What follows belongs to an exercise in optimizing a design on an open flow for small area and a short achievable clock period; a production flow would make more cautious choices.
Function was checked by simulation only, so behaviour that the tests miss may differ from the original.
The series may have gaps, and a smaller design here may also do less where the tests do not look.
Power is estimated from default activity; no workload was simulated.

===== design.v =====
module lz_sub(i_data, z_bar, o_zeros);
    input wire [7:0] i_data;
    output wire z_bar;
    output reg [2:0] o_zeros;
    assign z_bar =|i_data[7:0];
    always@*
        begin
            casex(i_data)
                8'b1xxxxxxx:o_zeros[2:0]=3'b000;
                8'b01xxxxxx:o_zeros[2:0]=3'b001;
                8'b001xxxxx:o_zeros[2:0]=3'b010;
                8'b0001xxxx:o_zeros[2:0]=3'b011;
                8'b00001xxx:o_zeros[2:0]=3'b100;     
                8'b000001xx:o_zeros[2:0]=3'b101;
                8'b0000001x:o_zeros[2:0]=3'b110;
                8'b00000001:o_zeros[2:0]=3'b111;
                8'b00000000:o_zeros[2:0]=3'b000;
            endcase
        end
endmodule
module float_add_lz(sj, lz_final_result);
    input wire [47:0] sj;
    output wire [5:0] lz_final_result;	 
    wire [23:0] lz_result;
    wire zb0, zb1, zb2, zb3, zb4, zb5, zb6, zbl;                    
    wire [2:0] zs0, zs1, zs2, zs3, zs4, zs5,   lz_hi_results;              
    wire lz_msb_result;
    reg [2:0] lz_low_results;
    lz_sub lz_sub0(.i_data(sj[7:0]),  .z_bar(zb0), .o_zeros(zs0));
    lz_sub lz_sub1(.i_data(sj[15:8]), .z_bar(zb1), .o_zeros(zs1));
    lz_sub lz_sub2(.i_data(sj[23:16]),.z_bar(zb2), .o_zeros(zs2));
    lz_sub lz_sub3(.i_data(sj[31:24]),.z_bar(zb3), .o_zeros(zs3));
    lz_sub lz_sub4(.i_data(sj[39:32]),.z_bar(zb4), .o_zeros(zs4));
    lz_sub lz_sub5(.i_data(sj[47:40]),.z_bar(zb5), .o_zeros(zs5));
    lz_sub lz_sub_lower(.i_data({zb5,zb4,zb3,zb2,zb1,zb0,2'b00}),.z_bar(zbl), .o_zeros(lz_hi_results));  
    assign lz_msb_result = ~|{zb0, zb1, zb2, zb3, zb4, zb5};
    assign lz_final_result = (sj == 0) ? 6'b0 :   + {lz_msb_result, lz_hi_results[2:0], lz_low_results[2:0]};  
    always@*
    begin
        case(lz_hi_results[2:0])
            3'b000:lz_low_results[2:0]=zs5;
            3'b001:lz_low_results[2:0]=zs4;
            3'b010:lz_low_results[2:0]=zs3;
            3'b011:lz_low_results[2:0]=zs2;
            3'b100:lz_low_results[2:0]=zs1;
            3'b101:lz_low_results[2:0]=zs0;
            default: lz_low_results = 3'b0;
        endcase
    end
endmodule
module float_add(clk, rst, i_cip, i_vstart,i_vector_length, i_sj, i_sk,i_v0,i_v1,i_v2,i_v3,i_v4,i_v5,i_v6,i_v7, o_busy, o_result, err);
    input wire        clk;
	 input wire        rst;
	 input wire [15:0] i_cip;
	 input wire        i_vstart;
	 input wire [6:0]  i_vector_length;
    input wire [63:0] i_sj;
    input wire [63:0] i_sk;
	 input wire [63:0] i_v0;
	 input wire [63:0] i_v1;
	 input wire [63:0] i_v2;
	 input wire [63:0] i_v3;
	 input wire [63:0] i_v4;
	 input wire [63:0] i_v5;
	 input wire [63:0] i_v6;
	 input wire [63:0] i_v7;
    output reg [63:0] o_result;
	 output wire       o_busy;
    output wire err;
    wire [6:0] instr;
	 wire [2:0] cip_j,cip_k;
	 reg [2:0]  cur_j, cur_k;    
	 reg [6:0]  reservation_time;
	 reg  [63:0] v_k_src;
	 reg  [63:0] v_j_src;
	 wire [63:0] selected_j_src;
	 wire [63:0] selected_k_src;
    reg sj_sign0, sk_sign0;
    reg sj_sign1, sk_sign1;
    reg sj_sign2, sk_sign2;
    reg result_sign3, result_sign4;
    reg [14:0] sj_exp0, sk_exp0;
    reg [14:0] sj_exp1, sk_exp1;
    reg [14:0] result_exp2, result_exp3, result_exp4;
    reg [47:0] sj_coef0, sk_coef0;
    reg [47:0] sj_coef1, sk_coef1;
    reg [47:0] sj_coef2, sk_coef2;
    reg [48:0] pre_norm_result3;
    reg [48:0] pre_norm_result4;
    wire jgtk0, jeqk0;
    reg  c_jgtk2;                   
    reg  c_jeqk2;                   
    reg [14:0] exp_sj_minus_sk0;
    reg [14:0] exp_sk_minus_sj0;
    reg [6:0] instr0, instr1, instr2;
    wire [5:0] lz_result;
    reg [5:0] lz_result4;
    wire shift_j1;
    wire shift_k1;
    wire exp_diff_too_big;       
    wire [47:0] pre_norm_result_carry;
    wire [48:0] norm_coef;
    wire [14:0] norm_exp;
    reg add2;                    
assign err = exp_diff_too_big;
assign instr = i_cip[15:9];
assign cip_j = i_cip[5:3];
assign cip_k = i_cip[2:0];
always@(posedge clk)
   if(i_vstart)
	   begin
		   cur_j <= cip_j;
			cur_k <= cip_k;
		end
always@*
   begin
	   case(cur_j)
		   3'o0:v_j_src = i_v0;
			3'o1:v_j_src = i_v1;
			3'o2:v_j_src = i_v2;
			3'o3:v_j_src = i_v3;
			3'o4:v_j_src = i_v4;
			3'o5:v_j_src = i_v5;
			3'o6:v_j_src = i_v6;
			3'o7:v_j_src = i_v7;
		endcase
	end
always@*
   begin
	   case(cur_k)
		   3'o0:v_k_src = i_v0;
			3'o1:v_k_src = i_v1;
			3'o2:v_k_src = i_v2;
			3'o3:v_k_src = i_v3;
			3'o4:v_k_src = i_v4;
			3'o5:v_k_src = i_v5;
			3'o6:v_k_src = i_v6;
			3'o7:v_k_src = i_v7;
		endcase
	end
assign selected_j_src = (reservation_time==7'b1111111) ? i_sj : v_j_src;
assign selected_k_src = (reservation_time==7'b1111111) ? i_sk : v_k_src;
always@(posedge clk)
   if(rst)
	    reservation_time <= 7'b1111111;
	else if(i_vstart)
	    reservation_time <= i_vector_length;  
	else if(reservation_time!=7'b1111111)	 
	    reservation_time <= reservation_time - 7'b1;
assign o_busy = ~reservation_time [6] | (reservation_time[5:0] == 6'b0);	 
always@(posedge clk)
   o_result <= {result_sign4, (result_exp4[14:0] + ~{8'b0,lz_result4[5:0]} + 15'b1), (pre_norm_result4[47:0] << lz_result4[5:0])};
float_add_lz lz(.sj(pre_norm_result_carry[47:0]), .lz_final_result(lz_result[5:0]));
    assign shift_j1 = (~jgtk0 & ~jeqk0);                 
    assign shift_k1 = jgtk0;                             
    assign exp_diff_too_big = (shift_j1 & (exp_sk_minus_sj0 > 15'b110000)) | (shift_k1 & (exp_sj_minus_sk0 > 15'b110000));       
    assign pre_norm_result_carry[47:0] = pre_norm_result3[48] ? pre_norm_result3[48:1] : pre_norm_result3[47:0];
assign jgtk0 = (sj_exp0 > sk_exp0);               
assign jeqk0 = (sj_exp0 == sk_exp0);              
always@(posedge clk)
   begin
      sj_sign0 <= selected_j_src[63];
      sk_sign0 <= selected_k_src[63];
      sj_exp0[14:0]  <= selected_j_src[62:48];
      sk_exp0[14:0]  <= selected_k_src[62:48];
      sj_coef0[47:0] <= selected_j_src[47:0];
      sk_coef0[47:0] <= selected_k_src[47:0];
      exp_sj_minus_sk0 <= (selected_j_src[62:48] + ~selected_k_src[62:48] + 15'b1);      
      exp_sk_minus_sj0 <= (selected_k_src[62:48] + ~selected_j_src[62:48] + 15'b1);      
      instr0[6:0] <= instr[6:0];
      sj_exp1[14:0] <= shift_j1 ? (sj_exp0[14:0] + exp_sk_minus_sj0[14:0]) : sj_exp0[14:0];      
      sj_coef1[47:0] <= shift_j1 ? (sj_coef0[47:0] >> exp_sk_minus_sj0[5:0]) : sj_coef0[47:0];   
      sk_coef1[47:0] <= shift_k1 ? (sk_coef0[47:0] >> exp_sj_minus_sk0[5:0]) : sk_coef0[47:0];   
      sj_sign1 <= sj_sign0;      
      sk_sign1 <= sk_sign0;
      instr1[6:0] <= instr0[6:0];
      result_exp2 <= sj_exp1[14:0];              
      c_jgtk2 <= (sj_coef1[47:0] > sk_coef1[47:0]);              
      c_jeqk2 <= (sj_coef1[47:0] == sk_coef1[47:0]);
      instr2[6:0] <= instr1[6:0];
      sj_coef2[47:0] <= sj_coef1[47:0];
      sk_coef2[47:0] <= sk_coef1[47:0];
      sj_sign2 <= sj_sign1;     
      sk_sign2 <= sk_sign1;
	  add2 <= (instr1[6:0]==7'b0110010);	 
      result_exp3 <= result_exp2;
      case({add2,(c_jgtk2  ),sj_sign2, sk_sign2})             
         4'b0000: begin	 
                    pre_norm_result3[48:0] <= sk_coef2[47:0] + ~sj_coef2[47:0] + 48'b1;              
                    result_sign3 <= 1'b1;         
                  end
         4'b0001: begin	 
                    pre_norm_result3[48:0] <= sj_coef2[47:0] + sk_coef2[47:0];         
                    result_sign3 <= 1'b0;         
                  end
         4'b0010: begin	 
                    pre_norm_result3[48:0] <= sj_coef2[47:0] + sk_coef2[47:0];       
                    result_sign3 <= 1'b1;
                  end
         4'b0011: begin	 
                    pre_norm_result3[48:0] <= sk_coef2[47:0] + ~sj_coef2[47:0] + 48'b1;       
                    result_sign3 <= 1'b0;
                  end
         4'b0100: begin	 
                    pre_norm_result3[48:0] <= sj_coef2[47:0] + ~sk_coef2[47:0] + 48'b1;     
                    result_sign3 <= 1'b0;
                  end
         4'b0101: begin	 
                    pre_norm_result3[48:0] <= sj_coef2[47:0] + sk_coef2[47:0];
                    result_sign3 <= 1'b0;
                  end
         4'b0110: begin	 
                    pre_norm_result3[48:0] <= sj_coef2[47:0] + sk_coef2[47:0];        
                    result_sign3 <= 1'b1;
                  end
         4'b0111: begin	 
                    pre_norm_result3[48:0] <= sj_coef2[47:0] + ~sk_coef2[47:0] + 48'b1;        
                    result_sign3 <= 1'b1;
                  end
         4'b1000: begin	 
                    pre_norm_result3[48:0] <= sj_coef2[47:0] + sk_coef2[47:0];
                    result_sign3 <= 1'b0;
                  end
         4'b1001: begin	 
                    pre_norm_result3[48:0] <= sk_coef2[47:0] + ~sj_coef2[47:0] + 48'b1;
                    result_sign3 <= 1'b1;
                  end
         4'b1010: begin	 
                    pre_norm_result3[48:0] <= sk_coef2[47:0] + ~sj_coef2[47:0] + 48'b1;
                    result_sign3 <= 1'b0;
                  end
         4'b1011: begin	 
                    pre_norm_result3[48:0] <= sj_coef2[47:0] + sk_coef2[47:0];
                    result_sign3 <= 1'b1;
                  end
         4'b1100: begin	 
                    pre_norm_result3[48:0] <= sj_coef2[47:0] + sk_coef2[47:0];
                    result_sign3 <= 1'b0;
                  end
         4'b1101: begin	 
                    pre_norm_result3[48:0] <= sj_coef2[47:0] + ~sk_coef2[47:0] + 48'b1;
                    result_sign3 <= 1'b0;
                  end
         4'b1110: begin	 
                    pre_norm_result3[48:0] <= sj_coef2[47:0] + ~sk_coef2[47:0] + 48'b1;
                    result_sign3 <= 1'b1;
                  end
         4'b1111: begin	 
                    pre_norm_result3[48:0] <= sj_coef2[47:0] + sk_coef2[47:0];
                    result_sign3 <= 1'b1;
                  end
      endcase      
        pre_norm_result4[47:0] <= pre_norm_result_carry[47:0];
        lz_result4[5:0] <= lz_result;
        result_sign4 <= result_sign3;
        result_exp4[14:0] <= (|pre_norm_result_carry) ? (pre_norm_result3[48] ? (result_exp3[14:0] + 15'b1) : result_exp3[14:0]) : 15'b0;
   end    
endmodule

===== run.sh =====
#!/bin/bash
# synth_recipe.tcl (not shown) runs the flow's synth.tcl, then flattens the netlist and writes it again
# the make line also repeats each setting of config.mk as NAME=value (left out here)
make -C /OpenROAD-flow-scripts/flow DESIGN_CONFIG=/design/flow/config.mk WORK_HOME=/design/flow/orfs CLKGATE_MAP_FILE= SYNTH_SCRIPT=/design/flow/synth_recipe.tcl finish

===== constraint.sdc =====
create_clock -name core_clock -period 6.0 [get_ports {clk}]
set_input_delay 1.2000 -clock core_clock [delete_from_list [all_inputs] [get_ports {clk}]]
set_output_delay 1.2000 -clock core_clock [all_outputs]
set_load 0.01 [all_outputs]

===== config.mk =====
export PLATFORM = sky130hd
export DESIGN_NAME = float_add
export DESIGN_NICKNAME = float_add
export VERILOG_FILES = /design/flow/design.v
export SDC_FILE = /design/flow/constraint.sdc
export NUM_CORES = 4
export LEC_CHECK = 0
export ABC_CLOCK_PERIOD_IN_PS = 2000
export CAP_MARGIN = 20
export CORE_MARGIN = 2
export CORE_UTILIZATION = 40
export SLEW_MARGIN = 20

### Signal wires on met1, run 1

The bar under the picture is 100 µm long.
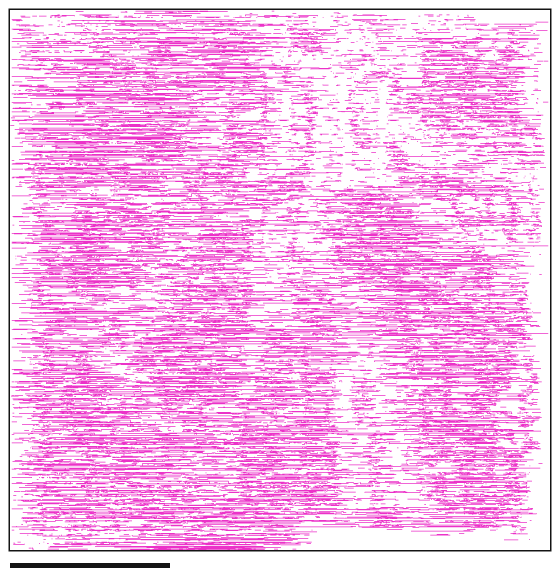
- wire length on this layer: 88.8 mm
- share of all routed wire: 39%

### Cell density map, run 1

The die is cut into 34 by 34 equal tiles; white is low, dark blue is high, 0 to 100% covered.
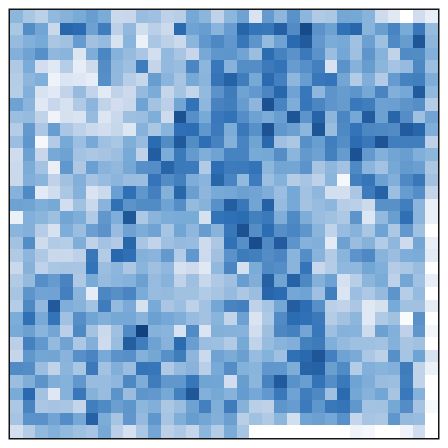
- mean over tiles: 47%
- emptiest ninth of the die: upper left
- tiles over 75% full: 5.9%
- nearly empty tiles: 1.7%

==> impl_metrics.py, run 1 <==
metrics = {
    "outcome": {
        "status": "finished clean",
    },
    "synth": {
        "synth-async-reset-ratio": 0,
        "postSynthRegisterBits": 611,
        "yosysSeqAreaShare": 0.277,
        "synth_top_cell_area_share": 0.273,
        "mappedNetlistArea_um2": 44400,
        "synth_enable_flop_cells": 6,
        "yosys.area_share.simple": 0.159,
        "yosys_warnings": 3,
        "yosys-top-cells-area": "sky130_fd_sc_hd__dfxtp_1 27%, sky130_fd_sc_hd__mux4_2 9.0%, sky130_fd_sc_hd__ha_1 7.3%",
        "synth_top_area_cell": "sky130_fd_sc_hd__dfxtp_1",
        "number_of_instances_in_the_synthesized_netlist": 5563,
        "synth_xor_area_frac": 0.0235,
        "syn_area_per_cell_um2": 7.98,
        "yosys-mux-area-fraction": 0.161,
        "combinational_family_with_the_most_area_after_synthesis": "compound AO/OA/AOI/OAI gates",
        "synth_fa_ha_area_frac": 0.0762,
        "synth-main-ff-cell": "sky130_fd_sc_hd__dfxtp_1",
        "compound_gate_portion_of_the_synthesized_area": 0.241,
    },
    "pwr": {
        "p_int_uw": 16300,
        "pwr-share-comb": 0.640,
        "p_leak_uw": 0.0228,
        "p_sw_uw": 17000,
        "worst_vdd_drop_v": 0.000300,
        "seq_power_share": 0.225,
        "pwr_density_cell_nw_per_um2": 601,
        "power_frac_clock": 0.135,
        "power.share.switching": 0.510,
        "totalPowerFinal_uw": 33300,
    },
    "drt": {
        "wl_met1_mm": 88.8,
        "initialDrtViolationCount": 5881,
        "detail_route.drc_violations": 0,
        "num_vias": 46900,
        "dr_wl_met3_mm": 20.9,
        "wl_met2_mm": 100,
        "drtPass1Iterations": 8,
        "postRouteAntennaNets": 0,
        "vias_per_cell": 6.11,
        "top_layer_used": "met5",
        "wire_per_inst_um": 29.8,
        "postRouteWirelength_mm": 229,
    },
    "floorplanning": {
        "fp.dieH_um": 337,
        "ios": 732,
        "die_area_um2": 114000,
        "core_um2": 110000,
        "floorplan.initialDensity": 0.402,
        "die_width_um": 337,
        "rows": 122,
    },
    "final_layout": {
        "largest_registers": "o_result: 64 flops, pre_norm_result3: 49 flops",
        "registers.top_by_ff_count": "o_result",
        "nets": 7013,
        "layout-drive-gt1-share": 0.0816,
        "largest_reg_flops": 64,
        "fillerInstances": 10900,
        "area.growth.synth_to_final_pct": 24.9,
    },
    "clock_network": {
        "tritoncts.num_buffers": 70,
        "total_of_cells_resized_after_clock_tree_synthesis": 0,
        "clk_transition_reported_paths_ns": 0.06,
        "clk_latency_ns": 0.67,
        "clk_root_buffer_cell": "sky130_fd_sc_hd__clkbuf_16",
        "cts_post_setup_buffers_inserted": 0,
        "cts_hold_buffers": 0,
        "cts-htree-levels": 3,
        "tritoncts_sink_count": 611,
        "cts.path.max_buffers": 3,
    },
    "sta": {
        "final.setup_skew_ns": 0.0386,
        "achievable-frequency_mhz": 204,
        "rsz0062_at_grt": "no",
        "measured_slew_at_the_worst_slew_check_pin_ns": 1.30,
        "fin_tns_setup_ns": 0,
        "post-route-period-util": 0.819,
        "final_slew_viol_count": 0,
        "timing.final.hold_violations": 0,
        "setup_viol_count_final": 0,
        "worst_slew_margin_rel": 0.126,
    },
    "setup_path": {
        "reg2reg_slack_ns": 1.36,
        "critical_path.slowest_cell": "sky130_fd_sc_hd__clkdlybuf4s50_1",
        "r2r.worst_path.cells": 16,
        "critical_path_cell_sequence": "ha_1 -> a21o_1 -> a21o_1 -> a21oi_1 -> nor2_1 -> a211oi_1 -> o21ai_1 -> a211oi_1 -> buf_4 -> clkdlybuf4s50_1",
        "cp.depth": 10,
        "critical_path_peak_fanout": 5,
        "crit_required_ns": 4.80,
        "path_class": "reg -> out",
        "critical_path.max_stage_delay_ns": 0.56,
        "worst_r2r_startpoint": "cur_k[0]$_DFFE_PP_",
        "cp.buffers_inverters": 2,
        "critPathLaunch": "sj_exp0[8]$_DFF_P_",
        "end_kind": "output port",
        "path_delay_family": "compound AO/OA/AOI/OAI gates",
        "crit_path_start_kind": "flip-flop",
        "cp-endpoint": "err",
        "r2r-end": "exp_sj_minus_sk0[13]$_DFF_P_",
    },
    "global_routing": {
        "grt_use_met2": 0.596,
        "wire_length_of_the_first_global_routing_pass_mm": 320,
        "via_count_of_the_first_global_routing_pass": 44600,
        "busiest_layer": "met2",
        "met1_usage": 0.485,
        "pin_count_of_the_biggest_net_entering_global_routing": 95,
        "grt_overflow_total": 0,
        "initial_antenna_violation_count": 84,
        "met3_track_usage_gr": 0.0822,
        "grt_use_total": 0.389,
    },
    "min_path": {
        "timing.hold.worst.start": "sj_exp1[7]$_DFF_P_",
        "min_delay_worst_endpoint": "result_exp2[7]$_DFF_P_",
        "worstHoldPathType": "reg -> reg",
        "min_path_cells": 0,
    },
    "placed_design": {
        "hpwlAfterDp_mm": 187,
        "routabilityCongestion": 1.06,
        "port_buffers": 728,
    },
}
### Gate-type map, run 1

The bar under the picture is 100 µm long.
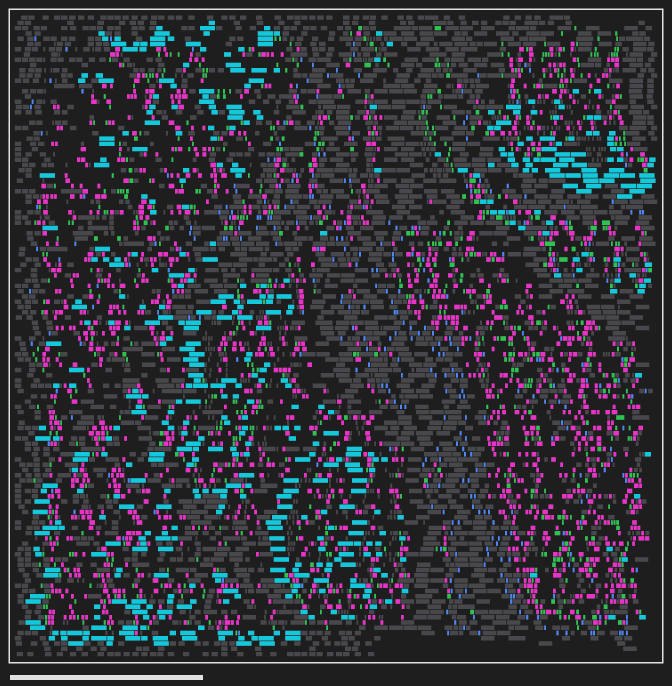
- NOR gates: green (cells 694; most used nor2_1; where spread over the die)
- multiplexers: cyan (cells 484; most used mux2i_1; where spread over the die)
- inverting AOI/OAI gates: magenta (cells 1,513; most used a21oi_1; where spread over the die)
- inverters: blue (cells 343; most used inv_1; where spread over the die)

[run 1: cell usage in the layout (no fill, tap or decap), types with 71 or more instances in the layout]
cell type	Yosys	final
sky130_fd_sc_hd__dfxtp_1	605	598
sky130_fd_sc_hd__nor2_1	528	523
sky130_fd_sc_hd__mux2i_1	243	243
sky130_fd_sc_hd__mux4_2	177	177
sky130_fd_sc_hd__a211oi_1	79	79
sky130_fd_sc_hd__nand2_1	705	702
sky130_fd_sc_hd__xnor2_1	82	81
sky130_fd_sc_hd__nor3_1	72	71
sky130_fd_sc_hd__ha_1	259	259
sky130_fd_sc_hd__clkdlybuf4s50_1	0	728
sky130_fd_sc_hd__o21ai_0	457	456
sky130_fd_sc_hd__buf_4	5	86
sky130_fd_sc_hd__a21oi_1	539	539
sky130_fd_sc_hd__inv_1	332	332
[run 1: power by group through the flow]
| stage | Clock [µW] | Combinational, µW | Sequential, µW |
|---|---|---|---|
| finish | 4490 | 21400 | 7500 |
| global route | 4730 | 22800 | 7680 |
| CTS | 4570 | 20700 | 7470 |
| detailed placement | 0 | 20600 | 7550 |
| global placement | 0 | 20600 | 7510 |
| floorplan | 0 | 13800 | 6910 |
[run 1: Yosys cell counts, drive strengths merged, types with 48 or more instances]
cell type	count
mux4	177
nor2	528
a21o	63
mux2i	243
a31oi	48
mux2	64
o21ai	468
nor2b	50
nand2b	49
dfxtp	605
nand3	62
a21oi	539
clkbuf	244
inv	336
o22ai	62
o31ai	65
xnor2	82
o21bai	52
ha	259
a211oi	82
buf	127
nand2	705
nor3	75
[run 1: metrics by stage]
stage               setup WS (ns)  hold slack, ns  std cells  cell area [µm²]  utilization
floorplan                    1.96           0.310       5563            44400            -
CTS                         0.962           0.303       7617            55300        0.501
detailed placement          0.993           0.312       7496            52800        0.479
global placement             1.04           0.310       7496            52800        0.479
global route                0.903           0.328       7669            55400        0.502
finish                       1.09           0.319       7684            55400        0.502
[run 1: layout make-up]
type	count	area (µm²)	area share
well taps	1488	1860	0.0336
clock buffers	89	1940	0.0351
multi-input cells	4238	29400	0.530
repair buffers	817	7990	0.144
flip-flops and latches	611	12300	0.222
inverters	343	1290	0.0232
diodes	66	165	0.00298
clock inverters	32	508	0.00916
==> run 2: a larger rewrite; changed files in full <==
removed: run.sh
==> design.v <==
module float_add_lz(d, z, v);
    input  wire [63:0] d;
    output wire [5:0]  z;
    output wire        v;
    wire [31:0] v1;  wire [31:0]  z1;
    wire [15:0] v2;  wire [31:0]  z2;
    wire [7:0]  v3;  wire [23:0]  z3;
    wire [3:0]  v4;  wire [15:0]  z4;
    wire [1:0]  v5;  wire [9:0]   z5;
    genvar i;
    generate
        for (i = 0; i < 32; i = i + 1) begin : l1
            assign v1[i] = d[2*i+1] | d[2*i];
            assign z1[i] = ~d[2*i+1];
        end
        for (i = 0; i < 16; i = i + 1) begin : l2
            assign v2[i] = v1[2*i+1] | v1[2*i];
            assign z2[2*i+1:2*i] = v1[2*i+1] ? {1'b0, z1[2*i+1]} : {1'b1, z1[2*i]};
        end
        for (i = 0; i < 8; i = i + 1) begin : l3
            assign v3[i] = v2[2*i+1] | v2[2*i];
            assign z3[3*i+2:3*i] = v2[2*i+1] ? {1'b0, z2[4*i+3:4*i+2]} : {1'b1, z2[4*i+1:4*i]};
        end
        for (i = 0; i < 4; i = i + 1) begin : l4
            assign v4[i] = v3[2*i+1] | v3[2*i];
            assign z4[4*i+3:4*i] = v3[2*i+1] ? {1'b0, z3[6*i+5:6*i+3]} : {1'b1, z3[6*i+2:6*i]};
        end
        for (i = 0; i < 2; i = i + 1) begin : l5
            assign v5[i] = v4[2*i+1] | v4[2*i];
            assign z5[5*i+4:5*i] = v4[2*i+1] ? {1'b0, z4[8*i+7:8*i+4]} : {1'b1, z4[8*i+3:8*i]};
        end
    endgenerate
    assign v = v5[1] | v5[0];
    assign z = v5[1] ? {1'b0, z5[9:5]} : {1'b1, z5[4:0]};
endmodule
module float_add(clk, rst, i_cip, i_vstart, i_vector_length, i_sj, i_sk,
                 i_v0, i_v1, i_v2, i_v3, i_v4, i_v5, i_v6, i_v7,
                 o_busy, o_result, err);
    input  wire        clk;
    input  wire        rst;
    input  wire [15:0] i_cip;
    input  wire        i_vstart;
    input  wire [6:0]  i_vector_length;
    input  wire [63:0] i_sj;
    input  wire [63:0] i_sk;
    input  wire [63:0] i_v0;
    input  wire [63:0] i_v1;
    input  wire [63:0] i_v2;
    input  wire [63:0] i_v3;
    input  wire [63:0] i_v4;
    input  wire [63:0] i_v5;
    input  wire [63:0] i_v6;
    input  wire [63:0] i_v7;
    output reg  [63:0] o_result;
    output wire        o_busy;
    output wire        err;
    reg [6:0] reservation_time;
    reg [2:0] cur_j, cur_k;
    reg       busy_q;
    wire [6:0] rt_next = rst ? 7'h7f :
                         i_vstart ? i_vector_length :
                         (reservation_time != 7'h7f) ? reservation_time - 7'd1 :
                         reservation_time;
    always @(posedge clk) begin
        reservation_time <= rt_next;
        busy_q <= ~rt_next[6] | (rt_next[5:0] == 6'd0);
        if (i_vstart) begin
            cur_j <= i_cip[5:3];
            cur_k <= i_cip[2:0];
        end
    end
    assign o_busy = busy_q;
    wire scalar = &reservation_time;
    reg [63:0] vj, vk;
    always @* begin
        case (cur_j)
            3'd0: vj = i_v0;  3'd1: vj = i_v1;  3'd2: vj = i_v2;  3'd3: vj = i_v3;
            3'd4: vj = i_v4;  3'd5: vj = i_v5;  3'd6: vj = i_v6;  default: vj = i_v7;
        endcase
        case (cur_k)
            3'd0: vk = i_v0;  3'd1: vk = i_v1;  3'd2: vk = i_v2;  3'd3: vk = i_v3;
            3'd4: vk = i_v4;  3'd5: vk = i_v5;  3'd6: vk = i_v6;  default: vk = i_v7;
        endcase
    end
    wire [63:0] a = scalar ? i_sj : vj;
    wire [63:0] b = scalar ? i_sk : vk;
    wire [14:0] ea = a[62:48];
    wire [14:0] eb = b[62:48];
    wire        jgt = ea > eb;
    wire [5:0]  d_ab = ea[5:0] - eb[5:0];
    wire [5:0]  d_ba = eb[5:0] - ea[5:0];
    wire        big_diff = ({1'b0, ea} > {1'b0, eb} + 16'd48) |
                           ({1'b0, eb} > {1'b0, ea} + 16'd48);
    wire        is_add = (i_cip[15:9] == 7'b0110010);
    reg [47:0] ca1, cb1;
    reg [14:0] e1;
    reg [5:0]  sh1;
    reg        jgt1, sa1, sub1, err_q;
    always @(posedge clk) begin
        ca1   <= a[47:0];
        cb1   <= b[47:0];
        e1    <= jgt ? ea : eb;
        sh1   <= jgt ? d_ab : d_ba;
        jgt1  <= jgt;
        sa1   <= a[63];
        sub1  <= a[63] ^ b[63] ^ ~is_add;
        err_q <= big_diff;
    end
    assign err = err_q;
    wire [47:0] x1 = jgt1 ? ca1 : cb1;
    wire [47:0] y1 = jgt1 ? cb1 : ca1;
    reg [47:0] x2, y2;
    reg [14:0] e2;
    reg        jgt2, sa2, sub2;
    always @(posedge clk) begin
        x2   <= x1;
        y2   <= y1 >> sh1;
        e2   <= e1 + 15'd1;
        jgt2 <= jgt1;
        sa2  <= sa1;
        sub2 <= sub1;
    end
    wire [47:0] s0, s1;
    wire        c0, c1;
    fadd_cadd48 u_add(.x(x2), .y(y2 ^ {48{sub2}}), .s0(s0), .s1(s1), .c0(c0), .c1(c1));
    wire [48:0] s2 = sub2 ? (c0 ? {1'b0, s1} : {1'b0, ~s0}) : {c0, s0};
    wire        a_gt_b = jgt2 ? c0 : ~c1;
    reg [48:0] s3;
    reg [14:0] e3;
    reg        sg3;
    always @(posedge clk) begin
        s3  <= s2;
        e3  <= e2;
        sg3 <= sa2 ^ (sub2 & ~a_gt_b);
    end
    wire [5:0] lz;
    wire       nz;
    float_add_lz u_lz(.d({s3, 15'h7fff}), .z(lz), .v(nz));
    wire       zero3 = ~|s3;
    reg [48:0] t4;
    reg [3:0]  lz4;
    reg [14:0] e4;
    reg        sg4;
    always @(posedge clk) begin
        t4  <= s3 << {lz[5:4], 4'b0};
        lz4 <= lz[3:0];
        e4  <= zero3 ? 15'd0 : e3 - {9'd0, lz};
        sg4 <= sg3;
    end
    wire [48:0] t5 = t4 << lz4;
    reg  [63:0] r5;
    always @(posedge clk) begin
        r5       <= {sg4, e4, t5[48:1]};
        o_result <= r5;
    end
endmodule
module fadd_cadd48(x, y, s0, s1, c0, c1);
    input  wire [47:0] x, y;
    output wire [47:0] s0, s1;
    output wire        c0, c1;
    wire [47:0] g [0:6];
    wire [47:0] p [0:6];
    assign g[0] = x & y;
    assign p[0] = x ^ y;
    genvar l, i;
    generate
        for (l = 0; l < 6; l = l + 1) begin : lev
            for (i = 0; i < 48; i = i + 1) begin : bt
                if ((i >> l) & 1) begin : comb
                    localparam integer J = ((i >> l) << l) - 1;
                    assign g[l+1][i] = g[l][i] | (p[l][i] & g[l][J]);
                    assign p[l+1][i] = p[l][i] & p[l][J];
                end else begin : pass
                    assign g[l+1][i] = g[l][i];
                    assign p[l+1][i] = p[l][i];
                end
            end
        end
    endgenerate
    wire [48:0] cg = {g[6], 1'b0};
    wire [48:0] cp = {p[6], 1'b1};
    assign s0 = p[0] ^ cg[47:0];
    assign s1 = p[0] ^ (cg[47:0] | cp[47:0]);
    assign c0 = cg[48];
    assign c1 = cg[48] | cp[48];
endmodule
==> flow/run.sh <==
#!/bin/bash
set -euo pipefail
export BUFFER_PORTS_ARGS="-buffer_cell sky130_fd_sc_hd__buf_1"
bash standard.sh > standard.log 2>&1
==> standard.sh <==
#!/bin/bash
# synth_recipe.tcl (not shown) runs the flow's synth.tcl, then flattens the netlist and writes it again
# the make line also repeats each setting of config.mk as NAME=value (left out here)
make -C /OpenROAD-flow-scripts/flow DESIGN_CONFIG=/design/flow/config.mk WORK_HOME=/design/flow/orfs CLKGATE_MAP_FILE= SYNTH_SCRIPT=/design/flow/synth_recipe.tcl "${@:-finish}"
==> config.mk <==
export PLATFORM = sky130hd
export DESIGN_NAME = float_add
export DESIGN_NICKNAME = float_add
export VERILOG_FILES = /design/flow/design.v
export SDC_FILE = /design/flow/constraint.sdc
export NUM_CORES = 4
export LEC_CHECK = 0
export CAP_MARGIN = 20
export CORE_MARGIN = 2
export CORE_UTILIZATION = 60
export SETUP_SLACK_MARGIN = 3.6
export SLEW_MARGIN = 20
==> run 2 against run 1 <==
Compared with the run above:
- the run now fails in 5_1_grt
- synthesized cell count shrank 34%
- area after synthesis decreased by 26%
==> impl_metrics.py, run 2 <==
metrics = {
    "placed_design": {
        "hpwlAfterDp_mm": 132,
        "routabilityCongestion": 1.24,
        "placed_cells": 4883,
        "port_buffers": 728,
    },
    "outcome": {
        "lastStage": "5_1_grt",
        "status": "did not finish",
        "error_message": "[ERROR GRT-0232] Routing congestion too high. Check the congestion heatmap in the GUI.",
    },
    "global_routing": {
        "grt_overflow_total": 486,
        "pin_count_of_the_biggest_net_entering_global_routing": 83,
        "grt_use_total": 0.887,
    },
    "sta": {
        "timing.grt.repair.worst_endpoint": "err_q$_DFF_P_/D",
        "timing.worst_endpoint.kind": "register input",
    },
    "clock_network": {
        "tritoncts_sink_count": 511,
        "tritoncts.num_buffers": 50,
        "clk_root_buffer_cell": "sky130_fd_sc_hd__clkbuf_16",
        "cts-htree-levels": 2,
        "cts.path.max_buffers": 3,
        "cts_hold_buffers": 0,
    },
    "synth": {
        "synth_commonest_cells": "505 x sky130_fd_sc_hd__dfxtp_1, 408 x sky130_fd_sc_hd__nand2_1, 316 x sky130_fd_sc_hd__nor2_1",
        "synth_enable_flop_cells": 6,
        "number_of_instances_in_the_synthesized_netlist": 3659,
        "synth-async-reset-ratio": 0,
        "yosys.cell_count.top_type": "sky130_fd_sc_hd__dfxtp_1",
        "synth_top_area_cell": "sky130_fd_sc_hd__dfxtp_1",
        "synth-main-ff-cell": "sky130_fd_sc_hd__dfxtp_1",
        "yosys-top-cells-area": "sky130_fd_sc_hd__dfxtp_1 31%, sky130_fd_sc_hd__mux4_2 11%, sky130_fd_sc_hd__mux2i_1 6.6%",
        "syn_area_per_cell_um2": 8.96,
        "postSynthRegisterBits": 511,
        "mappedNetlistArea_um2": 32800,
        "synth_cell_type_count": 86,
        "yosys_warnings": 2,
        "synth_top_cell_area_share": 0.308,
        "yosysSeqAreaShare": 0.314,
    },
    "floorplanning": {
        "fp.dieH_um": 238,
        "floorplan.initialDensity": 0.608,
        "rows": 85,
        "die_width_um": 238,
        "ios": 732,
    },
}
-- run 2: cell types whose count changed after synthesis, moves of 158 or more --
cell,previous run,this run
sky130_fd_sc_hd__nor2_1,528,316
sky130_fd_sc_hd__inv_1,332,79
sky130_fd_sc_hd__a21oi_1,539,192
sky130_fd_sc_hd__ha_1,259,101
sky130_fd_sc_hd__nand2_1,705,408
sky130_fd_sc_hd__o21ai_0,457,294
-- run 2: logic make-up after synthesis --
group                      after synthesis  share of synthesized area
xor gates and xnor gates               148                     0.0395
and+or+nand+nor                       1037                      0.141
DFF                                    511                      0.314
adders and majority gates              110                     0.0440
buffers and inverters                  365                     0.0455
AOI/OAI and AO/OA                      967                      0.189
muxes                                  521                      0.228
-- run 2: worst min-delay path by stage --
| stage | startpoint | to | slack (ns) | cells after the start |
|---|---|---|---|---|
| 3_3_place_gp | e2[8]$_DFF_P_ | e3[8]$_DFF_P_ | 0.31 | 0 |
| 4_1_cts | r5[15]$_DFF_P_ | o_result[15]$_DFF_P_ | 0.32 | 0 |
| 3_5_place_dp | e2[8]$_DFF_P_ | e3[8]$_DFF_P_ | 0.31 | 0 |
| 2_1_floorplan | e2[0]$_DFF_P_ | e3[0]$_DFF_P_ | 0.31 | 0 |
-- run 2: layer usage --
layer  GRT overflow  GRT usage
met1             53      0.889
met2            200      0.985
met3             61      0.799
met4            164      0.868
met5              8      0.654
-- run 2: what timing repair did --
item	CTS
buffers inserted	194
pin swaps	129
cloned	41
setup endpoints to repair	276
gates resized for setup	506
-- run 2: per-stage QoR --
step | setup slack, ns | total power, µW | area [µm²] | utilization
3_3_place_gp | 1.35 | 18400 | 36200 | 0.672
4_1_cts | 2.20 | 25800 | 42700 | 0.792
3_5_place_dp | 1.26 | 18800 | 36200 | 0.672
2_1_floorplan | 2.16 | 15300 | 33300 | -
-- run 2: power by group through the flow --
stage,Sequential [µW],Combinational (µW),Clock [µW]
after global placement,6200,12200,0
after CTS,6190,16200,3400
after detailed placement,6270,12500,0
after floorplan,5760,9540,0
==> run 2 -> run 3 <==
==> run.sh (new file) <==
#!/bin/bash
# synth_recipe.tcl (not shown) runs the flow's synth.tcl, then flattens the netlist and writes it again
# the make line also repeats each setting of config.mk as NAME=value (left out here)
make -C /OpenROAD-flow-scripts/flow DESIGN_CONFIG=/design/flow/config.mk WORK_HOME=/design/flow/orfs CLKGATE_MAP_FILE= SYNTH_SCRIPT=/design/flow/synth_recipe.tcl finish
removed: flow/run.sh
removed: standard.sh
==> run 3 against run 2 <==
Compared with the run above:
- the run again fails in 5_1_grt
- synthesized cell count unchanged
- area after synthesis unchanged
==> impl_metrics.py, run 3 <==
metrics = {
    "floorplanning": {
        "fp.dieH_um": 238,
        "floorplan.initialDensity": 0.608,
        "rows": 85,
        "ios": 732,
        "die_width_um": 238,
    },
    "clock_network": {
        "clk_root_buffer_cell": "sky130_fd_sc_hd__clkbuf_16",
        "tritoncts_sink_count": 511,
        "cts-htree-levels": 2,
        "tritoncts.num_buffers": 50,
        "cts.path.max_buffers": 3,
        "cts_hold_buffers": 0,
    },
    "global_routing": {
        "grt_overflow_total": 921,
        "pin_count_of_the_biggest_net_entering_global_routing": 65,
        "grt_use_total": 0.918,
    },
    "outcome": {
        "error_message": "[ERROR GRT-0232] Routing congestion too high. Check the congestion heatmap in the GUI.",
        "lastStage": "5_1_grt",
        "status": "did not finish",
    },
    "synth": {
        "yosys.cell_count.top_type": "sky130_fd_sc_hd__dfxtp_1",
        "synth_commonest_cells": "505 x sky130_fd_sc_hd__dfxtp_1, 408 x sky130_fd_sc_hd__nand2_1, 316 x sky130_fd_sc_hd__nor2_1",
        "mappedNetlistArea_um2": 32800,
        "synth-async-reset-ratio": 0,
        "combinational_family_with_the_most_area_after_synthesis": "multiplexers",
        "synth_cell_type_count": 86,
        "yosys-mux-area-fraction": 0.228,
        "compound_gate_portion_of_the_synthesized_area": 0.189,
        "yosys-top-cells-area": "sky130_fd_sc_hd__dfxtp_1 31%, sky130_fd_sc_hd__mux4_2 11%, sky130_fd_sc_hd__mux2i_1 6.6%",
        "yosysSeqAreaShare": 0.314,
        "synth_fa_ha_area_frac": 0.0440,
        "synth_xor_area_frac": 0.0395,
        "syn_area_per_cell_um2": 8.96,
        "number_of_instances_in_the_synthesized_netlist": 3659,
        "synth_enable_flop_cells": 6,
        "synth_top_cell_area_share": 0.308,
        "yosys.area_share.simple": 0.141,
        "postSynthRegisterBits": 511,
        "synth-main-ff-cell": "sky130_fd_sc_hd__dfxtp_1",
        "synth_top_area_cell": "sky130_fd_sc_hd__dfxtp_1",
        "yosys_warnings": 2,
    },
    "placed_design": {
        "hpwlAfterDp_mm": 132,
        "port_buffers": 728,
        "routabilityCongestion": 1.24,
        "placed_cells": 4886,
    },
    "sta": {
        "timing.worst_endpoint.kind": "register input",
        "timing.grt.repair.worst_endpoint": "e4[14]$_SDFF_PN0_/D",
    },
}
==> run 3: cell counts after synthesis <==
Identical to the previous run, type by type.
==> run 3: stage by stage <==
stage | util | area (µm²) | setup WS (ns)
2_1_floorplan | - | 33300 | 2.16
3_3_place_gp | 0.757 | 40800 | 0.997
3_5_place_dp | 0.757 | 40800 | 0.968
4_1_cts | 0.867 | 46800 | 2.13
==> run 3: logic make-up after synthesis <==
| group | after synthesis |
|---|---|
| XOR/XNOR | 148 |
| flip-flops | 511 |
| adder cells (fa/ha/maj) | 110 |
| multiplexers | 521 |
| AO/OA/AOI/OAI | 967 |
| AND/OR/NAND/NOR | 1037 |
| buffers and inverters | 365 |
==> run 3: how the worst max path moves through the flow <==
stage / start / slack (ns) / to
floorplan: i_v6[53] / 2.16 / err_q$_DFF_P_
CTS: s3[40]$_DFF_P_ / 2.13 / e4[8]$_SDFF_PN0_
detailed placement: i_v0[54] / 0.97 / err_q$_DFF_P_
global placement: i_v5[55] / 1.0 / err_q$_DFF_P_
==> run 3: layer usage <==
layer  GRT usage  overflow
met1       0.894       112
met2        1.01       393
met3       0.830        99
met4       0.968       311
met5       0.667         6
==> run 3: what timing repair did <==
action                                  CTS
endpoints found under the setup margin  362
setup buffers                           214
pin swaps                               137
cloned                                   27
hold endpoints to repair                  0
resized for setup                       809
==> run 3: power by group through the flow <==
| stage | combinational [µW] | clock, µW | sequential [µW] |
|---|---|---|---|
| floorplan | 9540 | 0 | 5760 |
| global placement | 12800 | 0 | 6220 |
| detailed placement | 13100 | 0 | 6330 |
| CTS | 16700 | 3250 | 6260 |
==> run 3 -> run 4 <==
--- a/config.mk
+++ b/config.mk
@@ -7,6 +7,6 @@
 export LEC_CHECK = 0
+export ABC_CLOCK_PERIOD_IN_PS = 2000
 export CAP_MARGIN = 20
 export CORE_MARGIN = 2
-export CORE_UTILIZATION = 60
-export SETUP_SLACK_MARGIN = 3.6
+export CORE_UTILIZATION = 40
 export SLEW_MARGIN = 20
### Signal wires on met1, run 4

The bar under the picture is 100 µm long.
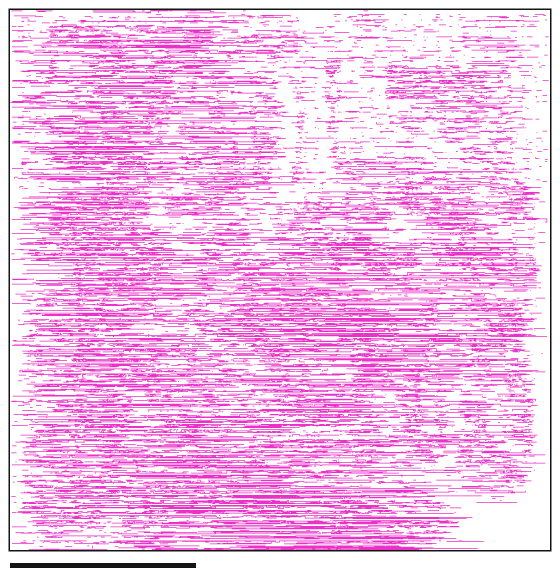
- nets with wire on the layer: 4,685
- wire length on this layer: 68.3 mm
- longest straight run: 107 µm

### Final layout, run 4

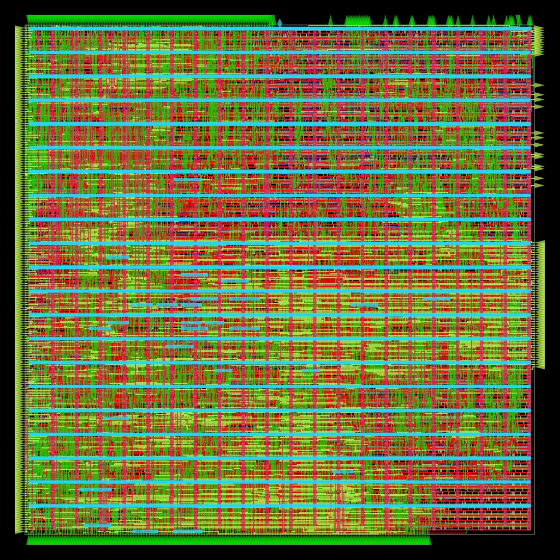
number of top-level pins: 732
detailed-route wire length: 167 mm

==> run 4 against run 3 <==
Compared with the run above:
- now clean on timing, DRC and antenna
- area after synthesis unchanged
- synthesized cell count is the same
==> impl_metrics.py, run 4 <==
metrics = {
    "setup_path": {
        "crit_required_ns": 6.57,
        "crit_path_start_kind": "flip-flop",
        "critical_path_cell_sequence": "buf_4 -> buf_4 -> mux2i_1 -> nor2_1 -> a21oi_1 -> o221ai_1 -> o21ai_0 -> nor2_1 -> a21oi_1 -> inv_1 -> ha_1 -> nor2b_1 -> o21ai_0 -> a21boi_0 -> o21ai_0 -> a21boi_0 -> o21ai_0 -> a21oi_2 -> buf_4 -> mux2i_1",
        "critical_path.most_common_cell": "sky130_fd_sc_hd__o21ai_0",
        "critical_path.slowest_cell": "sky130_fd_sc_hd__edfxtp_1",
        "critical_path.max_stage_delay_ns": 0.70,
        "critical_path_peak_fanout": 18,
        "crit_arrival_ns": 5.51,
        "path_class": "reg -> reg",
        "end_kind": "flip-flop",
    },
    "clock_network": {
        "cts_tree": "yes",
        "tritoncts_sink_count": 511,
        "clk_latency_ns": 0.67,
        "cts-htree-levels": 2,
        "total_of_cells_resized_after_clock_tree_synthesis": 0,
        "cts_post_setup_buffers_inserted": 0,
        "tritoncts.num_buffers": 55,
        "clk_transition_reported_paths_ns": 0.07,
        "cts_hold_buffers": 0,
        "cts.path.max_buffers": 3,
        "clk_root_buffer_cell": "sky130_fd_sc_hd__clkbuf_16",
    },
    "global_routing": {
        "wire_length_of_the_first_global_routing_pass_mm": 231,
        "initial_antenna_violation_count": 124,
        "pin_count_of_the_biggest_net_entering_global_routing": 111,
        "grt_overflow_total": 0,
        "via_count_of_the_first_global_routing_pass": 30800,
        "grt_use_total": 0.382,
    },
    "drt": {
        "wl_met1_mm": 68.3,
        "vias_per_cell": 6.09,
        "num_vias": 33100,
        "drtPass1Iterations": 6,
        "wl_met2_mm": 69.6,
        "initialDrtViolationCount": 4325,
        "top_layer_used": "met5",
        "dr_wl_met3_mm": 22.4,
        "detail_route.drc_violations": 0,
        "wire_per_inst_um": 30.7,
        "postRouteAntennaNets": 0,
    },
    "min_path": {
        "worstHoldPathType": "reg -> reg",
    },
    "synth": {
        "synth_commonest_cells": "505 x sky130_fd_sc_hd__dfxtp_1, 408 x sky130_fd_sc_hd__nand2_1, 316 x sky130_fd_sc_hd__nor2_1",
        "postSynthRegisterBits": 511,
        "yosys-mux-area-fraction": 0.228,
        "number_of_instances_in_the_synthesized_netlist": 3659,
        "synth_cell_type_count": 86,
        "synth_enable_flop_cells": 6,
        "syn_area_per_cell_um2": 8.96,
        "mappedNetlistArea_um2": 32800,
        "synth_xor_area_frac": 0.0395,
        "compound_gate_portion_of_the_synthesized_area": 0.189,
        "yosys.area_share.simple": 0.141,
        "combinational_family_with_the_most_area_after_synthesis": "multiplexers",
        "synth-async-reset-ratio": 0,
        "synth-main-ff-cell": "sky130_fd_sc_hd__dfxtp_1",
        "synth_fa_ha_area_frac": 0.0440,
        "synth_top_area_cell": "sky130_fd_sc_hd__dfxtp_1",
        "yosysSeqAreaShare": 0.314,
        "yosys-top-cells-area": "sky130_fd_sc_hd__dfxtp_1 31%, sky130_fd_sc_hd__mux4_2 11%, sky130_fd_sc_hd__mux2i_1 6.6%",
        "yosys.cell_count.top_type": "sky130_fd_sc_hd__dfxtp_1",
        "yosys_warnings": 2,
        "synth_top_cell_area_share": 0.308,
    },
    "final_layout": {
        "regArea_um2": 10300,
        "post-route-util": 0.529,
        "final_common_cell": "sky130_fd_sc_hd__clkdlybuf4s50_1",
        "fillerInstances": 7683,
        "multi_input_area_um2": 21000,
        "largest_registers": "o_result: 64 flops, r5: 64 flops",
        "nets": 5032,
        "area.growth.synth_to_final_pct": 31.6,
        "top_library_cells_by_usage_in_the_layout_fill_and_taps_aside": "728 x sky130_fd_sc_hd__clkdlybuf4s50_1, 496 x sky130_fd_sc_hd__dfxtp_1, 408 x sky130_fd_sc_hd__nand2_1",
        "layout-drive-gt1-share": 0.123,
    },
    "sta": {
        "min_period_ns": 4.94,
        "whs_ns": 0.321,
        "post-route-period-util": 0.824,
        "setup_viol_count_final": 0,
        "final.setup_skew_ns": 0.0939,
        "achievable-frequency_mhz": 202,
        "fin_tns_setup_ns": 0,
        "measured_slew_at_the_worst_slew_check_pin_ns": 1.06,
        "final_slew_viol_count": 0,
        "timing.final.hold_violations": 0,
        "worst_slew_margin_rel": 0.284,
        "rsz0062_at_grt": "no",
    },
    "floorplanning": {
        "rows": 105,
        "core_um2": 81600,
        "fp.dieH_um": 290,
        "die_area_um2": 84300,
        "floorplan.initialDensity": 0.402,
        "die_width_um": 290,
    },
    "pwr": {
        "pwr_density_cell_nw_per_um2": 541,
        "p_leak_uw": 0.0168,
        "worst_vdd_drop_v": 0.000342,
    },
    "placed_design": {
        "hpwlAfterDp_mm": 138,
        "port_buffers": 728,
        "routabilityCongestion": 1.07,
    },
    "flow_run": {
        "max_cap_viol_count": 0,
    },
    "outcome": {
        "status": "finished clean",
    },
}
-- run 4: path summary, 6_finish.rpt --
check        slack, ns          startpoint  depth (start not counted)              endpoint
max               1.06  cur_k[1]$_DFFE_PP_                         20         e1[4]$_DFF_P_
min               0.32      r5[54]$_DFF_P_                          0  o_result[54]$_DFF_P_
max reg2reg       1.06  cur_k[1]$_DFFE_PP_                         20         e1[4]$_DFF_P_
min reg2reg       0.32      r5[54]$_DFF_P_                          0  o_result[54]$_DFF_P_
-- run 4: logic make-up (layout without fill, tap and decap cells) --
group / after synthesis / in the layout
muxes: 521 / 521
adders and majority gates: 110 / 110
other: 0 / 69
and+or+nand+nor: 1037 / 1037
DFF: 511 / 511
xor gates and xnor gates: 148 / 148
AOI/OAI and AO/OA: 967 / 967
buffers and inverters: 365 / 1005
-- run 4: through the flow --
stage               instance area (µm²)  power (µW)  setup WS (ns)  instances
finish                            43200       23300           1.06       5438
global route                      43100       24700          0.631       5406
CTS                               43000       23200           1.02       5368
detailed placement                41000       19500          0.570       5268
global placement                  41000       19400          0.673       5268
floorplan                         32800       14800           1.36       3659
-- run 4: cell type report --
| type | instances | area share |
|---|---|---|
| multi-input combinational | 2783 | 0.488 |
| sequential | 511 | 0.239 |
| timing repair buffer | 817 | 0.185 |
| clock buffer | 72 | 0.0359 |
| tap | 1070 | 0.0310 |
| clock inverter | 28 | 0.00951 |
| inverter | 88 | 0.00765 |
| antenna | 69 | 0.00400 |
-- run 4: per-layer routing --
layer / vias up / track usage
met2: 2085 / 0.550
met4: 52 / 0.142
met5: - / 0
li1: 14800 / -
met1: 15900 / 0.523
met3: 305 / 0.134
-- run 4: worst max-delay path: cells and delay by family (launching register included) --
| family | cells | cell delay (ns) |
|---|---|---|
| compound gates | 10 | 2.08 |
| buf+inv | 4 | 0.99 |
| flops | 1 | 0.70 |
| mux | 2 | 0.47 |
| fa+ha+maj | 1 | 0.35 |
| simple gates | 3 | 0.24 |
-- run 4: report_power, final --
part / switching [µW] / leakage [µW] / total (µW) / internal, µW
clock network: 1510 / 0.000959 / 3640 / 2140
logic: 7620 / 0.0115 / 13400 / 5810
registers: 1220 / 0.00431 / 6260 / 5040
total: 10400 / 0.0168 / 23300 / 13000
### Gate-type map, run 4

The bar under the picture is 100 µm long.
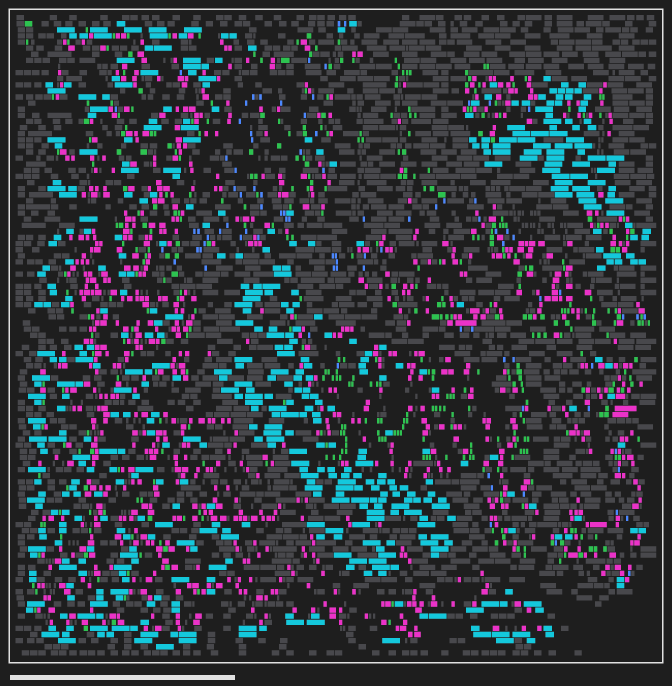

--- run 5 (changed files replaced; the others as in run 4) ---
==> design.v <==
module float_add_lz(d, z, v);
    input  wire [63:0] d;
    output wire [5:0]  z;
    output wire        v;
    wire [31:0] v1;  wire [31:0]  z1;
    wire [15:0] v2;  wire [31:0]  z2;
    wire [7:0]  v3;  wire [23:0]  z3;
    wire [3:0]  v4;  wire [15:0]  z4;
    wire [1:0]  v5;  wire [9:0]   z5;
    genvar i;
    generate
        for (i = 0; i < 32; i = i + 1) begin : l1
            assign v1[i] = d[2*i+1] | d[2*i];
            assign z1[i] = ~d[2*i+1];
        end
        for (i = 0; i < 16; i = i + 1) begin : l2
            assign v2[i] = v1[2*i+1] | v1[2*i];
            assign z2[2*i+1:2*i] = v1[2*i+1] ? {1'b0, z1[2*i+1]} : {1'b1, z1[2*i]};
        end
        for (i = 0; i < 8; i = i + 1) begin : l3
            assign v3[i] = v2[2*i+1] | v2[2*i];
            assign z3[3*i+2:3*i] = v2[2*i+1] ? {1'b0, z2[4*i+3:4*i+2]} : {1'b1, z2[4*i+1:4*i]};
        end
        for (i = 0; i < 4; i = i + 1) begin : l4
            assign v4[i] = v3[2*i+1] | v3[2*i];
            assign z4[4*i+3:4*i] = v3[2*i+1] ? {1'b0, z3[6*i+5:6*i+3]} : {1'b1, z3[6*i+2:6*i]};
        end
        for (i = 0; i < 2; i = i + 1) begin : l5
            assign v5[i] = v4[2*i+1] | v4[2*i];
            assign z5[5*i+4:5*i] = v4[2*i+1] ? {1'b0, z4[8*i+7:8*i+4]} : {1'b1, z4[8*i+3:8*i]};
        end
    endgenerate
    assign v = v5[1] | v5[0];
    assign z = v5[1] ? {1'b0, z5[9:5]} : {1'b1, z5[4:0]};
endmodule
module float_add(clk, rst, i_cip, i_vstart, i_vector_length, i_sj, i_sk,
                 i_v0, i_v1, i_v2, i_v3, i_v4, i_v5, i_v6, i_v7,
                 o_busy, o_result, err);
    input  wire        clk;
    input  wire        rst;
    input  wire [15:0] i_cip;
    input  wire        i_vstart;
    input  wire [6:0]  i_vector_length;
    input  wire [63:0] i_sj;
    input  wire [63:0] i_sk;
    input  wire [63:0] i_v0;
    input  wire [63:0] i_v1;
    input  wire [63:0] i_v2;
    input  wire [63:0] i_v3;
    input  wire [63:0] i_v4;
    input  wire [63:0] i_v5;
    input  wire [63:0] i_v6;
    input  wire [63:0] i_v7;
    output reg  [63:0] o_result;
    output wire        o_busy;
    output wire        err;
    reg [6:0] reservation_time;
    reg       busy_q;
    reg       sel_s;
    reg [7:0] sel_j, sel_k;
    wire [6:0] rt_next = rst ? 7'h7f :
                         i_vstart ? i_vector_length :
                         (reservation_time != 7'h7f) ? reservation_time - 7'd1 :
                         reservation_time;
    wire       scalar_next = &rt_next;
    wire [7:0] j_dec = 8'd1 << i_cip[5:3];
    wire [7:0] k_dec = 8'd1 << i_cip[2:0];
    always @(posedge clk) begin
        reservation_time <= rt_next;
        busy_q <= ~rt_next[6] | (rt_next[5:0] == 6'd0);
        sel_s  <= scalar_next;
        sel_j  <= scalar_next ? 8'd0 : i_vstart ? j_dec : sel_j;
        sel_k  <= scalar_next ? 8'd0 : i_vstart ? k_dec : sel_k;
    end
    assign o_busy = busy_q;
    wire [63:0] a, b;
    fadd_sel u_sel_a(.s(sel_s), .v(sel_j), .xs(i_sj), .x0(i_v0), .x1(i_v1), .x2(i_v2),
                     .x3(i_v3), .x4(i_v4), .x5(i_v5), .x6(i_v6), .x7(i_v7), .y(a));
    fadd_sel u_sel_b(.s(sel_s), .v(sel_k), .xs(i_sk), .x0(i_v0), .x1(i_v1), .x2(i_v2),
                     .x3(i_v3), .x4(i_v4), .x5(i_v5), .x6(i_v6), .x7(i_v7), .y(b));
    wire [14:0] ea = a[62:48];
    wire [14:0] eb = b[62:48];
    wire        jgt, big;
    wire [5:0]  dab, dba;
    fadd_exp u_exp(.ea(ea), .eb(eb), .jgt(jgt), .big(big), .dab(dab), .dba(dba));
    wire        is_add = (i_cip[15:9] == 7'b0110010);
    wire        sub = a[63] ^ b[63] ^ ~is_add;
    reg [47:0] ca1, cb1;
    reg [14:0] ea1, eb1;
    reg [5:0]  dab1, dba1;
    reg        jgt1, sa1, sub1, err_q;
    always @(posedge clk) begin
        ca1   <= a[47:0];
        cb1   <= b[47:0] ^ {48{sub}};
        ea1   <= ea;
        eb1   <= eb;
        dab1  <= dab;
        dba1  <= dba;
        jgt1  <= jgt;
        sa1   <= a[63];
        sub1  <= sub;
        err_q <= big;
    end
    assign err = err_q;
    wire [47:0] xa  = jgt1 ? ca1 : cb1;
    wire [47:0] y1  = jgt1 ? cb1 : ca1;
    wire [5:0]  sh1 = jgt1 ? dab1 : dba1;
    wire        fill1 = sub1 & jgt1;
    wire [47:0] t5 = sh1[5] ? {{32{fill1}}, y1[47:32]}  : y1;
    wire [47:0] t4 = sh1[4] ? {{16{fill1}}, t5[47:16]} : t5;
    wire [47:0] t3 = sh1[3] ? {{8{fill1}},  t4[47:8]}  : t4;
    wire [47:0] t2 = sh1[2] ? {{4{fill1}},  t3[47:4]}  : t3;
    wire [47:0] t1 = sh1[1] ? {{2{fill1}},  t2[47:2]}  : t2;
    wire [47:0] yb = sh1[0] ? {fill1,       t1[47:1]}  : t1;
    reg [47:0] x2, y2;
    reg [14:0] e2;
    reg        sa2, sub2;
    always @(posedge clk) begin
        x2   <= xa;
        y2   <= yb;
        e2   <= (jgt1 ? ea1 : eb1) + 15'd1;
        sa2  <= sa1;
        sub2 <= sub1;
    end
    wire [47:0] s2;
    wire        c2;
    fadd_add48 u_add(.x(x2), .y(y2), .s(s2), .co(c2));
    reg [47:0] s3;
    reg        c3, sub3, sa3;
    reg [14:0] e3;
    always @(posedge clk) begin
        s3   <= s2;
        c3   <= c2;
        sub3 <= sub2;
        sa3  <= sa2;
        e3   <= e2;
    end
    wire [47:0] ones;       
    fadd_ones48 u_ones(.d(s3), .o(ones));
    wire [48:0] m3 = {~sub3 & c3, s3 ^ ({48{sub3}} & (ones | {48{~c3}}))};
    reg [48:0] m4;
    reg        sg4;
    reg [14:0] e4;
    always @(posedge clk) begin
        m4  <= m3;
        sg4 <= sa3 ^ (sub3 & ~c3);
        e4  <= e3;
    end
    wire [5:0] lz;
    wire       nz;
    float_add_lz u_lz(.d({m4, 15'h7fff}), .z(lz), .v(nz));
    reg [48:0] m5;
    reg [5:0]  lz5;
    reg        zero5, sg5;
    reg [14:0] e5;
    always @(posedge clk) begin
        m5    <= m4;
        lz5   <= lz;
        zero5 <= ~|m4;
        sg5   <= sg4;
        e5    <= e4;
    end
    wire [48:0] n5 = m5 << lz5;
    always @(posedge clk)
        o_result <= {sg5, zero5 ? 15'd0 : e5 - {9'd0, lz5}, n5[48:1]};
endmodule
module fadd_sel(s, v, xs, x0, x1, x2, x3, x4, x5, x6, x7, y);
    input  wire        s;
    input  wire [7:0]  v;
    input  wire [63:0] xs, x0, x1, x2, x3, x4, x5, x6, x7;
    output wire [63:0] y;
    assign y = ({64{s}}    & xs) |
               ({64{v[0]}} & x0) | ({64{v[1]}} & x1) | ({64{v[2]}} & x2) |
               ({64{v[3]}} & x3) | ({64{v[4]}} & x4) | ({64{v[5]}} & x5) |
               ({64{v[6]}} & x6) | ({64{v[7]}} & x7);
endmodule
module fadd_exp(ea, eb, jgt, big, dab, dba);
    input  wire [14:0] ea, eb;
    output wire        jgt, big;
    output wire [5:0]  dab, dba;
    function carry16;
        input [15:0] x, y;
        reg   [15:0] g, p;
        reg   [7:0]  g1, p1;
        reg   [3:0]  g2, p2;
        reg   [1:0]  g3, p3;
        integer i;
        begin
            g = x & y;
            p = x | y;
            for (i = 0; i < 8; i = i + 1) begin
                g1[i] = g[2*i+1] | (p[2*i+1] & g[2*i]);
                p1[i] = p[2*i+1] & p[2*i];
            end
            for (i = 0; i < 4; i = i + 1) begin
                g2[i] = g1[2*i+1] | (p1[2*i+1] & g1[2*i]);
                p2[i] = p1[2*i+1] & p1[2*i];
            end
            for (i = 0; i < 2; i = i + 1) begin
                g3[i] = g2[2*i+1] | (p2[2*i+1] & g2[2*i]);
                p3[i] = p2[2*i+1] & p2[2*i];
            end
            carry16 = g3[1] | (p3[1] & g3[0]);
        end
    endfunction
    function far_above;
        input [14:0] x, y;
        reg   [15:0] u, v, k, s, c;
        begin
            u = {1'b0, x};
            v = {1'b0, ~y};
            k = 16'd32720;
            s = u ^ v ^ k;
            c = (u & v) | (u & k) | (v & k);
            far_above = carry16(s, {c[14:0], 1'b0});
        end
    endfunction
    assign jgt = carry16({ea, 1'b0}, {~eb, 1'b0});
    assign big = far_above(ea, eb) | far_above(eb, ea);
    assign dab = ea[5:0] - eb[5:0];
    assign dba = eb[5:0] - ea[5:0];
endmodule
module fadd_add48(x, y, s, co);
    input  wire [47:0] x, y;
    output wire [47:0] s;
    output wire        co;
    wire [47:0] g [0:6];
    wire [47:0] p [0:6];
    assign g[0] = x & y;
    assign p[0] = x ^ y;
    genvar l, i;
    generate
        for (l = 0; l < 6; l = l + 1) begin : lev
            for (i = 0; i < 48; i = i + 1) begin : bt
                if ((i >> l) & 1) begin : comb
                    localparam integer J = ((i >> l) << l) - 1;
                    assign g[l+1][i] = g[l][i] | (p[l][i] & g[l][J]);
                    assign p[l+1][i] = p[l][i] & p[l][J];
                end else begin : pass
                    assign g[l+1][i] = g[l][i];
                    assign p[l+1][i] = p[l][i];
                end
            end
        end
    endgenerate
    assign s  = p[0] ^ {g[6][46:0], 1'b0};
    assign co = g[6][47];
endmodule
module fadd_ones48(d, o);
    input  wire [47:0] d;
    output wire [47:0] o;
    wire [47:0] t [0:6];
    assign t[0] = d;
    genvar l, i;
    generate
        for (l = 0; l < 6; l = l + 1) begin : lev
            for (i = 0; i < 48; i = i + 1) begin : bt
                if ((i >> l) & 1) begin : comb
                    localparam integer J = ((i >> l) << l) - 1;
                    assign t[l+1][i] = t[l][i] & t[l][J];
                end else begin : pass
                    assign t[l+1][i] = t[l][i];
                end
            end
        end
    endgenerate
    assign o = {t[6][46:0], 1'b1};
endmodule
==> config.mk <==
export PLATFORM = sky130hd
export DESIGN_NAME = float_add
export DESIGN_NICKNAME = float_add
export VERILOG_FILES = /design/flow/design.v
export SDC_FILE = /design/flow/constraint.sdc
export NUM_CORES = 4
export LEC_CHECK = 0
export CAP_MARGIN = 20
export CORE_MARGIN = 2
export CORE_UTILIZATION = 40
export SETUP_SLACK_MARGIN = 3.4
export SLEW_MARGIN = 20
export SYNTH_HIERARCHICAL = 1
### Gate-type map, run 5

The bar under the picture is 100 µm long.
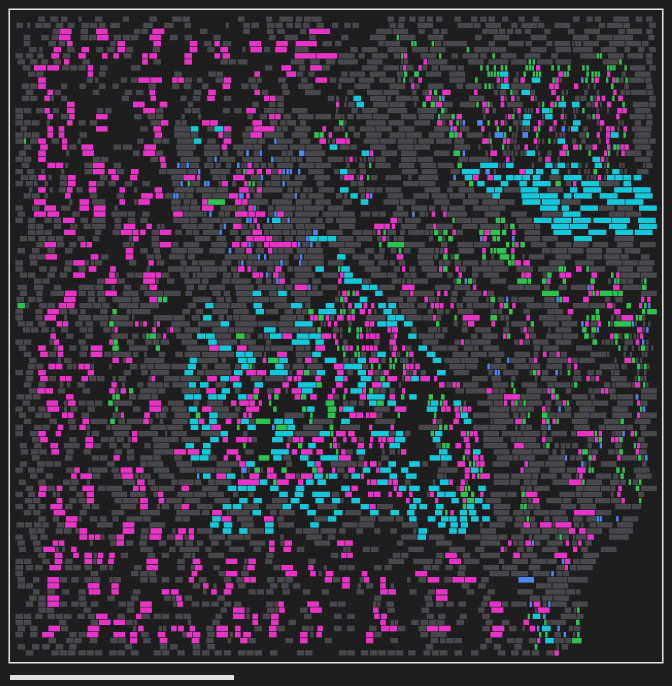
most common library cell in the layout ignoring fill and taps: sky130_fd_sc_hd__clkdlybuf4s50_1
share of the final layout cell area in multi-input gates: 0.474

==> run 5 against run 4 <==
Compared with the run above:
- still clean on timing, DRC and antenna
- first-iteration DRC count grew 17%
- clock power shrank 1%
- register-to-register slack gained 2.2 ns
- non-clock buffer count grew 110
- utilization grew 3.3 points
- wire length grew 3.1%
- sequential share of layout area grew 0.14 points
- critical path type is now in -> reg
- largest cell class unchanged
- highest routed layer unchanged
==> impl_metrics.py, run 5 <==
metrics = {
    "floorplanning": {
        "floorplan.initialDensity": 0.403,
        "die_width_um": 291,
        "core_um2": 81800,
        "fp.dieH_um": 291,
        "die_area_um2": 84700,
        "rows": 105,
        "ios": 732,
    },
    "global_routing": {
        "wire_length_of_the_first_global_routing_pass_mm": 235,
        "via_count_of_the_first_global_routing_pass": 31700,
        "grt_overflow_total": 0,
        "initial_antenna_violation_count": 96,
        "grt_use_total": 0.382,
        "pin_count_of_the_biggest_net_entering_global_routing": 87,
    },
    "clock_network": {
        "cts_tree": "yes",
        "cts.path.max_buffers": 3,
        "cts-htree-levels": 2,
        "tritoncts.num_buffers": 58,
        "clk_root_buffer_cell": "sky130_fd_sc_hd__clkbuf_16",
        "clk_latency_ns": 0.65,
        "cts_hold_buffers": 0,
        "tritoncts_sink_count": 547,
        "clk_transition_reported_paths_ns": 0.06,
    },
    "drt": {
        "initialDrtViolationCount": 5044,
        "num_vias": 33900,
        "wire_per_inst_um": 32.0,
        "vias_per_cell": 6.31,
        "drtPass1Iterations": 8,
        "postRouteAntennaNets": 0,
        "postRouteWirelength_mm": 172,
        "detail_route.drc_violations": 0,
    },
    "outcome": {
        "status": "finished clean",
    },
    "sta": {
        "post-route-period-util": 0.485,
        "setup_viol_count_final": 0,
        "measured_slew_at_the_worst_slew_check_pin_ns": 0.890,
        "min_period_ns": 2.91,
        "final_slew_viol_count": 0,
        "worst_slew_margin_rel": 0.407,
        "final.setup_skew_ns": 0.0356,
        "rsz0062_at_grt": "yes",
        "fin_tns_setup_ns": 0,
        "whs_ns": 0.302,
        "timing.final.hold_violations": 0,
        "achievable-frequency_mhz": 344,
    },
    "synth": {
        "number_of_instances_in_the_synthesized_netlist": 3436,
        "syn_area_per_cell_um2": 9.59,
        "mappedNetlistArea_um2": 33000,
        "yosys_warnings": 10,
    },
    "final_layout": {
        "registers.top_by_ff_count": "o_result",
        "area.growth.synth_to_final_pct": 39.7,
        "largest_reg_flops": 64,
        "top_library_cells_by_usage_in_the_layout_fill_and_taps_aside": "573 x sky130_fd_sc_hd__clkdlybuf4s50_1, 510 x sky130_fd_sc_hd__dfxtp_1, 203 x sky130_fd_sc_hd__nand2_1",
        "largest_registers": "o_result: 64 flops, m4: 49 flops, m5: 49 flops",
        "nets": 4974,
        "layout-drive-gt1-share": 0.244,
    },
    "setup_path": {
        "reg2reg_slack_ns": 3.24,
        "path_class": "in -> reg",
        "critical_path.slowest_cell": "sky130_fd_sc_hd__clkdlybuf4s50_1",
        "critical_path.max_stage_delay_ns": 0.42,
        "crit_arrival_ns": 3.47,
        "crit_required_ns": 6.56,
        "end_kind": "flip-flop",
        "crit_path_start_kind": "primary input",
        "cp.buffers_inverters": 2,
        "critical_path_cell_sequence": "clkdlybuf4s50_1 -> a222oi_1 -> nand3_2 -> inv_1 -> ha_2 -> a31oi_1 -> o31ai_2 -> a221oi_2 -> o21ai_2 -> o211ai_2",
        "critical_path_peak_fanout": 5,
        "path_delay_family": "compound AO/OA/AOI/OAI gates",
    },
    "pwr": {
        "p_leak_uw": 0.0182,
        "pwr_density_cell_nw_per_um2": 586,
        "worst_vdd_drop_v": 0.000316,
    },
    "placed_design": {
        "hpwlAfterDp_mm": 130,
        "port_buffers": 728,
        "routabilityCongestion": 1.02,
    },
    "flow_run": {
        "max_cap_viol_count": 0,
    },
    "min_path": {
        "worstHoldPathType": "reg -> reg",
    },
}
### Placed cells, one color a class, run 5

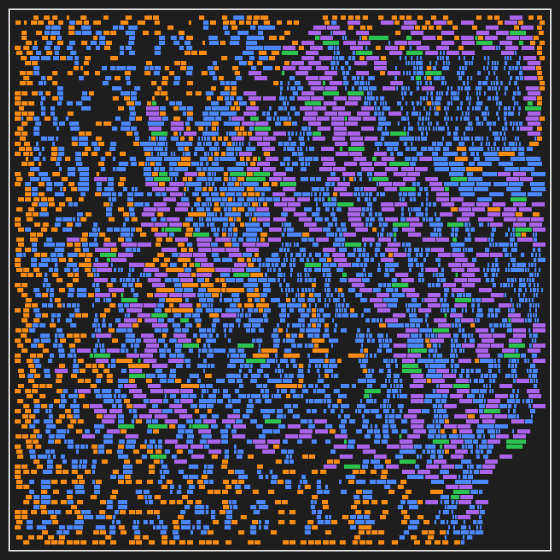
- flops: purple (cells 547)
- other buffers and delay cells: orange (cells 927)
- clock drivers and dummy loads: green (cells 104)
- combinational and other logic: blue (cells 2,664)

[run 5: metrics by stage]
step	setup slack, ns	total power, µW	instances	util	area, µm²
final	3.09	27000	5378	0.562	46000
after global placement	1.92	20500	5045	0.496	40600
after global routing	3.08	28400	5351	0.562	46000
after floorplan	2.82	16100	3472	-	33200
after CTS	3.17	25300	5238	0.543	44400
after detailed placement	1.93	20600	5045	0.496	40600
[run 5: what timing repair did]
item	CTS	global route
resized for setup	426	183
endpoints found under the setup margin	257	140
buffers inserted	79	58
pin swaps	127	104
cloned	10	16
hold endpoints to repair	0	0
[run 5: path summary, 6_finish.rpt]
kind,from,to,cells past startpoint
setup / recovery,i_v0[56],err_q$_DFF_P_,10
setup reg to reg,sel_j[2]$_SDFFE_PP0P_,err_q$_DFF_P_,10
hold / removal,e3[6]$_DFF_P_,e4[6]$_DFF_P_,0
hold reg to reg,e3[6]$_DFF_P_,e4[6]$_DFF_P_,0
[run 5: final cells by class]
class / instances / area (µm²)
diodes: 66 / 165
clock buffers: 73 / 1560
clock inverters: 31 / 373
fillers: 7376 / 35800
inverters: 101 / 425
multi-input cells: 2562 / 21800
flip-flops and latches: 547 / 11100
well taps: 1070 / 1340
repair buffers: 927 / 9300
repair inverters: 1 / 5.00
[run 5: report_power, final]
| group | leakage [µW] | internal (µW) | switching, µW |
|---|---|---|---|
| sequential | 0.00462 | 5530 | 1730 |
| clock | 0.000924 | 2030 | 1560 |
| combinational | 0.0127 | 7310 | 8830 |
| total | 0.0182 | 14900 | 12100 |
[run 5: layer usage]
metal  wire, µm  vias to the layer above  global-route usage
li1           -                    14900                   -
met1      69100                    16500               0.507
met2      73000                     2128               0.566
met3      23200                      367               0.145
met4       6380                       38               0.125
met5        248                        -                   0
### Cell density map, run 5

The die is cut into 29 by 29 equal tiles; white is low, dark blue is high, 0 to 100% covered.
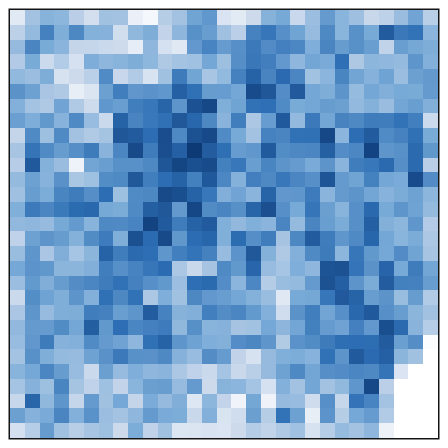

==> run 5 -> run 6 <==
==> flow/run.sh (new file) <==
#!/bin/bash
# The standard layout (standard.sh: ORFS synthesis to final), with one
# change: the port buffers that ORFS inserts at placement are the smallest
# buffer cell (buf_1) rather than the tool's default choice. Every input
# and output port still gets its own buffer. ORFS keeps each step's log in
# orfs/logs; make's own output goes to standard.log here.
set -euo pipefail
export BUFFER_PORTS_ARGS="-buffer_cell sky130_fd_sc_hd__buf_1"
bash standard.sh > standard.log 2>&1
==> standard.sh (new file) <==
#!/bin/bash
# synth_recipe.tcl (not shown) runs the flow's synth.tcl, then flattens the netlist and writes it again
# the make line also repeats each setting of config.mk as NAME=value (left out here)
make -C /OpenROAD-flow-scripts/flow DESIGN_CONFIG=/design/flow/config.mk WORK_HOME=/design/flow/orfs CLKGATE_MAP_FILE= SYNTH_SCRIPT=/design/flow/synth_recipe.tcl "${@:-finish}"
removed: run.sh
### Cell density map, run 6

The die is cut into 29 by 29 equal tiles; white is low, dark blue is high, 0 to 100% covered.
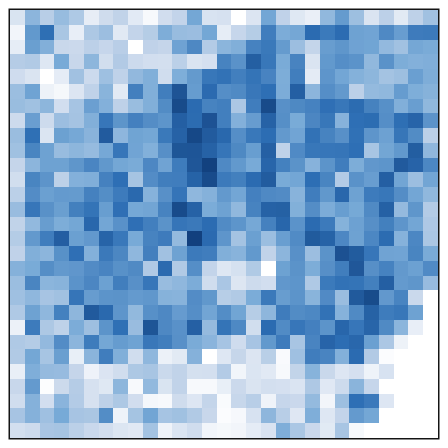
- tiles over 75% full: 8.8%
- nearly empty tiles: 4.2%
- fullest tile: 94%
- mean over tiles: 47%

==> run 6 against run 5 <==
Compared with the run above:
- still clean on timing, DRC and antenna
- via count down 0.37%
- worst hold slack worse by 0.0042 ns
- sequential power decreased by 2%
- non-clock buffer count decreased by 44
- combinational power decreased by 4%
- critical path depth up 1
- critical path type unchanged
- highest routed layer unchanged
==> impl_metrics.py, run 6 <==
metrics = {
    "global_routing": {
        "grt_use_total": 0.378,
        "wire_length_of_the_first_global_routing_pass_mm": 233,
        "via_count_of_the_first_global_routing_pass": 31500,
        "pin_count_of_the_biggest_net_entering_global_routing": 86,
        "initial_antenna_violation_count": 86,
        "grt_overflow_total": 0,
    },
    "drt": {
        "vias_per_cell": 6.35,
        "wire_per_inst_um": 31.8,
        "drtPass1Iterations": 12,
        "detail_route.drc_violations": 0,
        "postRouteWirelength_mm": 169,
        "initialDrtViolationCount": 4877,
        "postRouteAntennaNets": 0,
        "num_vias": 33800,
    },
    "sta": {
        "post-route-period-util": 0.474,
        "fin_tns_setup_ns": 0,
        "min_period_ns": 2.84,
        "measured_slew_at_the_worst_slew_check_pin_ns": 0.800,
        "final_slew_viol_count": 0,
        "worst_case_setup_margin_in_the_final_layout_ns": 3.16,
        "timing.final.hold_violations": 0,
        "setup_viol_count_final": 0,
        "worst_slew_margin_rel": 0.466,
        "achievable-frequency_mhz": 352,
        "rsz0062_at_grt": "yes",
        "whs_ns": 0.298,
        "final.setup_skew_ns": 0.0333,
    },
    "final_layout": {
        "layout-drive-gt1-share": 0.223,
        "fillerInstances": 7848,
        "registers.top_by_ff_count": "o_result",
        "largest_reg_flops": 64,
        "area.growth.synth_to_final_pct": 24.5,
        "top_library_cells_by_usage_in_the_layout_fill_and_taps_aside": "718 x sky130_fd_sc_hd__buf_1, 517 x sky130_fd_sc_hd__dfxtp_1, 202 x sky130_fd_sc_hd__nand2_1",
        "final_common_cell": "sky130_fd_sc_hd__buf_1",
        "nets": 4931,
        "largest_registers": "o_result: 64 flops, m4: 49 flops, m5: 49 flops",
    },
    "setup_path": {
        "crit_required_ns": 6.55,
        "r2r.worst_path.cells": 11,
        "path_class": "in -> reg",
        "reg2reg_slack_ns": 3.19,
        "end_kind": "flip-flop",
        "crit_path_start_kind": "primary input",
        "crit_arrival_ns": 3.40,
        "critical_path_peak_fanout": 5,
    },
    "floorplanning": {
        "die_area_um2": 84700,
        "rows": 105,
        "core_um2": 81800,
        "ios": 732,
        "floorplan.initialDensity": 0.403,
    },
    "clock_network": {
        "cts.path.max_buffers": 3,
        "clk_latency_ns": 0.66,
        "clk_root_buffer_cell": "sky130_fd_sc_hd__clkbuf_16",
        "tritoncts_sink_count": 547,
        "cts-htree-levels": 2,
        "cts_hold_buffers": 0,
        "cts_tree": "yes",
        "tritoncts.num_buffers": 59,
        "clk_transition_reported_paths_ns": 0.06,
    },
    "min_path": {
        "min_path_cells": 0,
        "worstHoldPathType": "reg -> reg",
    },
    "outcome": {
        "status": "finished clean",
    },
    "synth": {
        "number_of_instances_in_the_synthesized_netlist": 3436,
        "yosys_warnings": 10,
        "syn_area_per_cell_um2": 9.59,
        "mappedNetlistArea_um2": 33000,
    },
    "pwr": {
        "pwr_density_cell_nw_per_um2": 638,
        "p_leak_uw": 0.0156,
        "worst_vdd_drop_v": 0.000417,
    },
    "placed_design": {
        "port_buffers": 728,
        "hpwlAfterDp_mm": 129,
        "dp_worst_setup_slack_ns": 2.22,
        "routabilityCongestion": 1.01,
    },
    "flow_run": {
        "max_cap_viol_count": 0,
    },
}
### Final layout, run 6

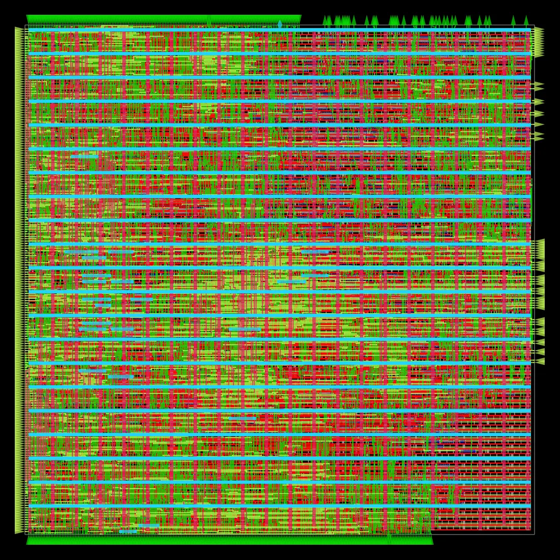
post-layout util: 0.501
Die X-Extent: 291 µm

==> run 6: final cells by class <==
cell class                 instances  area [µm²]  area share
sequential                       547       11100       0.269
tap                             1070        1340      0.0326
antenna                           54         135     0.00329
clock inverter                    27         315     0.00768
clock buffer                      81        1680      0.0409
multi-input combinational       2563       21600       0.526
timing repair buffer             883        4530       0.110
inverter                         101         413      0.0101
==> run 6: layer usage <==
metal | global-route usage | up-vias | wire length (µm)
li1 | - | 14800 | -
met1 | 0.498 | 16500 | 68600
met2 | 0.553 | 2114 | 70200
met3 | 0.150 | 418 | 22800
met4 | 0.142 | 44 | 7450
met5 | 0 | - | 284
==> run 6: path summary, 6_finish.rpt <==
kind                                      from             end
worst max-delay path                  i_v6[59]   err_q$_DFF_P_
worst min-delay path            e3[12]$_DFF_P_  e4[12]$_DFF_P_
worst max register to register   x2[1]$_DFF_P_  s3[45]$_DFF_P_
worst min register to register  e3[12]$_DFF_P_  e4[12]$_DFF_P_
==> run 6: metrics by stage <==
| stage | total power (µW) | instance area, µm² | cells |
|---|---|---|---|
| finish | 26200 | 41000 | 5326 |
| global route | 27600 | 41000 | 5306 |
| CTS | 24800 | 39800 | 5217 |
| detailed placement | 20000 | 36100 | 5042 |
| global placement | 20000 | 36100 | 5042 |
| floorplan | 16100 | 33200 | 3472 |
==> run 6: power by group <==
group,total (µW),switching [µW],internal [µW],leakage (µW)
combinational,15400,8740,6630,0.0100
sequential,7140,1620,5520,0.00462
clock,3670,1570,2110,0.000959
total,26200,11900,14300,0.0156
==> run 6: what timing repair did <==
action,4_1_cts,5_1_grt
setup buffers,56,50
resized for setup,212,148
pin swaps,63,70
setup endpoints to repair,161,135
gates cloned,11,5
==> run 6: worst max-delay path, stage by stage <==
cell and delay (ns):
sky130_fd_sc_hd__buf_1 0.15, sky130_fd_sc_hd__a22o_1 0.22, sky130_fd_sc_hd__a221oi_2 0.23, sky130_fd_sc_hd__nand3_2 0.16
sky130_fd_sc_hd__inv_2 0.12, sky130_fd_sc_hd__ha_4 0.22, sky130_fd_sc_hd__a222oi_1 0.41, sky130_fd_sc_hd__o31ai_1 0.16
sky130_fd_sc_hd__a221oi_1 0.31, sky130_fd_sc_hd__o21ai_1 0.12, sky130_fd_sc_hd__o211ai_2 0.08
### Signal wires on met1, run 6

The bar under the picture is 100 µm long.
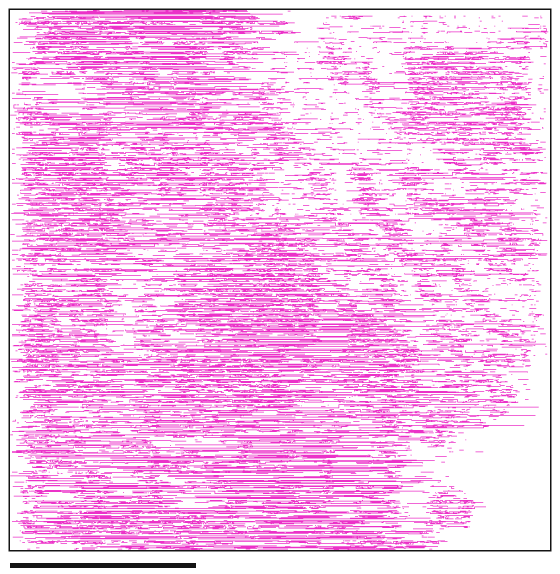

==> run 6 -> run 7 <==
--- a/config.mk
+++ b/config.mk
@@ -7,2 +7,3 @@
 export LEC_CHECK = 0
+export ABC_AREA = 1
 export CAP_MARGIN = 20
### Signal wires on met1, run 7

The bar under the picture is 100 µm long.
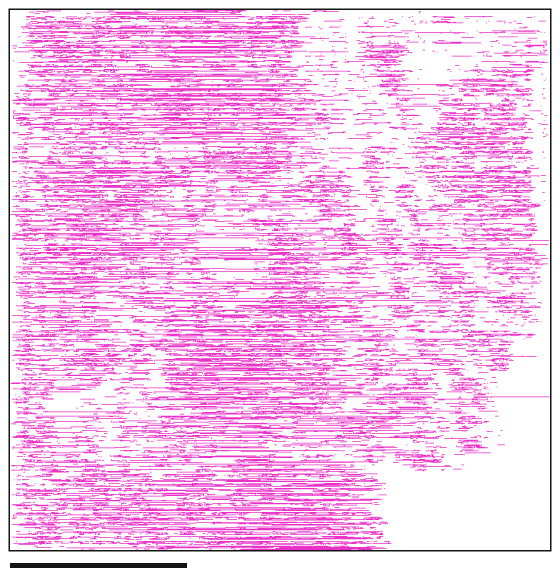
- longest straight run: 120 µm
- main direction: horizontal

### Placed cells, one color a class, run 7

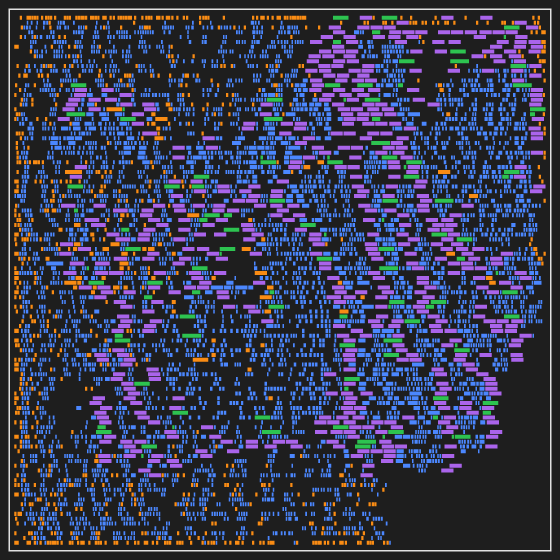
fraction of area in registers: 0.265
post-layout util: 0.461

==> run 7 against run 6 <==
Compared with the run above:
- still clean on timing, DRC and antenna
- die area rose by 9.8%
- wire length fell by 7.7%
- clock skew fell by 0.0053 ns
- fmax rose by 11%
- via count rose by 17%
- cell count rose by 46%
- setup slack improved by 0.29 ns
- critical path depth did not move
- utilization fell by 4.0 points
- critical path type is now reg -> reg
- largest cell class unchanged
- highest routed layer unchanged
==> impl_metrics.py, run 7 <==
metrics = {
    "outcome": {
        "status": "finished clean",
    },
    "global_routing": {
        "wire_length_of_the_first_global_routing_pass_mm": 224,
        "busiest_layer": "met2",
        "met1_usage": 0.421,
        "via_count_of_the_first_global_routing_pass": 35500,
        "grt_overflow_total": 0,
        "initial_antenna_violation_count": 84,
        "grt_use_total": 0.320,
        "met3_track_usage_gr": 0.0848,
        "grt_use_met2": 0.491,
        "pin_count_of_the_biggest_net_entering_global_routing": 87,
    },
    "drt": {
        "drtPass1Iterations": 6,
        "postRouteWirelength_mm": 156,
        "num_vias": 39500,
        "postRouteAntennaNets": 0,
        "wire_per_inst_um": 20.1,
        "vias_per_cell": 5.10,
        "initialDrtViolationCount": 3875,
        "detail_route.drc_violations": 0,
    },
    "setup_path": {
        "crit_arrival_ns": 3.06,
        "critical_path.most_common_cell": "sky130_fd_sc_hd__nand3_1",
        "r2r-end": "y2[8]$_DFF_P_",
        "critical_path.max_stage_delay_ns": 0.41,
        "critical_path_peak_fanout": 48,
        "path_class": "reg -> reg",
        "worst_r2r_startpoint": "jgt1$_DFF_P_",
        "crit_required_ns": 6.51,
        "cp.depth": 11,
        "end_kind": "flip-flop",
        "critical_path.slowest_cell": "sky130_fd_sc_hd__dfxtp_4",
        "reg2reg_slack_ns": 3.45,
        "critical_path_cell_sequence": "clkbuf_4 -> buf_4 -> o21ai_4 -> buf_6 -> nand3_1 -> nand3_1 -> nand3_1 -> nand3_1 -> nand2_1 -> nand2_1 -> nand2_1",
        "r2r.worst_path.cells": 11,
        "cp.buffers_inverters": 3,
        "cp-endpoint": "y2[8]$_DFF_P_",
        "crit_path_start_kind": "flip-flop",
        "path_delay_family": "simple AND/OR/NAND/NOR gates",
        "critPathLaunch": "jgt1$_DFF_P_",
    },
    "final_layout": {
        "registers.top_by_ff_count": "o_result",
        "largest_reg_flops": 64,
        "final_common_cell": "sky130_fd_sc_hd__nand2_1",
        "layout-drive-gt1-share": 0.0592,
        "area.growth.synth_to_final_pct": 14.3,
        "fillerInstances": 9655,
        "largest_registers": "o_result: 64 flops, m4: 49 flops, m5: 49 flops",
        "nets": 7247,
        "top_library_cells_by_usage_in_the_layout_fill_and_taps_aside": "2,736 x sky130_fd_sc_hd__nand2_1, 728 x sky130_fd_sc_hd__buf_1, 681 x sky130_fd_sc_hd__nand3_1",
    },
    "pwr": {
        "pwr_density_cell_nw_per_um2": 578,
        "p_leak_uw": 0.0207,
        "worst_vdd_drop_v": 0.000310,
    },
    "clock_network": {
        "clk_latency_ns": 0.64,
        "cts_hold_buffers": 0,
        "tritoncts_sink_count": 547,
        "cts.path.max_buffers": 3,
        "cts_tree": "yes",
        "cts-htree-levels": 2,
        "tritoncts.num_buffers": 59,
        "clk_transition_reported_paths_ns": 0.06,
        "clk_root_buffer_cell": "sky130_fd_sc_hd__clkbuf_16",
    },
    "floorplanning": {
        "rows": 110,
        "die_area_um2": 93000,
        "core_um2": 89900,
        "die_width_um": 305,
        "fp.dieH_um": 305,
        "ios": 732,
        "floorplan.initialDensity": 0.403,
    },
    "flow_run": {
        "max_cap_viol_count": 0,
    },
    "sta": {
        "post-route-period-util": 0.425,
        "min_period_ns": 2.55,
        "fin_tns_setup_ns": 0,
        "setup_viol_count_final": 0,
        "measured_slew_at_the_worst_slew_check_pin_ns": 0.981,
        "worst_case_setup_margin_in_the_final_layout_ns": 3.45,
        "final_slew_viol_count": 0,
        "rsz0062_at_grt": "yes",
        "worst_slew_margin_rel": 0.339,
        "achievable-frequency_mhz": 392,
        "timing.final.hold_violations": 0,
        "final.setup_skew_ns": 0.0280,
    },
    "placed_design": {
        "port_buffers": 728,
        "dp_worst_setup_slack_ns": 2.44,
        "hpwlAfterDp_mm": 125,
        "routabilityCongestion": 0.994,
    },
    "min_path": {
        "timing.hold.worst.start": "e2[2]$_DFF_P_",
        "worstHoldPathType": "reg -> reg",
    },
    "synth": {
        "yosys_warnings": 10,
        "syn_area_per_cell_um2": 6.16,
        "number_of_instances_in_the_synthesized_netlist": 5884,
        "mappedNetlistArea_um2": 36200,
    },
}
## run 7: per-layer routing
layer,up-vias,routed length [µm],part of all wire
li1,19600,-,-
met1,17800,64300,0.41
met2,1757,66500,0.43
met3,311,17100,0.11
met4,32,7870,0.050
met5,-,410,0.0026
## run 7: power breakdown
| part | total, µW | internal, µW | leakage (µW) | switching (µW) |
|---|---|---|---|---|
| sequential | 6580 | 5480 | 0.00461 | 1100 |
| combinational | 13400 | 4450 | 0.0150 | 8970 |
| clock | 3970 | 2420 | 0.00106 | 1550 |
## run 7: how the worst min path moves through the flow
stage,to,slack [ns],cells past startpoint
6_report,e3[2]$_DFF_P_,0.32,0
5_1_grt,e3[12]$_DFF_P_,0.33,0
4_1_cts,e3[2]$_DFF_P_,0.33,0
3_5_place_dp,e3[0]$_DFF_P_,0.31,0
3_3_place_gp,e5[14]$_DFF_P_,0.31,0
2_1_floorplan,e3[0]$_DFF_P_,0.31,0
## run 7: stage by stage
stage	hold slack (ns)	power, µW	instances	cell area (µm²)
after floorplan	0.310	15900	5904	36300
after global placement	0.312	19400	7565	38600
after detailed placement	0.312	19500	7565	38600
after CTS	0.326	23700	7684	41000
after global routing	0.330	26000	7731	41400
final	0.323	24000	7755	41400
## run 7: layout make-up
type / count / area (µm²) / share of cell area
clock buffers: 79 / 1690 / 0.0408
clock inverters: 30 / 467 / 0.0113
inverters: 325 / 1270 / 0.0307
well taps: 1176 / 1470 / 0.0355
repair inverters: 1 / 7.51 / 0.000181
diodes: 60 / 150 / 0.00362
repair buffers: 797 / 3480 / 0.0840
flip-flops and latches: 547 / 11000 / 0.265
multi-input cells: 4740 / 21900 / 0.528
## run 7: what timing repair did
| item | 4_1_cts | 5_1_grt |
|---|---|---|
| cloned | 1 | 2 |
| buffers inserted | 9 | 9 |
| resized for setup | 32 | 39 |
| endpoints found under the setup margin | 133 | 113 |
### Gate-type map, run 7

The bar under the picture is 100 µm long.
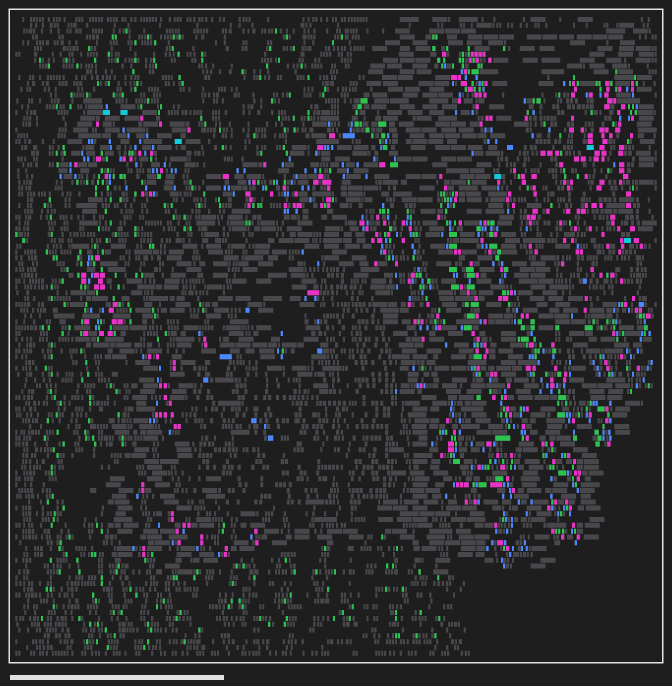

==> run 7 -> run 8 <==
--- a/config.mk
+++ b/config.mk
@@ -11,2 +11,5 @@
 export CORE_UTILIZATION = 40
+export CTS_CLUSTER_DIAMETER = 80
+export CTS_CLUSTER_SIZE = 30
+export PLACE_DENSITY = 0.75
 export SETUP_SLACK_MARGIN = 3.4
### Gate-type map, run 8

The bar under the picture is 100 µm long.
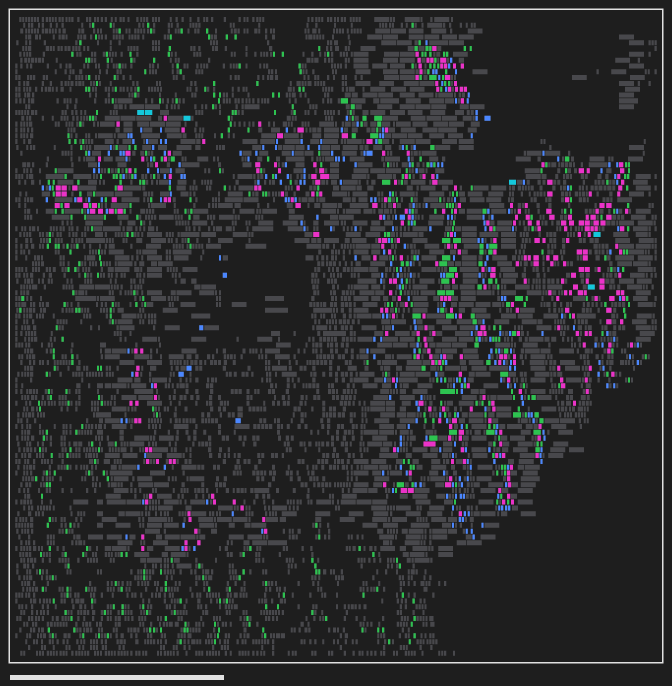
- inverters: blue (cells 326; most used inv_1)
- NOR gates: green (cells 543; most used nor2_1; where spread over the die)
- inverting AOI/OAI gates: magenta (cells 337; most used o21ai_0)
- multiplexers: cyan (cells 6; most used mux2i_1)

==> run 8 against run 7 <==
Compared with the run above:
- still clean
- design area fell by 3.3%
- worst hold slack better by 0.012 ns
- register-to-register slack got worse by 0.05 ns
- sequential share of layout area is 0.94 points higher
- cell count shrank 1.1%
- global-route usage is 1.5 points lower
- highest routed layer unchanged
==> impl_metrics.py, run 8 <==
metrics = {
    "outcome": {
        "status": "finished clean",
    },
    "pwr": {
        "pwr-share-comb": 0.596,
        "p_int_uw": 10800,
        "pwr_density_cell_nw_per_um2": 551,
        "seq_power_share": 0.297,
        "power_frac_clock": 0.106,
        "worst_vdd_drop_v": 0.000255,
        "power.share.switching": 0.511,
        "p_sw_uw": 11300,
        "p_leak_uw": 0.0200,
    },
    "sta": {
        "whs_ns": 0.335,
        "rsz0062_at_grt": "yes",
        "post-route-period-util": 0.434,
        "measured_slew_at_the_worst_slew_check_pin_ns": 0.871,
        "min_period_ns": 2.60,
        "final.setup_skew_ns": 0.0345,
        "timing.final.hold_violations": 0,
        "achievable-frequency_mhz": 384,
        "setup_viol_count_final": 0,
        "fin_tns_setup_ns": 0,
        "final_slew_viol_count": 0,
    },
    "clock_network": {
        "cts_tree": "yes",
        "clk_transition_reported_paths_ns": 0.11,
        "cts_hold_buffers": 0,
        "cts.path.max_buffers": 3,
        "total_of_cells_resized_after_clock_tree_synthesis": 35,
        "cts_post_setup_buffers_inserted": 7,
        "cts-htree-levels": 1,
        "clk_root_buffer_cell": "sky130_fd_sc_hd__clkbuf_16",
        "tritoncts.num_buffers": 28,
        "tritoncts_sink_count": 547,
    },
    "drt": {
        "postRouteWirelength_mm": 149,
        "detail_route.drc_violations": 0,
        "postRouteAntennaNets": 0,
        "drtPass1Iterations": 7,
        "num_vias": 39600,
    },
    "global_routing": {
        "wire_length_of_the_first_global_routing_pass_mm": 216,
        "initial_antenna_violation_count": 73,
        "pin_count_of_the_biggest_net_entering_global_routing": 97,
        "grt_overflow_total": 0,
        "via_count_of_the_first_global_routing_pass": 35400,
        "grt_use_total": 0.305,
    },
    "setup_path": {
        "critical_path.most_common_cell": "sky130_fd_sc_hd__nand2_1",
        "critical_path_peak_fanout": 24,
        "crit_path_start_kind": "flip-flop",
        "r2r.worst_path.cells": 13,
        "critical_path_cell_sequence": "nand2_1 -> nand3_1 -> nor2_1 -> nand2_1 -> inv_1 -> ha_1 -> or2_0 -> nand3_1 -> nor2_1 -> nand2_1 -> nand2_1 -> nand2_1 -> nand3_1",
        "path_class": "reg -> reg",
    },
    "synth": {
        "syn_area_per_cell_um2": 6.16,
        "mappedNetlistArea_um2": 36200,
        "number_of_instances_in_the_synthesized_netlist": 5884,
    },
    "flow_run": {
        "max_cap_viol_count": 0,
    },
    "floorplanning": {
        "die_width_um": 305,
        "die_area_um2": 93000,
        "core_um2": 89900,
        "floorplan.initialDensity": 0.403,
        "fp.dieH_um": 305,
        "rows": 110,
        "ios": 732,
    },
    "placed_design": {
        "hpwlAfterDp_mm": 119,
        "port_buffers": 728,
        "routabilityCongestion": 1.05,
    },
    "final_layout": {
        "layout-drive-gt1-share": 0.0472,
        "area.growth.synth_to_final_pct": 10.5,
        "largest_reg_flops": 64,
        "nets": 7196,
        "top_library_cells_by_usage_in_the_layout_fill_and_taps_aside": "2,736 x sky130_fd_sc_hd__nand2_1, 728 x sky130_fd_sc_hd__buf_1, 681 x sky130_fd_sc_hd__nand3_1",
        "fillerInstances": 9588,
    },
}
### Signal wires on met1, run 8

The bar under the picture is 100 µm long.
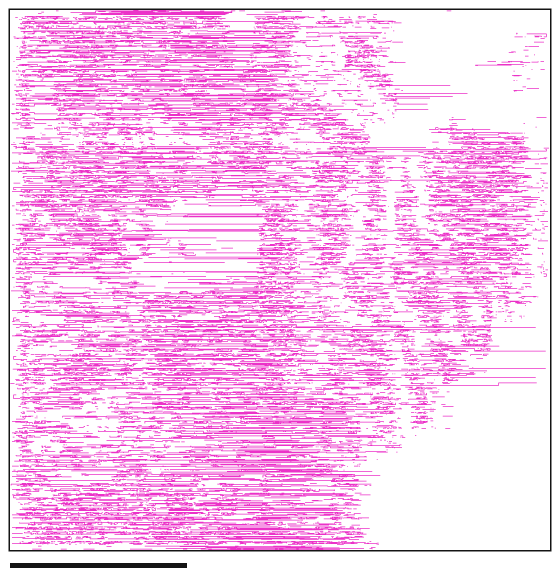
- wire length on this layer: 61.9 mm
- nets with wire on the layer: 6,533
- share of all routed wire: 42%

==> run 8: power groups by stage <==
| stage | Clock (µW) | Combinational, µW | Sequential, µW |
|---|---|---|---|
| 5_1_grt | 2530 | 14800 | 6730 |
| 3_5_place_dp | 0 | 12700 | 6660 |
| 4_1_cts | 2400 | 12900 | 6550 |
| 2_1_floorplan | 0 | 9670 | 6260 |
| 3_3_place_gp | 0 | 12500 | 6620 |
| 6_report | 2350 | 13200 | 6570 |
==> run 8: final timing paths <==
kind,endpoint,startpoint,slack [ns]
min,e5[12]$_DFF_P_,e4[12]$_DFF_P_,0.34
min reg2reg,e5[12]$_DFF_P_,e4[12]$_DFF_P_,0.34
max reg2reg,err_q$_DFF_P_,sel_j[1]$_SDFFE_PP0P_,3.40
max,err_q$_DFF_P_,sel_j[1]$_SDFFE_PP0P_,3.40
==> run 8: critical path, delay by kind of cell, from the launching register on <==
family        cells  cell delay [ns]
simple gates     11             1.14
flops             1             0.80
fa+ha+maj         1             0.43
buf+inv           1             0.09
==> run 8: metal layers <==
layer | part of all wire | GRT usage | vias to the layer above
met5 | 0.0010 | 0 | -
met4 | 0.044 | 0.127 | 22
met3 | 0.11 | 0.0795 | 346
met2 | 0.43 | 0.467 | 1902
met1 | 0.42 | 0.405 | 17800
li1 | - | - | 19500
==> run 8: final cells by class <==
| cell class | instances | area (µm²) | area share |
|---|---|---|---|
| Multi-Input combinational cell | 4740 | 21900 | 0.546 |
| Clock buffer | 30 | 739 | 0.0185 |
| Timing Repair Buffer | 777 | 3290 | 0.0821 |
| Sequential cell | 547 | 11000 | 0.275 |
| Timing Repair inverter | 1 | 7.51 | 0.000187 |
| Clock inverter | 16 | 282 | 0.00703 |
| Antenna cell | 56 | 140 | 0.00350 |
| Tap cell | 1176 | 1470 | 0.0367 |
| Inverter | 325 | 1250 | 0.0311 |
==> run 8: through the flow <==
step / worst slack (ns) / power, µW / instance area [µm²] / instances / utilization
6_report: 3.40 / 22100 / 40100 / 7668 / 0.446
5_1_grt: 3.29 / 24100 / 40000 / 7646 / 0.445
4_1_cts: 3.45 / 21800 / 39800 / 7608 / 0.442
3_5_place_dp: 2.60 / 19300 / 38500 / 7554 / 0.429
3_3_place_gp: 2.61 / 19100 / 38500 / 7554 / 0.429
2_1_floorplan: 3.42 / 15900 / 36300 / 5904 / -
### Final layout, run 8

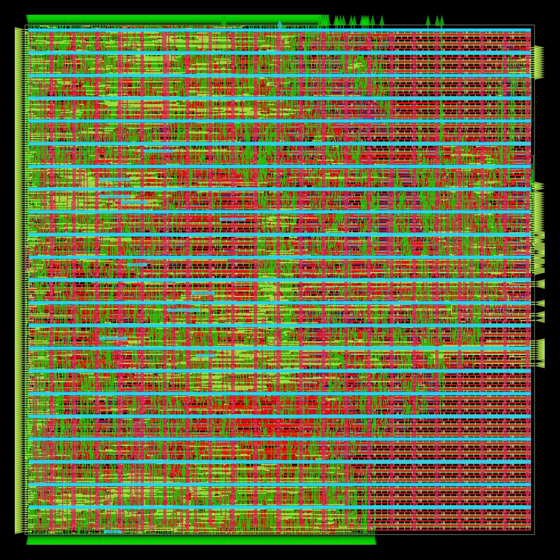

==> run 8 -> run 9 <==
==> flow/run.sh (replaced) <==
#!/bin/bash
# The standard layout (standard.sh: ORFS from synthesis to the final
# layout) with two changes:
#  - synthesis is the standard flow's own script (synth_recipe.tcl) except that Yosys's
#    abc pass runs flow/abc_map.script, a delay-targeted mapping
#    (dch + map -D 1200) in place of ORFS's default ABC script. Registers
#    are not touched by abc, so they are the standard synthesis's.
#  - the port buffers that ORFS inserts at placement are buf_1 cells.
#    Every input and output port still gets its own buffer.
# ORFS keeps each step's log in orfs/logs; make's output goes to
# standard.log here.
set -euo pipefail
here=$PWD
export BUFFER_PORTS_ARGS="-buffer_cell sky130_fd_sc_hd__buf_1"
export FLOW_ABC_SCRIPT=$here/flow/abc_map.script
export FLOW_ABC_FAST_SCRIPT=$here/flow/abc_fast.script
cat flow/abc_proc.tcl synth_recipe.tcl > flow_synth.tcl
sed "s#SYNTH_SCRIPT=[^ ]*#SYNTH_SCRIPT=$here/flow_synth.tcl#" standard.sh > flow_standard.sh
grep -q "SYNTH_SCRIPT=$here/flow_synth.tcl" flow_standard.sh
bash flow_standard.sh > standard.log 2>&1
==> flow/abc_fast.script (new file) <==
strash
dch -f
map -D 900
topo
stime -c
buffer -c
upsize -c -D 900
dnsize -c -D 900
==> flow/abc_map.script (new file) <==
strash
dch -f
map -D 1200
topo
stime -c
buffer -c
upsize -c -D 1200
dnsize -c -D 1200
==> flow/abc_proc.tcl (new file) <==
# abc as the standard flow's synthesis calls it, but with ABC scripts of our own (each
# carries its own delay target, so no -D): the input-stage modules
# (operand select, exponent compare) with flow/abc_fast.script, then the
# rest with flow/abc_map.script.
proc abc {args} {
  set i [lsearch -exact $args -script]
  if {$i >= 0} { set args [lreplace $args $i [expr {$i + 1}]] }
  set j [lsearch -exact $args -D]
  if {$j >= 0} { set args [lreplace $args $j [expr {$j + 1}]] }
  yosys abc -script $::env(FLOW_ABC_FAST_SCRIPT) {*}$args fadd_sel fadd_exp
  yosys abc -script $::env(FLOW_ABC_SCRIPT) {*}$args
}
--- a/config.mk
+++ b/config.mk
@@ -7,3 +7,2 @@
 export LEC_CHECK = 0
-export ABC_AREA = 1
 export CAP_MARGIN = 20
@@ -11,5 +10,2 @@
 export CORE_UTILIZATION = 40
-export CTS_CLUSTER_DIAMETER = 80
-export CTS_CLUSTER_SIZE = 30
-export PLACE_DENSITY = 0.75
 export SETUP_SLACK_MARGIN = 3.4
### Final layout, run 9

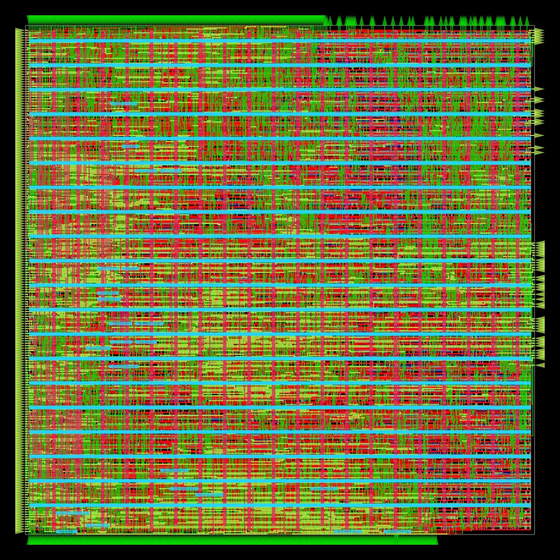
post-layout instance area: 39,200 µm²
number of standard cells in the layout, taps in and fillers out: 5,974

==> run 9 against run 8 <==
Compared with the run above:
- first-iteration DRC count up 1.8%
- power up 8.6%
- sequential power up 1%
- fmax down 4.3%
- clock skew down 0.0085 ns
- global-route usage up 8.6 points
- register-to-register slack worse by 0.06 ns
- critical path type is now in -> reg
- critical endpoint unchanged
- largest power group unchanged
- highest routed layer unchanged
==> impl_metrics.py, run 9 <==
metrics = {
    "outcome": {
        "status": "finished clean",
    },
    "final_layout": {
        "layout-drive-gt1-share": 0.113,
        "registers.top_by_ff_count": "o_result",
        "multi_input_area_um2": 19600,
        "final_common_cell": "sky130_fd_sc_hd__nand2_1",
        "fillerInstances": 7811,
        "nets": 5598,
        "largest_registers": "o_result: 64 flops, m4: 49 flops, m5: 49 flops",
        "regArea_um2": 11000,
        "largest_reg_flops": 64,
        "top_library_cells_by_usage_in_the_layout_fill_and_taps_aside": "964 x sky130_fd_sc_hd__nand2_1, 710 x sky130_fd_sc_hd__buf_1, 525 x sky130_fd_sc_hd__dfxtp_1",
        "area.growth.synth_to_final_pct": 25.7,
    },
    "setup_path": {
        "cp.buffers_inverters": 1,
        "crit_required_ns": 6.48,
        "path_class": "in -> reg",
        "reg2reg_slack_ns": 3.34,
        "critical_path_peak_fanout": 7,
        "crit_arrival_ns": 3.20,
        "worst_r2r_startpoint": "sel_j[6]$_SDFFE_PP0P_",
        "critical_path.slowest_cell": "sky130_fd_sc_hd__ha_4",
        "critical_path_cell_sequence": "clkbuf_2 -> a22oi_2 -> nand2_1 -> a221oi_2 -> nand3_2 -> ha_4 -> o211ai_1 -> nand3_1 -> nand3_1 -> nand3_2 -> nand4_1 -> o2111ai_2",
        "r2r-end": "jgt1$_DFF_P_",
        "cp.depth": 12,
        "r2r.worst_path.cells": 12,
        "crit_path_start_kind": "primary input",
        "critical_path.max_stage_delay_ns": 0.33,
        "path_delay_family": "compound AO/OA/AOI/OAI gates",
        "cp-endpoint": "err_q$_DFF_P_",
        "end_kind": "flip-flop",
        "critPathLaunch": "i_v6[50]",
    },
    "global_routing": {
        "initial_antenna_violation_count": 110,
        "grt_use_total": 0.391,
        "via_count_of_the_first_global_routing_pass": 32100,
        "wire_length_of_the_first_global_routing_pass_mm": 229,
        "pin_count_of_the_biggest_net_entering_global_routing": 79,
        "grt_overflow_total": 0,
    },
    "clock_network": {
        "tritoncts_sink_count": 547,
        "cts_hold_buffers": 0,
        "clk_latency_ns": 0.63,
        "cts.path.max_buffers": 3,
        "cts_tree": "yes",
        "clk_root_buffer_cell": "sky130_fd_sc_hd__clkbuf_16",
        "clk_transition_reported_paths_ns": 0.06,
        "cts-htree-levels": 2,
        "tritoncts.num_buffers": 56,
    },
    "floorplanning": {
        "fp.dieH_um": 283,
        "floorplan.initialDensity": 0.403,
        "die_width_um": 283,
        "ios": 732,
        "die_area_um2": 80200,
    },
    "placed_design": {
        "hpwlAfterDp_mm": 130,
        "dp_worst_setup_slack_ns": 2.19,
        "port_buffers": 728,
        "routabilityCongestion": 1.10,
    },
    "sta": {
        "rsz0062_at_grt": "yes",
        "measured_slew_at_the_worst_slew_check_pin_ns": 1.02,
        "fin_tns_setup_ns": 0,
        "final_slew_viol_count": 0,
        "worst_case_setup_margin_in_the_final_layout_ns": 3.28,
        "setup_viol_count_final": 0,
        "achievable-frequency_mhz": 368,
        "final.setup_skew_ns": 0.0260,
        "min_period_ns": 2.72,
        "worst_slew_margin_rel": 0.322,
        "timing.final.hold_violations": 0,
        "whs_ns": 0.320,
        "post-route-period-util": 0.453,
    },
    "synth": {
        "yosys_warnings": 10,
        "number_of_instances_in_the_synthesized_netlist": 4163,
        "syn_area_per_cell_um2": 7.49,
        "mappedNetlistArea_um2": 31200,
    },
    "pwr": {
        "pwr_density_cell_nw_per_um2": 612,
        "totalPowerFinal_uw": 24000,
        "worst_vdd_drop_v": 0.000367,
        "p_leak_uw": 0.0163,
    },
    "drt": {
        "wire_per_inst_um": 27.8,
        "initialDrtViolationCount": 4533,
        "detail_route.drc_violations": 0,
        "postRouteAntennaNets": 0,
        "num_vias": 35200,
        "drtPass1Iterations": 6,
        "postRouteWirelength_mm": 166,
        "vias_per_cell": 5.89,
    },
    "flow_run": {
        "max_cap_viol_count": 0,
    },
    "min_path": {
        "worstHoldPathType": "reg -> reg",
    },
}
### Placed cells, one color a class, run 9

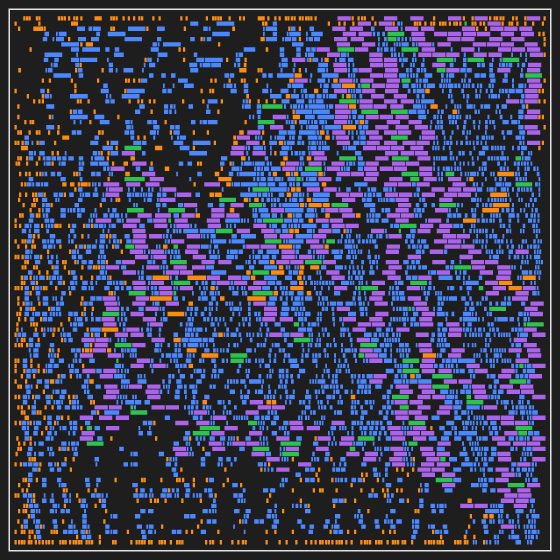
post-layout util: 0.507
Core Region: 77,300 µm²
FP Rows: 102

-- run 9: layout make-up --
cell class	instances	area share
multi-input combinational	3123	0.501
antenna	70	0.00447
timing repair buffer	843	0.104
timing repair inverter	2	0.000319
tap	1040	0.0332
inverter	249	0.0255
sequential	547	0.281
clock inverter	26	0.00945
clock buffer	74	0.0416
-- run 9: report_power, final --
part	total [µW]	leakage, µW	internal (µW)	switching (µW)
Clock	3720	0.000975	2220	1500
Combinational	13600	0.0107	4860	8740
Sequential	6660	0.00461	5480	1190
-- run 9: routing by layer --
metal  GRT usage  part of all wire  vias to the layer above
met1       0.517              0.41                    16500
li1            -                 -                    16000
met2       0.557              0.41                     2176
met3       0.153              0.13                      404
met5           0            0.0016                        -
met4       0.177             0.048                       46
-- run 9: worst register-to-register path: cells and delay by family, from the launching register on --
family,cells,cell delay (ns)
buffers and inverters,3,0.44
AOI/OAI and AO/OA,6,1.17
adders and majority gates,1,0.18
DFF,1,0.49
and+or+nand+nor,2,0.26
-- run 9: per-stage QoR --
step | util | instances | area [µm²]
floorplan | - | 4190 | 31500
global placement | 0.446 | 5725 | 34500
detailed placement | 0.446 | 5725 | 34500
CTS | 0.490 | 5877 | 37900
global route | 0.506 | 5947 | 39100
finish | 0.507 | 5974 | 39200
-- run 9: repair_timing --
item,in CTS,in global routing
buffers inserted,46,18
pin swaps,43,93
gates cloned,6,9
endpoints found under the setup margin,177,115
gates resized for setup,187,216
-- run 9: how the worst min path moves through the flow --
stage                  start            end  depth (start not counted)  slack (ns)
4_1_cts        e4[5]$_DFF_P_  e5[5]$_DFF_P_                          0        0.33
3_5_place_dp     sg4$_DFF_P_    sg5$_DFF_P_                          0        0.31
2_1_floorplan  e2[0]$_DFF_P_  e3[0]$_DFF_P_                          0        0.31
5_1_grt        e2[5]$_DFF_P_  e3[5]$_DFF_P_                          0        0.33
6_report       e4[5]$_DFF_P_  e5[5]$_DFF_P_                          0        0.32
3_3_place_gp   e4[0]$_DFF_P_  e5[0]$_DFF_P_                          0        0.31
### Gate-type map, run 9

The bar under the picture is 100 µm long.
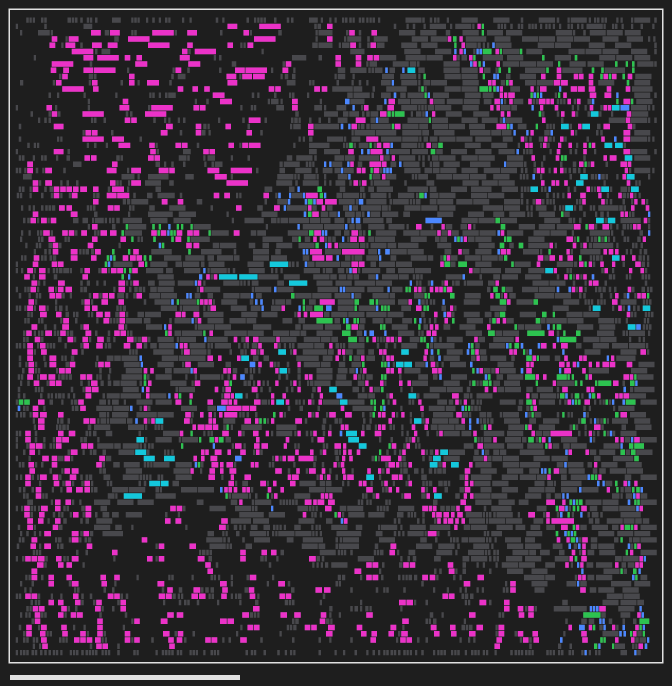

==> run 9 -> run 10 <==
--- a/flow/run.sh
+++ b/flow/run.sh
@@ -15,3 +15,2 @@
 export FLOW_ABC_SCRIPT=$here/flow/abc_map.script
-export FLOW_ABC_FAST_SCRIPT=$here/flow/abc_fast.script
 cat flow/abc_proc.tcl synth_recipe.tcl > flow_synth.tcl
==> flow/abc_proc.tcl (replaced) <==
# abc as the standard flow's synthesis calls it, but with the ABC script named by
# FLOW_ABC_SCRIPT (which carries its own delay target, so no -D)
proc abc {args} {
  set i [lsearch -exact $args -script]
  if {$i >= 0} { set args [lreplace $args $i [expr {$i + 1}]] }
  set j [lsearch -exact $args -D]
  if {$j >= 0} { set args [lreplace $args $j [expr {$j + 1}]] }
  yosys abc -script $::env(FLOW_ABC_SCRIPT) {*}$args
}
--- a/config.mk
+++ b/config.mk
@@ -10,3 +10,3 @@
 export CORE_UTILIZATION = 40
-export SETUP_SLACK_MARGIN = 3.4
+export SETUP_SLACK_MARGIN = 3.6
 export SLEW_MARGIN = 20
removed: flow/abc_fast.script
### Gate-type map, run 10

The bar under the picture is 100 µm long.
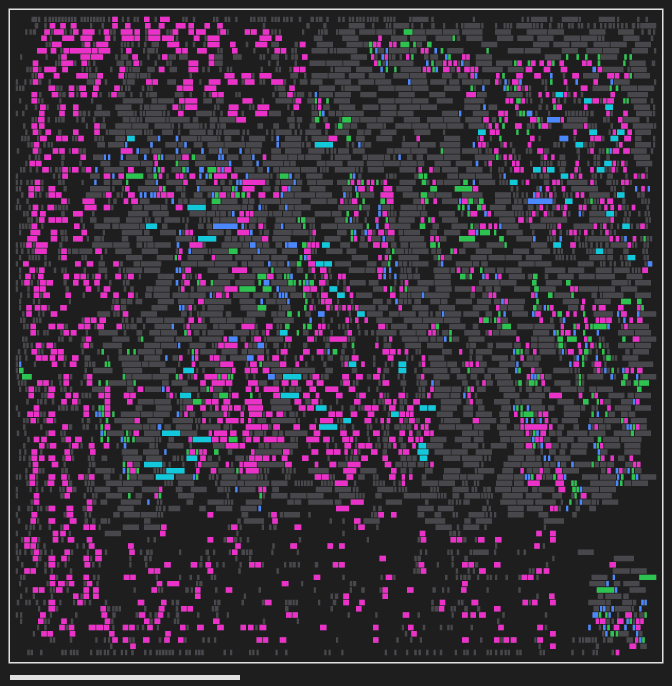
- multiplexers: cyan (cells 55; most used mux2i_1)
- inverting AOI/OAI gates: magenta (cells 1,204; most used a22oi_1; where spread over the die)
- inverters: blue (cells 255; most used inv_1)
- NOR gates: green (cells 303; most used nor2_1)

### Cell density map, run 10

The die is cut into 28 by 28 equal tiles; white is low, dark blue is high, 0 to 100% covered.
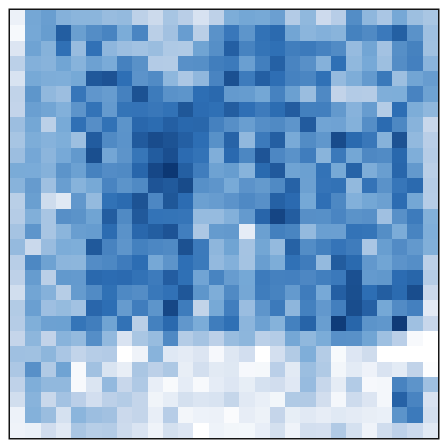
- mean over tiles: 50%
- nearly empty tiles: 1.1%
- fullest tile: 97%
- emptiest ninth of the die: bottom center

==> run 10 against run 9 <==
Compared with the run above:
- design area up 5.1%
- count of clock-buffer cells in the layout down 1
- synthesized cell count about the same
- setup slack better by 0.13 ns
- power up 9.8%
- die area down 0.23%
- critical path depth down 1
- clock skew up 0.0059 ns
- sequential share of layout area down 1.3 points
==> impl_metrics.py, run 10 <==
metrics = {
    "sta": {
        "min_period_ns": 2.59,
        "timing.final.hold_violations": 0,
        "achievable-frequency_mhz": 386,
        "rsz0062_at_grt": "yes",
        "final_slew_viol_count": 0,
        "final.setup_skew_ns": 0.0319,
        "worst_case_setup_margin_in_the_final_layout_ns": 3.41,
        "fin_tns_setup_ns": 0,
        "post-route-period-util": 0.432,
        "measured_slew_at_the_worst_slew_check_pin_ns": 0.952,
        "worst_slew_margin_rel": 0.364,
        "setup_viol_count_final": 0,
    },
    "final_layout": {
        "nets": 5690,
        "largest_registers": "o_result: 64 flops, m4: 49 flops, m5: 49 flops",
        "registers.top_by_ff_count": "o_result",
        "largest_reg_flops": 64,
        "instances_no_fill": 6073,
        "area.growth.synth_to_final_pct": 32.4,
        "layout-drive-gt1-share": 0.164,
        "top_library_cells_by_usage_in_the_layout_fill_and_taps_aside": "945 x sky130_fd_sc_hd__nand2_1, 702 x sky130_fd_sc_hd__buf_1, 520 x sky130_fd_sc_hd__dfxtp_1",
        "final_common_cell": "sky130_fd_sc_hd__nand2_1",
    },
    "setup_path": {
        "path_delay_family": "compound AO/OA/AOI/OAI gates",
        "critical_path.most_common_cell": "sky130_fd_sc_hd__o211ai_1",
        "cp.buffers_inverters": 1,
        "critical_path_peak_fanout": 4,
        "crit_arrival_ns": 3.14,
        "crit_required_ns": 6.54,
        "critical_path.max_stage_delay_ns": 0.36,
        "crit_path_start_kind": "primary input",
        "critical_path_cell_sequence": "buf_8 -> a22oi_2 -> nand2_1 -> a221oi_2 -> nand3_2 -> ha_4 -> nor2_4 -> nand2_2 -> a2111oi_4 -> o211ai_1 -> o211ai_1",
        "path_class": "in -> reg",
        "critical_path.slowest_cell": "sky130_fd_sc_hd__a2111oi_4",
        "end_kind": "flip-flop",
    },
    "floorplanning": {
        "fp.dieH_um": 283,
        "die_width_um": 283,
        "floorplan.initialDensity": 0.403,
        "core_um2": 77200,
        "rows": 102,
        "die_area_um2": 80000,
        "ios": 732,
    },
    "drt": {
        "num_vias": 36100,
        "postRouteWirelength_mm": 168,
        "postRouteAntennaNets": 0,
        "vias_per_cell": 5.95,
        "wire_per_inst_um": 27.6,
        "detail_route.drc_violations": 0,
        "drtPass1Iterations": 8,
        "initialDrtViolationCount": 4555,
    },
    "outcome": {
        "status": "finished clean",
    },
    "synth": {
        "mappedNetlistArea_um2": 31100,
        "syn_area_per_cell_um2": 7.47,
        "yosys_warnings": 10,
        "number_of_instances_in_the_synthesized_netlist": 4165,
    },
    "pwr": {
        "worst_vdd_drop_v": 0.000367,
        "pwr-share-comb": 0.604,
        "p_int_uw": 13900,
        "totalPowerFinal_uw": 26300,
        "p_leak_uw": 0.0171,
        "power_frac_clock": 0.144,
        "power.share.switching": 0.471,
        "pwr_density_cell_nw_per_um2": 639,
        "seq_power_share": 0.252,
        "p_sw_uw": 12400,
    },
    "global_routing": {
        "via_count_of_the_first_global_routing_pass": 32300,
        "wire_length_of_the_first_global_routing_pass_mm": 228,
        "initial_antenna_violation_count": 92,
        "grt_use_total": 0.396,
        "grt_overflow_total": 0,
        "pin_count_of_the_biggest_net_entering_global_routing": 69,
    },
    "placed_design": {
        "placed_cells": 5721,
        "dp_worst_setup_slack_ns": 2.31,
        "port_buffers": 728,
        "hpwlAfterDp_mm": 126,
        "routabilityCongestion": 1.04,
    },
    "clock_network": {
        "cts_tree": "yes",
        "tritoncts.num_buffers": 56,
        "clk_root_buffer_cell": "sky130_fd_sc_hd__clkbuf_16",
        "tritoncts_sink_count": 547,
        "clk_transition_reported_paths_ns": 0.06,
        "cts-htree-levels": 2,
        "clk_latency_ns": 0.65,
        "cts.path.max_buffers": 3,
    },
    "flow_run": {
        "max_cap_viol_count": 0,
    },
    "min_path": {
        "worstHoldPathType": "reg -> reg",
    },
}
==> run 10: power by group through the flow <==
stage          Sequential (µW)  Combinational, µW  Clock [µW]
2_1_floorplan             6270               8620           0
3_3_place_gp              6630              11600           0
3_5_place_dp              6640              11700           0
4_1_cts                   6610              13500        3840
5_1_grt                   6800              17200        4000
6_report                  6640              15900        3790
==> run 10: metal layers <==
layer  vias to the layer above  GRT usage  part of all wire
li1                      16300          -                 -
met1                     17100      0.525              0.41
met2                      2267      0.548              0.40
met3                       489      0.149              0.13
met4                        36      0.211             0.059
met5                         -     0.0348            0.0026
==> run 10: metrics by stage <==
step                      utilization  hold slack [ns]  area [µm²]
after floorplan                     -            0.310       31400
after global placement          0.446            0.310       34500
after detailed placement        0.446            0.312       34500
after CTS                       0.501            0.305       38700
after global routing            0.533            0.313       41100
final                           0.534            0.311       41200
==> run 10: cell type report <==
cell class	count	area, µm²
repair buffers	928	5220
clock buffers	73	1570
inverters	250	1050
flip-flops and latches	547	11000
repair inverters	5	41.3
clock inverters	30	470
multi-input cells	3126	20300
diodes	74	185
well taps	1040	1300
fillers	7630	36000
==> run 10: path summary, 6_finish.rpt <==
kind / slack [ns] / endpoint / depth (start not counted) / from
setup reg to reg: 3.45 / jgt1$_DFF_P_ / 10 / sel_k[2]$_SDFFE_PP0P_
setup / recovery: 3.41 / jgt1$_DFF_P_ / 11 / i_v6[49]
hold reg to reg: 0.31 / e5[10]$_DFF_P_ / 0 / e4[10]$_DFF_P_
hold / removal: 0.31 / e5[10]$_DFF_P_ / 0 / e4[10]$_DFF_P_
==> run 10: worst reg2reg max path, delay by kind of cell, from the launching register on <==
| family | cells | cell delay [ns] |
|---|---|---|
| AOI/OAI and AO/OA | 5 | 1.26 |
| adders and majority gates | 1 | 0.25 |
| DFF | 1 | 0.48 |
| and+or+nand+nor | 4 | 0.48 |
==> run 10: timing repair <==
action / CTS / global route
buffers inserted: 71 / 67
cloned: 18 / 19
endpoints found under the setup margin: 206 / 186
resized for setup: 291 / 403
pin swaps: 76 / 167
hold buffers: 0 / 0

## Gallery

Cell density map.
picture 1
The die is cut into 29 by 29 equal tiles; white is low, dark blue is high, 0 to 100% covered.
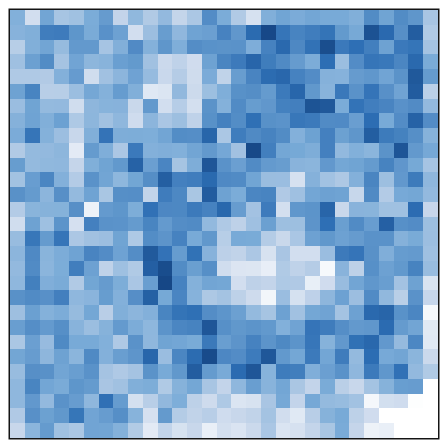
picture 2
The die is cut into 30 by 30 equal tiles; white is low, dark blue is high, 0 to 100% covered.
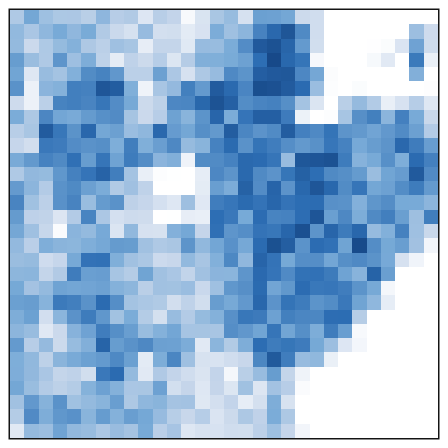
picture 3
The die is cut into 30 by 30 equal tiles; white is low, dark blue is high, 0 to 100% covered.
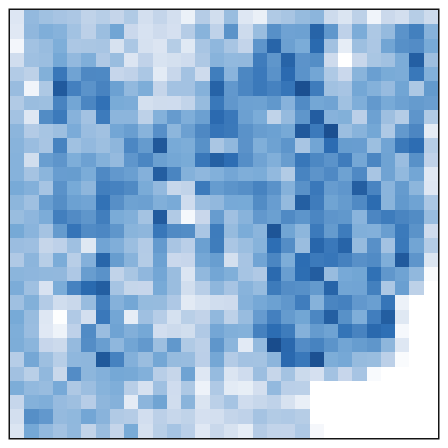
Run 7 is picture 3.
Run 4 is picture 1.
Run 8 is picture 2.

Key to picture 2:
- tiles over 75% full: 8.3%
- mean over tiles: 41%
- emptiest ninth of the die: lower right
- fullest tile: 90%


## Gallery

Placed cells, one color a class.
shot_01.png
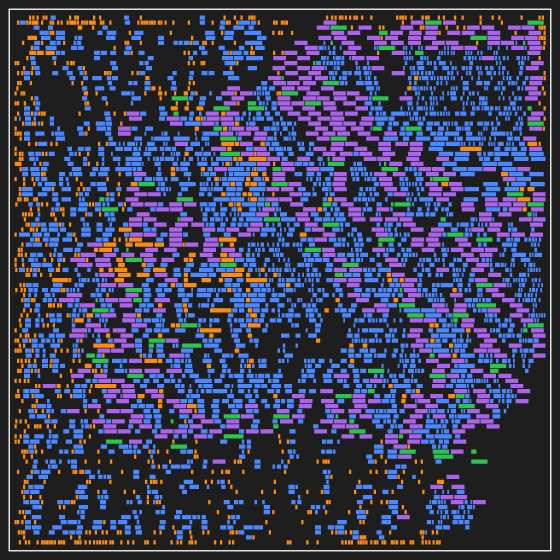
shot_02.png
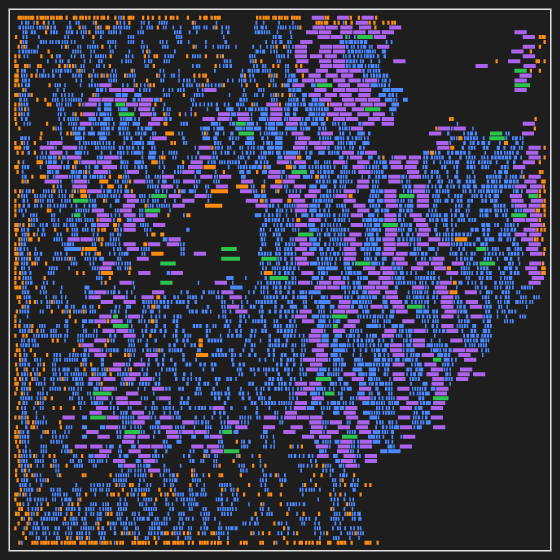
shot_03.png
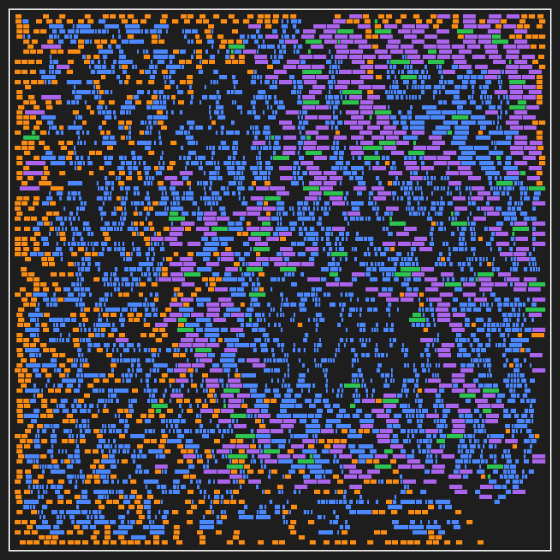
shot_04.png
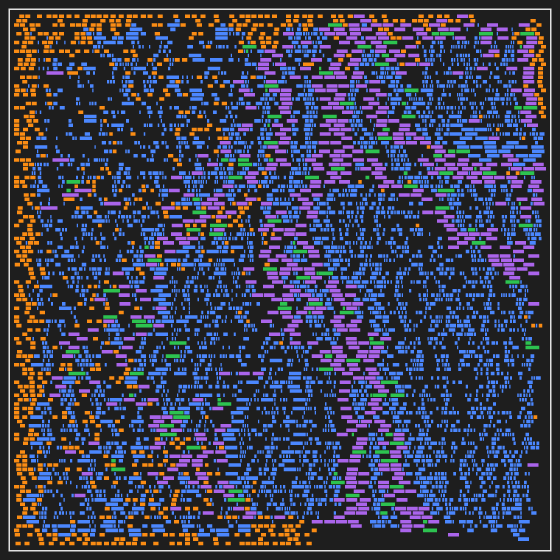
shot_03.png is run 4.
shot_04.png is run 1.
shot_01.png is run 6.
shot_02.png is run 8.

Key to shot_02.png:
- flops: purple (cells 547)
- clock drivers and dummy loads: green (cells 46)
- other buffers and delay cells: orange (cells 777)
- combinational and other logic: blue (cells 5,066)

[separate check: timing with driven ports]
The results above use ideal ports. As a check the final layouts listed here were re-extracted and re-timed, cells and wires unchanged. Step 1 sets driving cells, clkbuf_16 on the clock port and buf_2 on the other inputs (assumed; they add their load-dependent delay and slew). Step 2 times the ports against the registers' clock, not the clock port: input delays grow and output delays shrink by t, the midpoint of the rising clock arrivals with the driver on. Three values: ideal ports, drivers, drivers and shift; two values: the first two.
run	t, ns	slack for setup (ns)	hold slack, ns	cell pins on the clock port's net
run 1	0.737	1.088 / 0.997 / 0.892	0.319 / 0.319 / 0.319	1
run 4	0.680	1.058 / 1.058 / 0.527	0.321 / 0.321 / 0.321	1
run 5	0.711	3.090 / 3.113 / 2.402	0.302 / 0.302 / 0.302	1
run 6	0.718	3.158 / 3.184 / 2.466	0.298 / 0.298 / 0.298	1
run 7	0.702	3.447 / 3.447 / 2.809	0.323 / 0.323 / 0.323	1
run 8	0.703	3.398 / 3.398 / 2.824	0.335 / 0.335 / 0.335	1
run 9	0.692	3.281 / 3.311 / 2.619	0.320 / 0.320 / 0.320	1
run 10	0.714	3.407 / 3.431 / 2.717	0.311 / 0.311 / 0.311	1
After both steps every run listed still meets setup and hold. For run 6, which loses most, drivers alone change the setup slack by +0.026 ns; drivers and shift together by -0.692 ns.
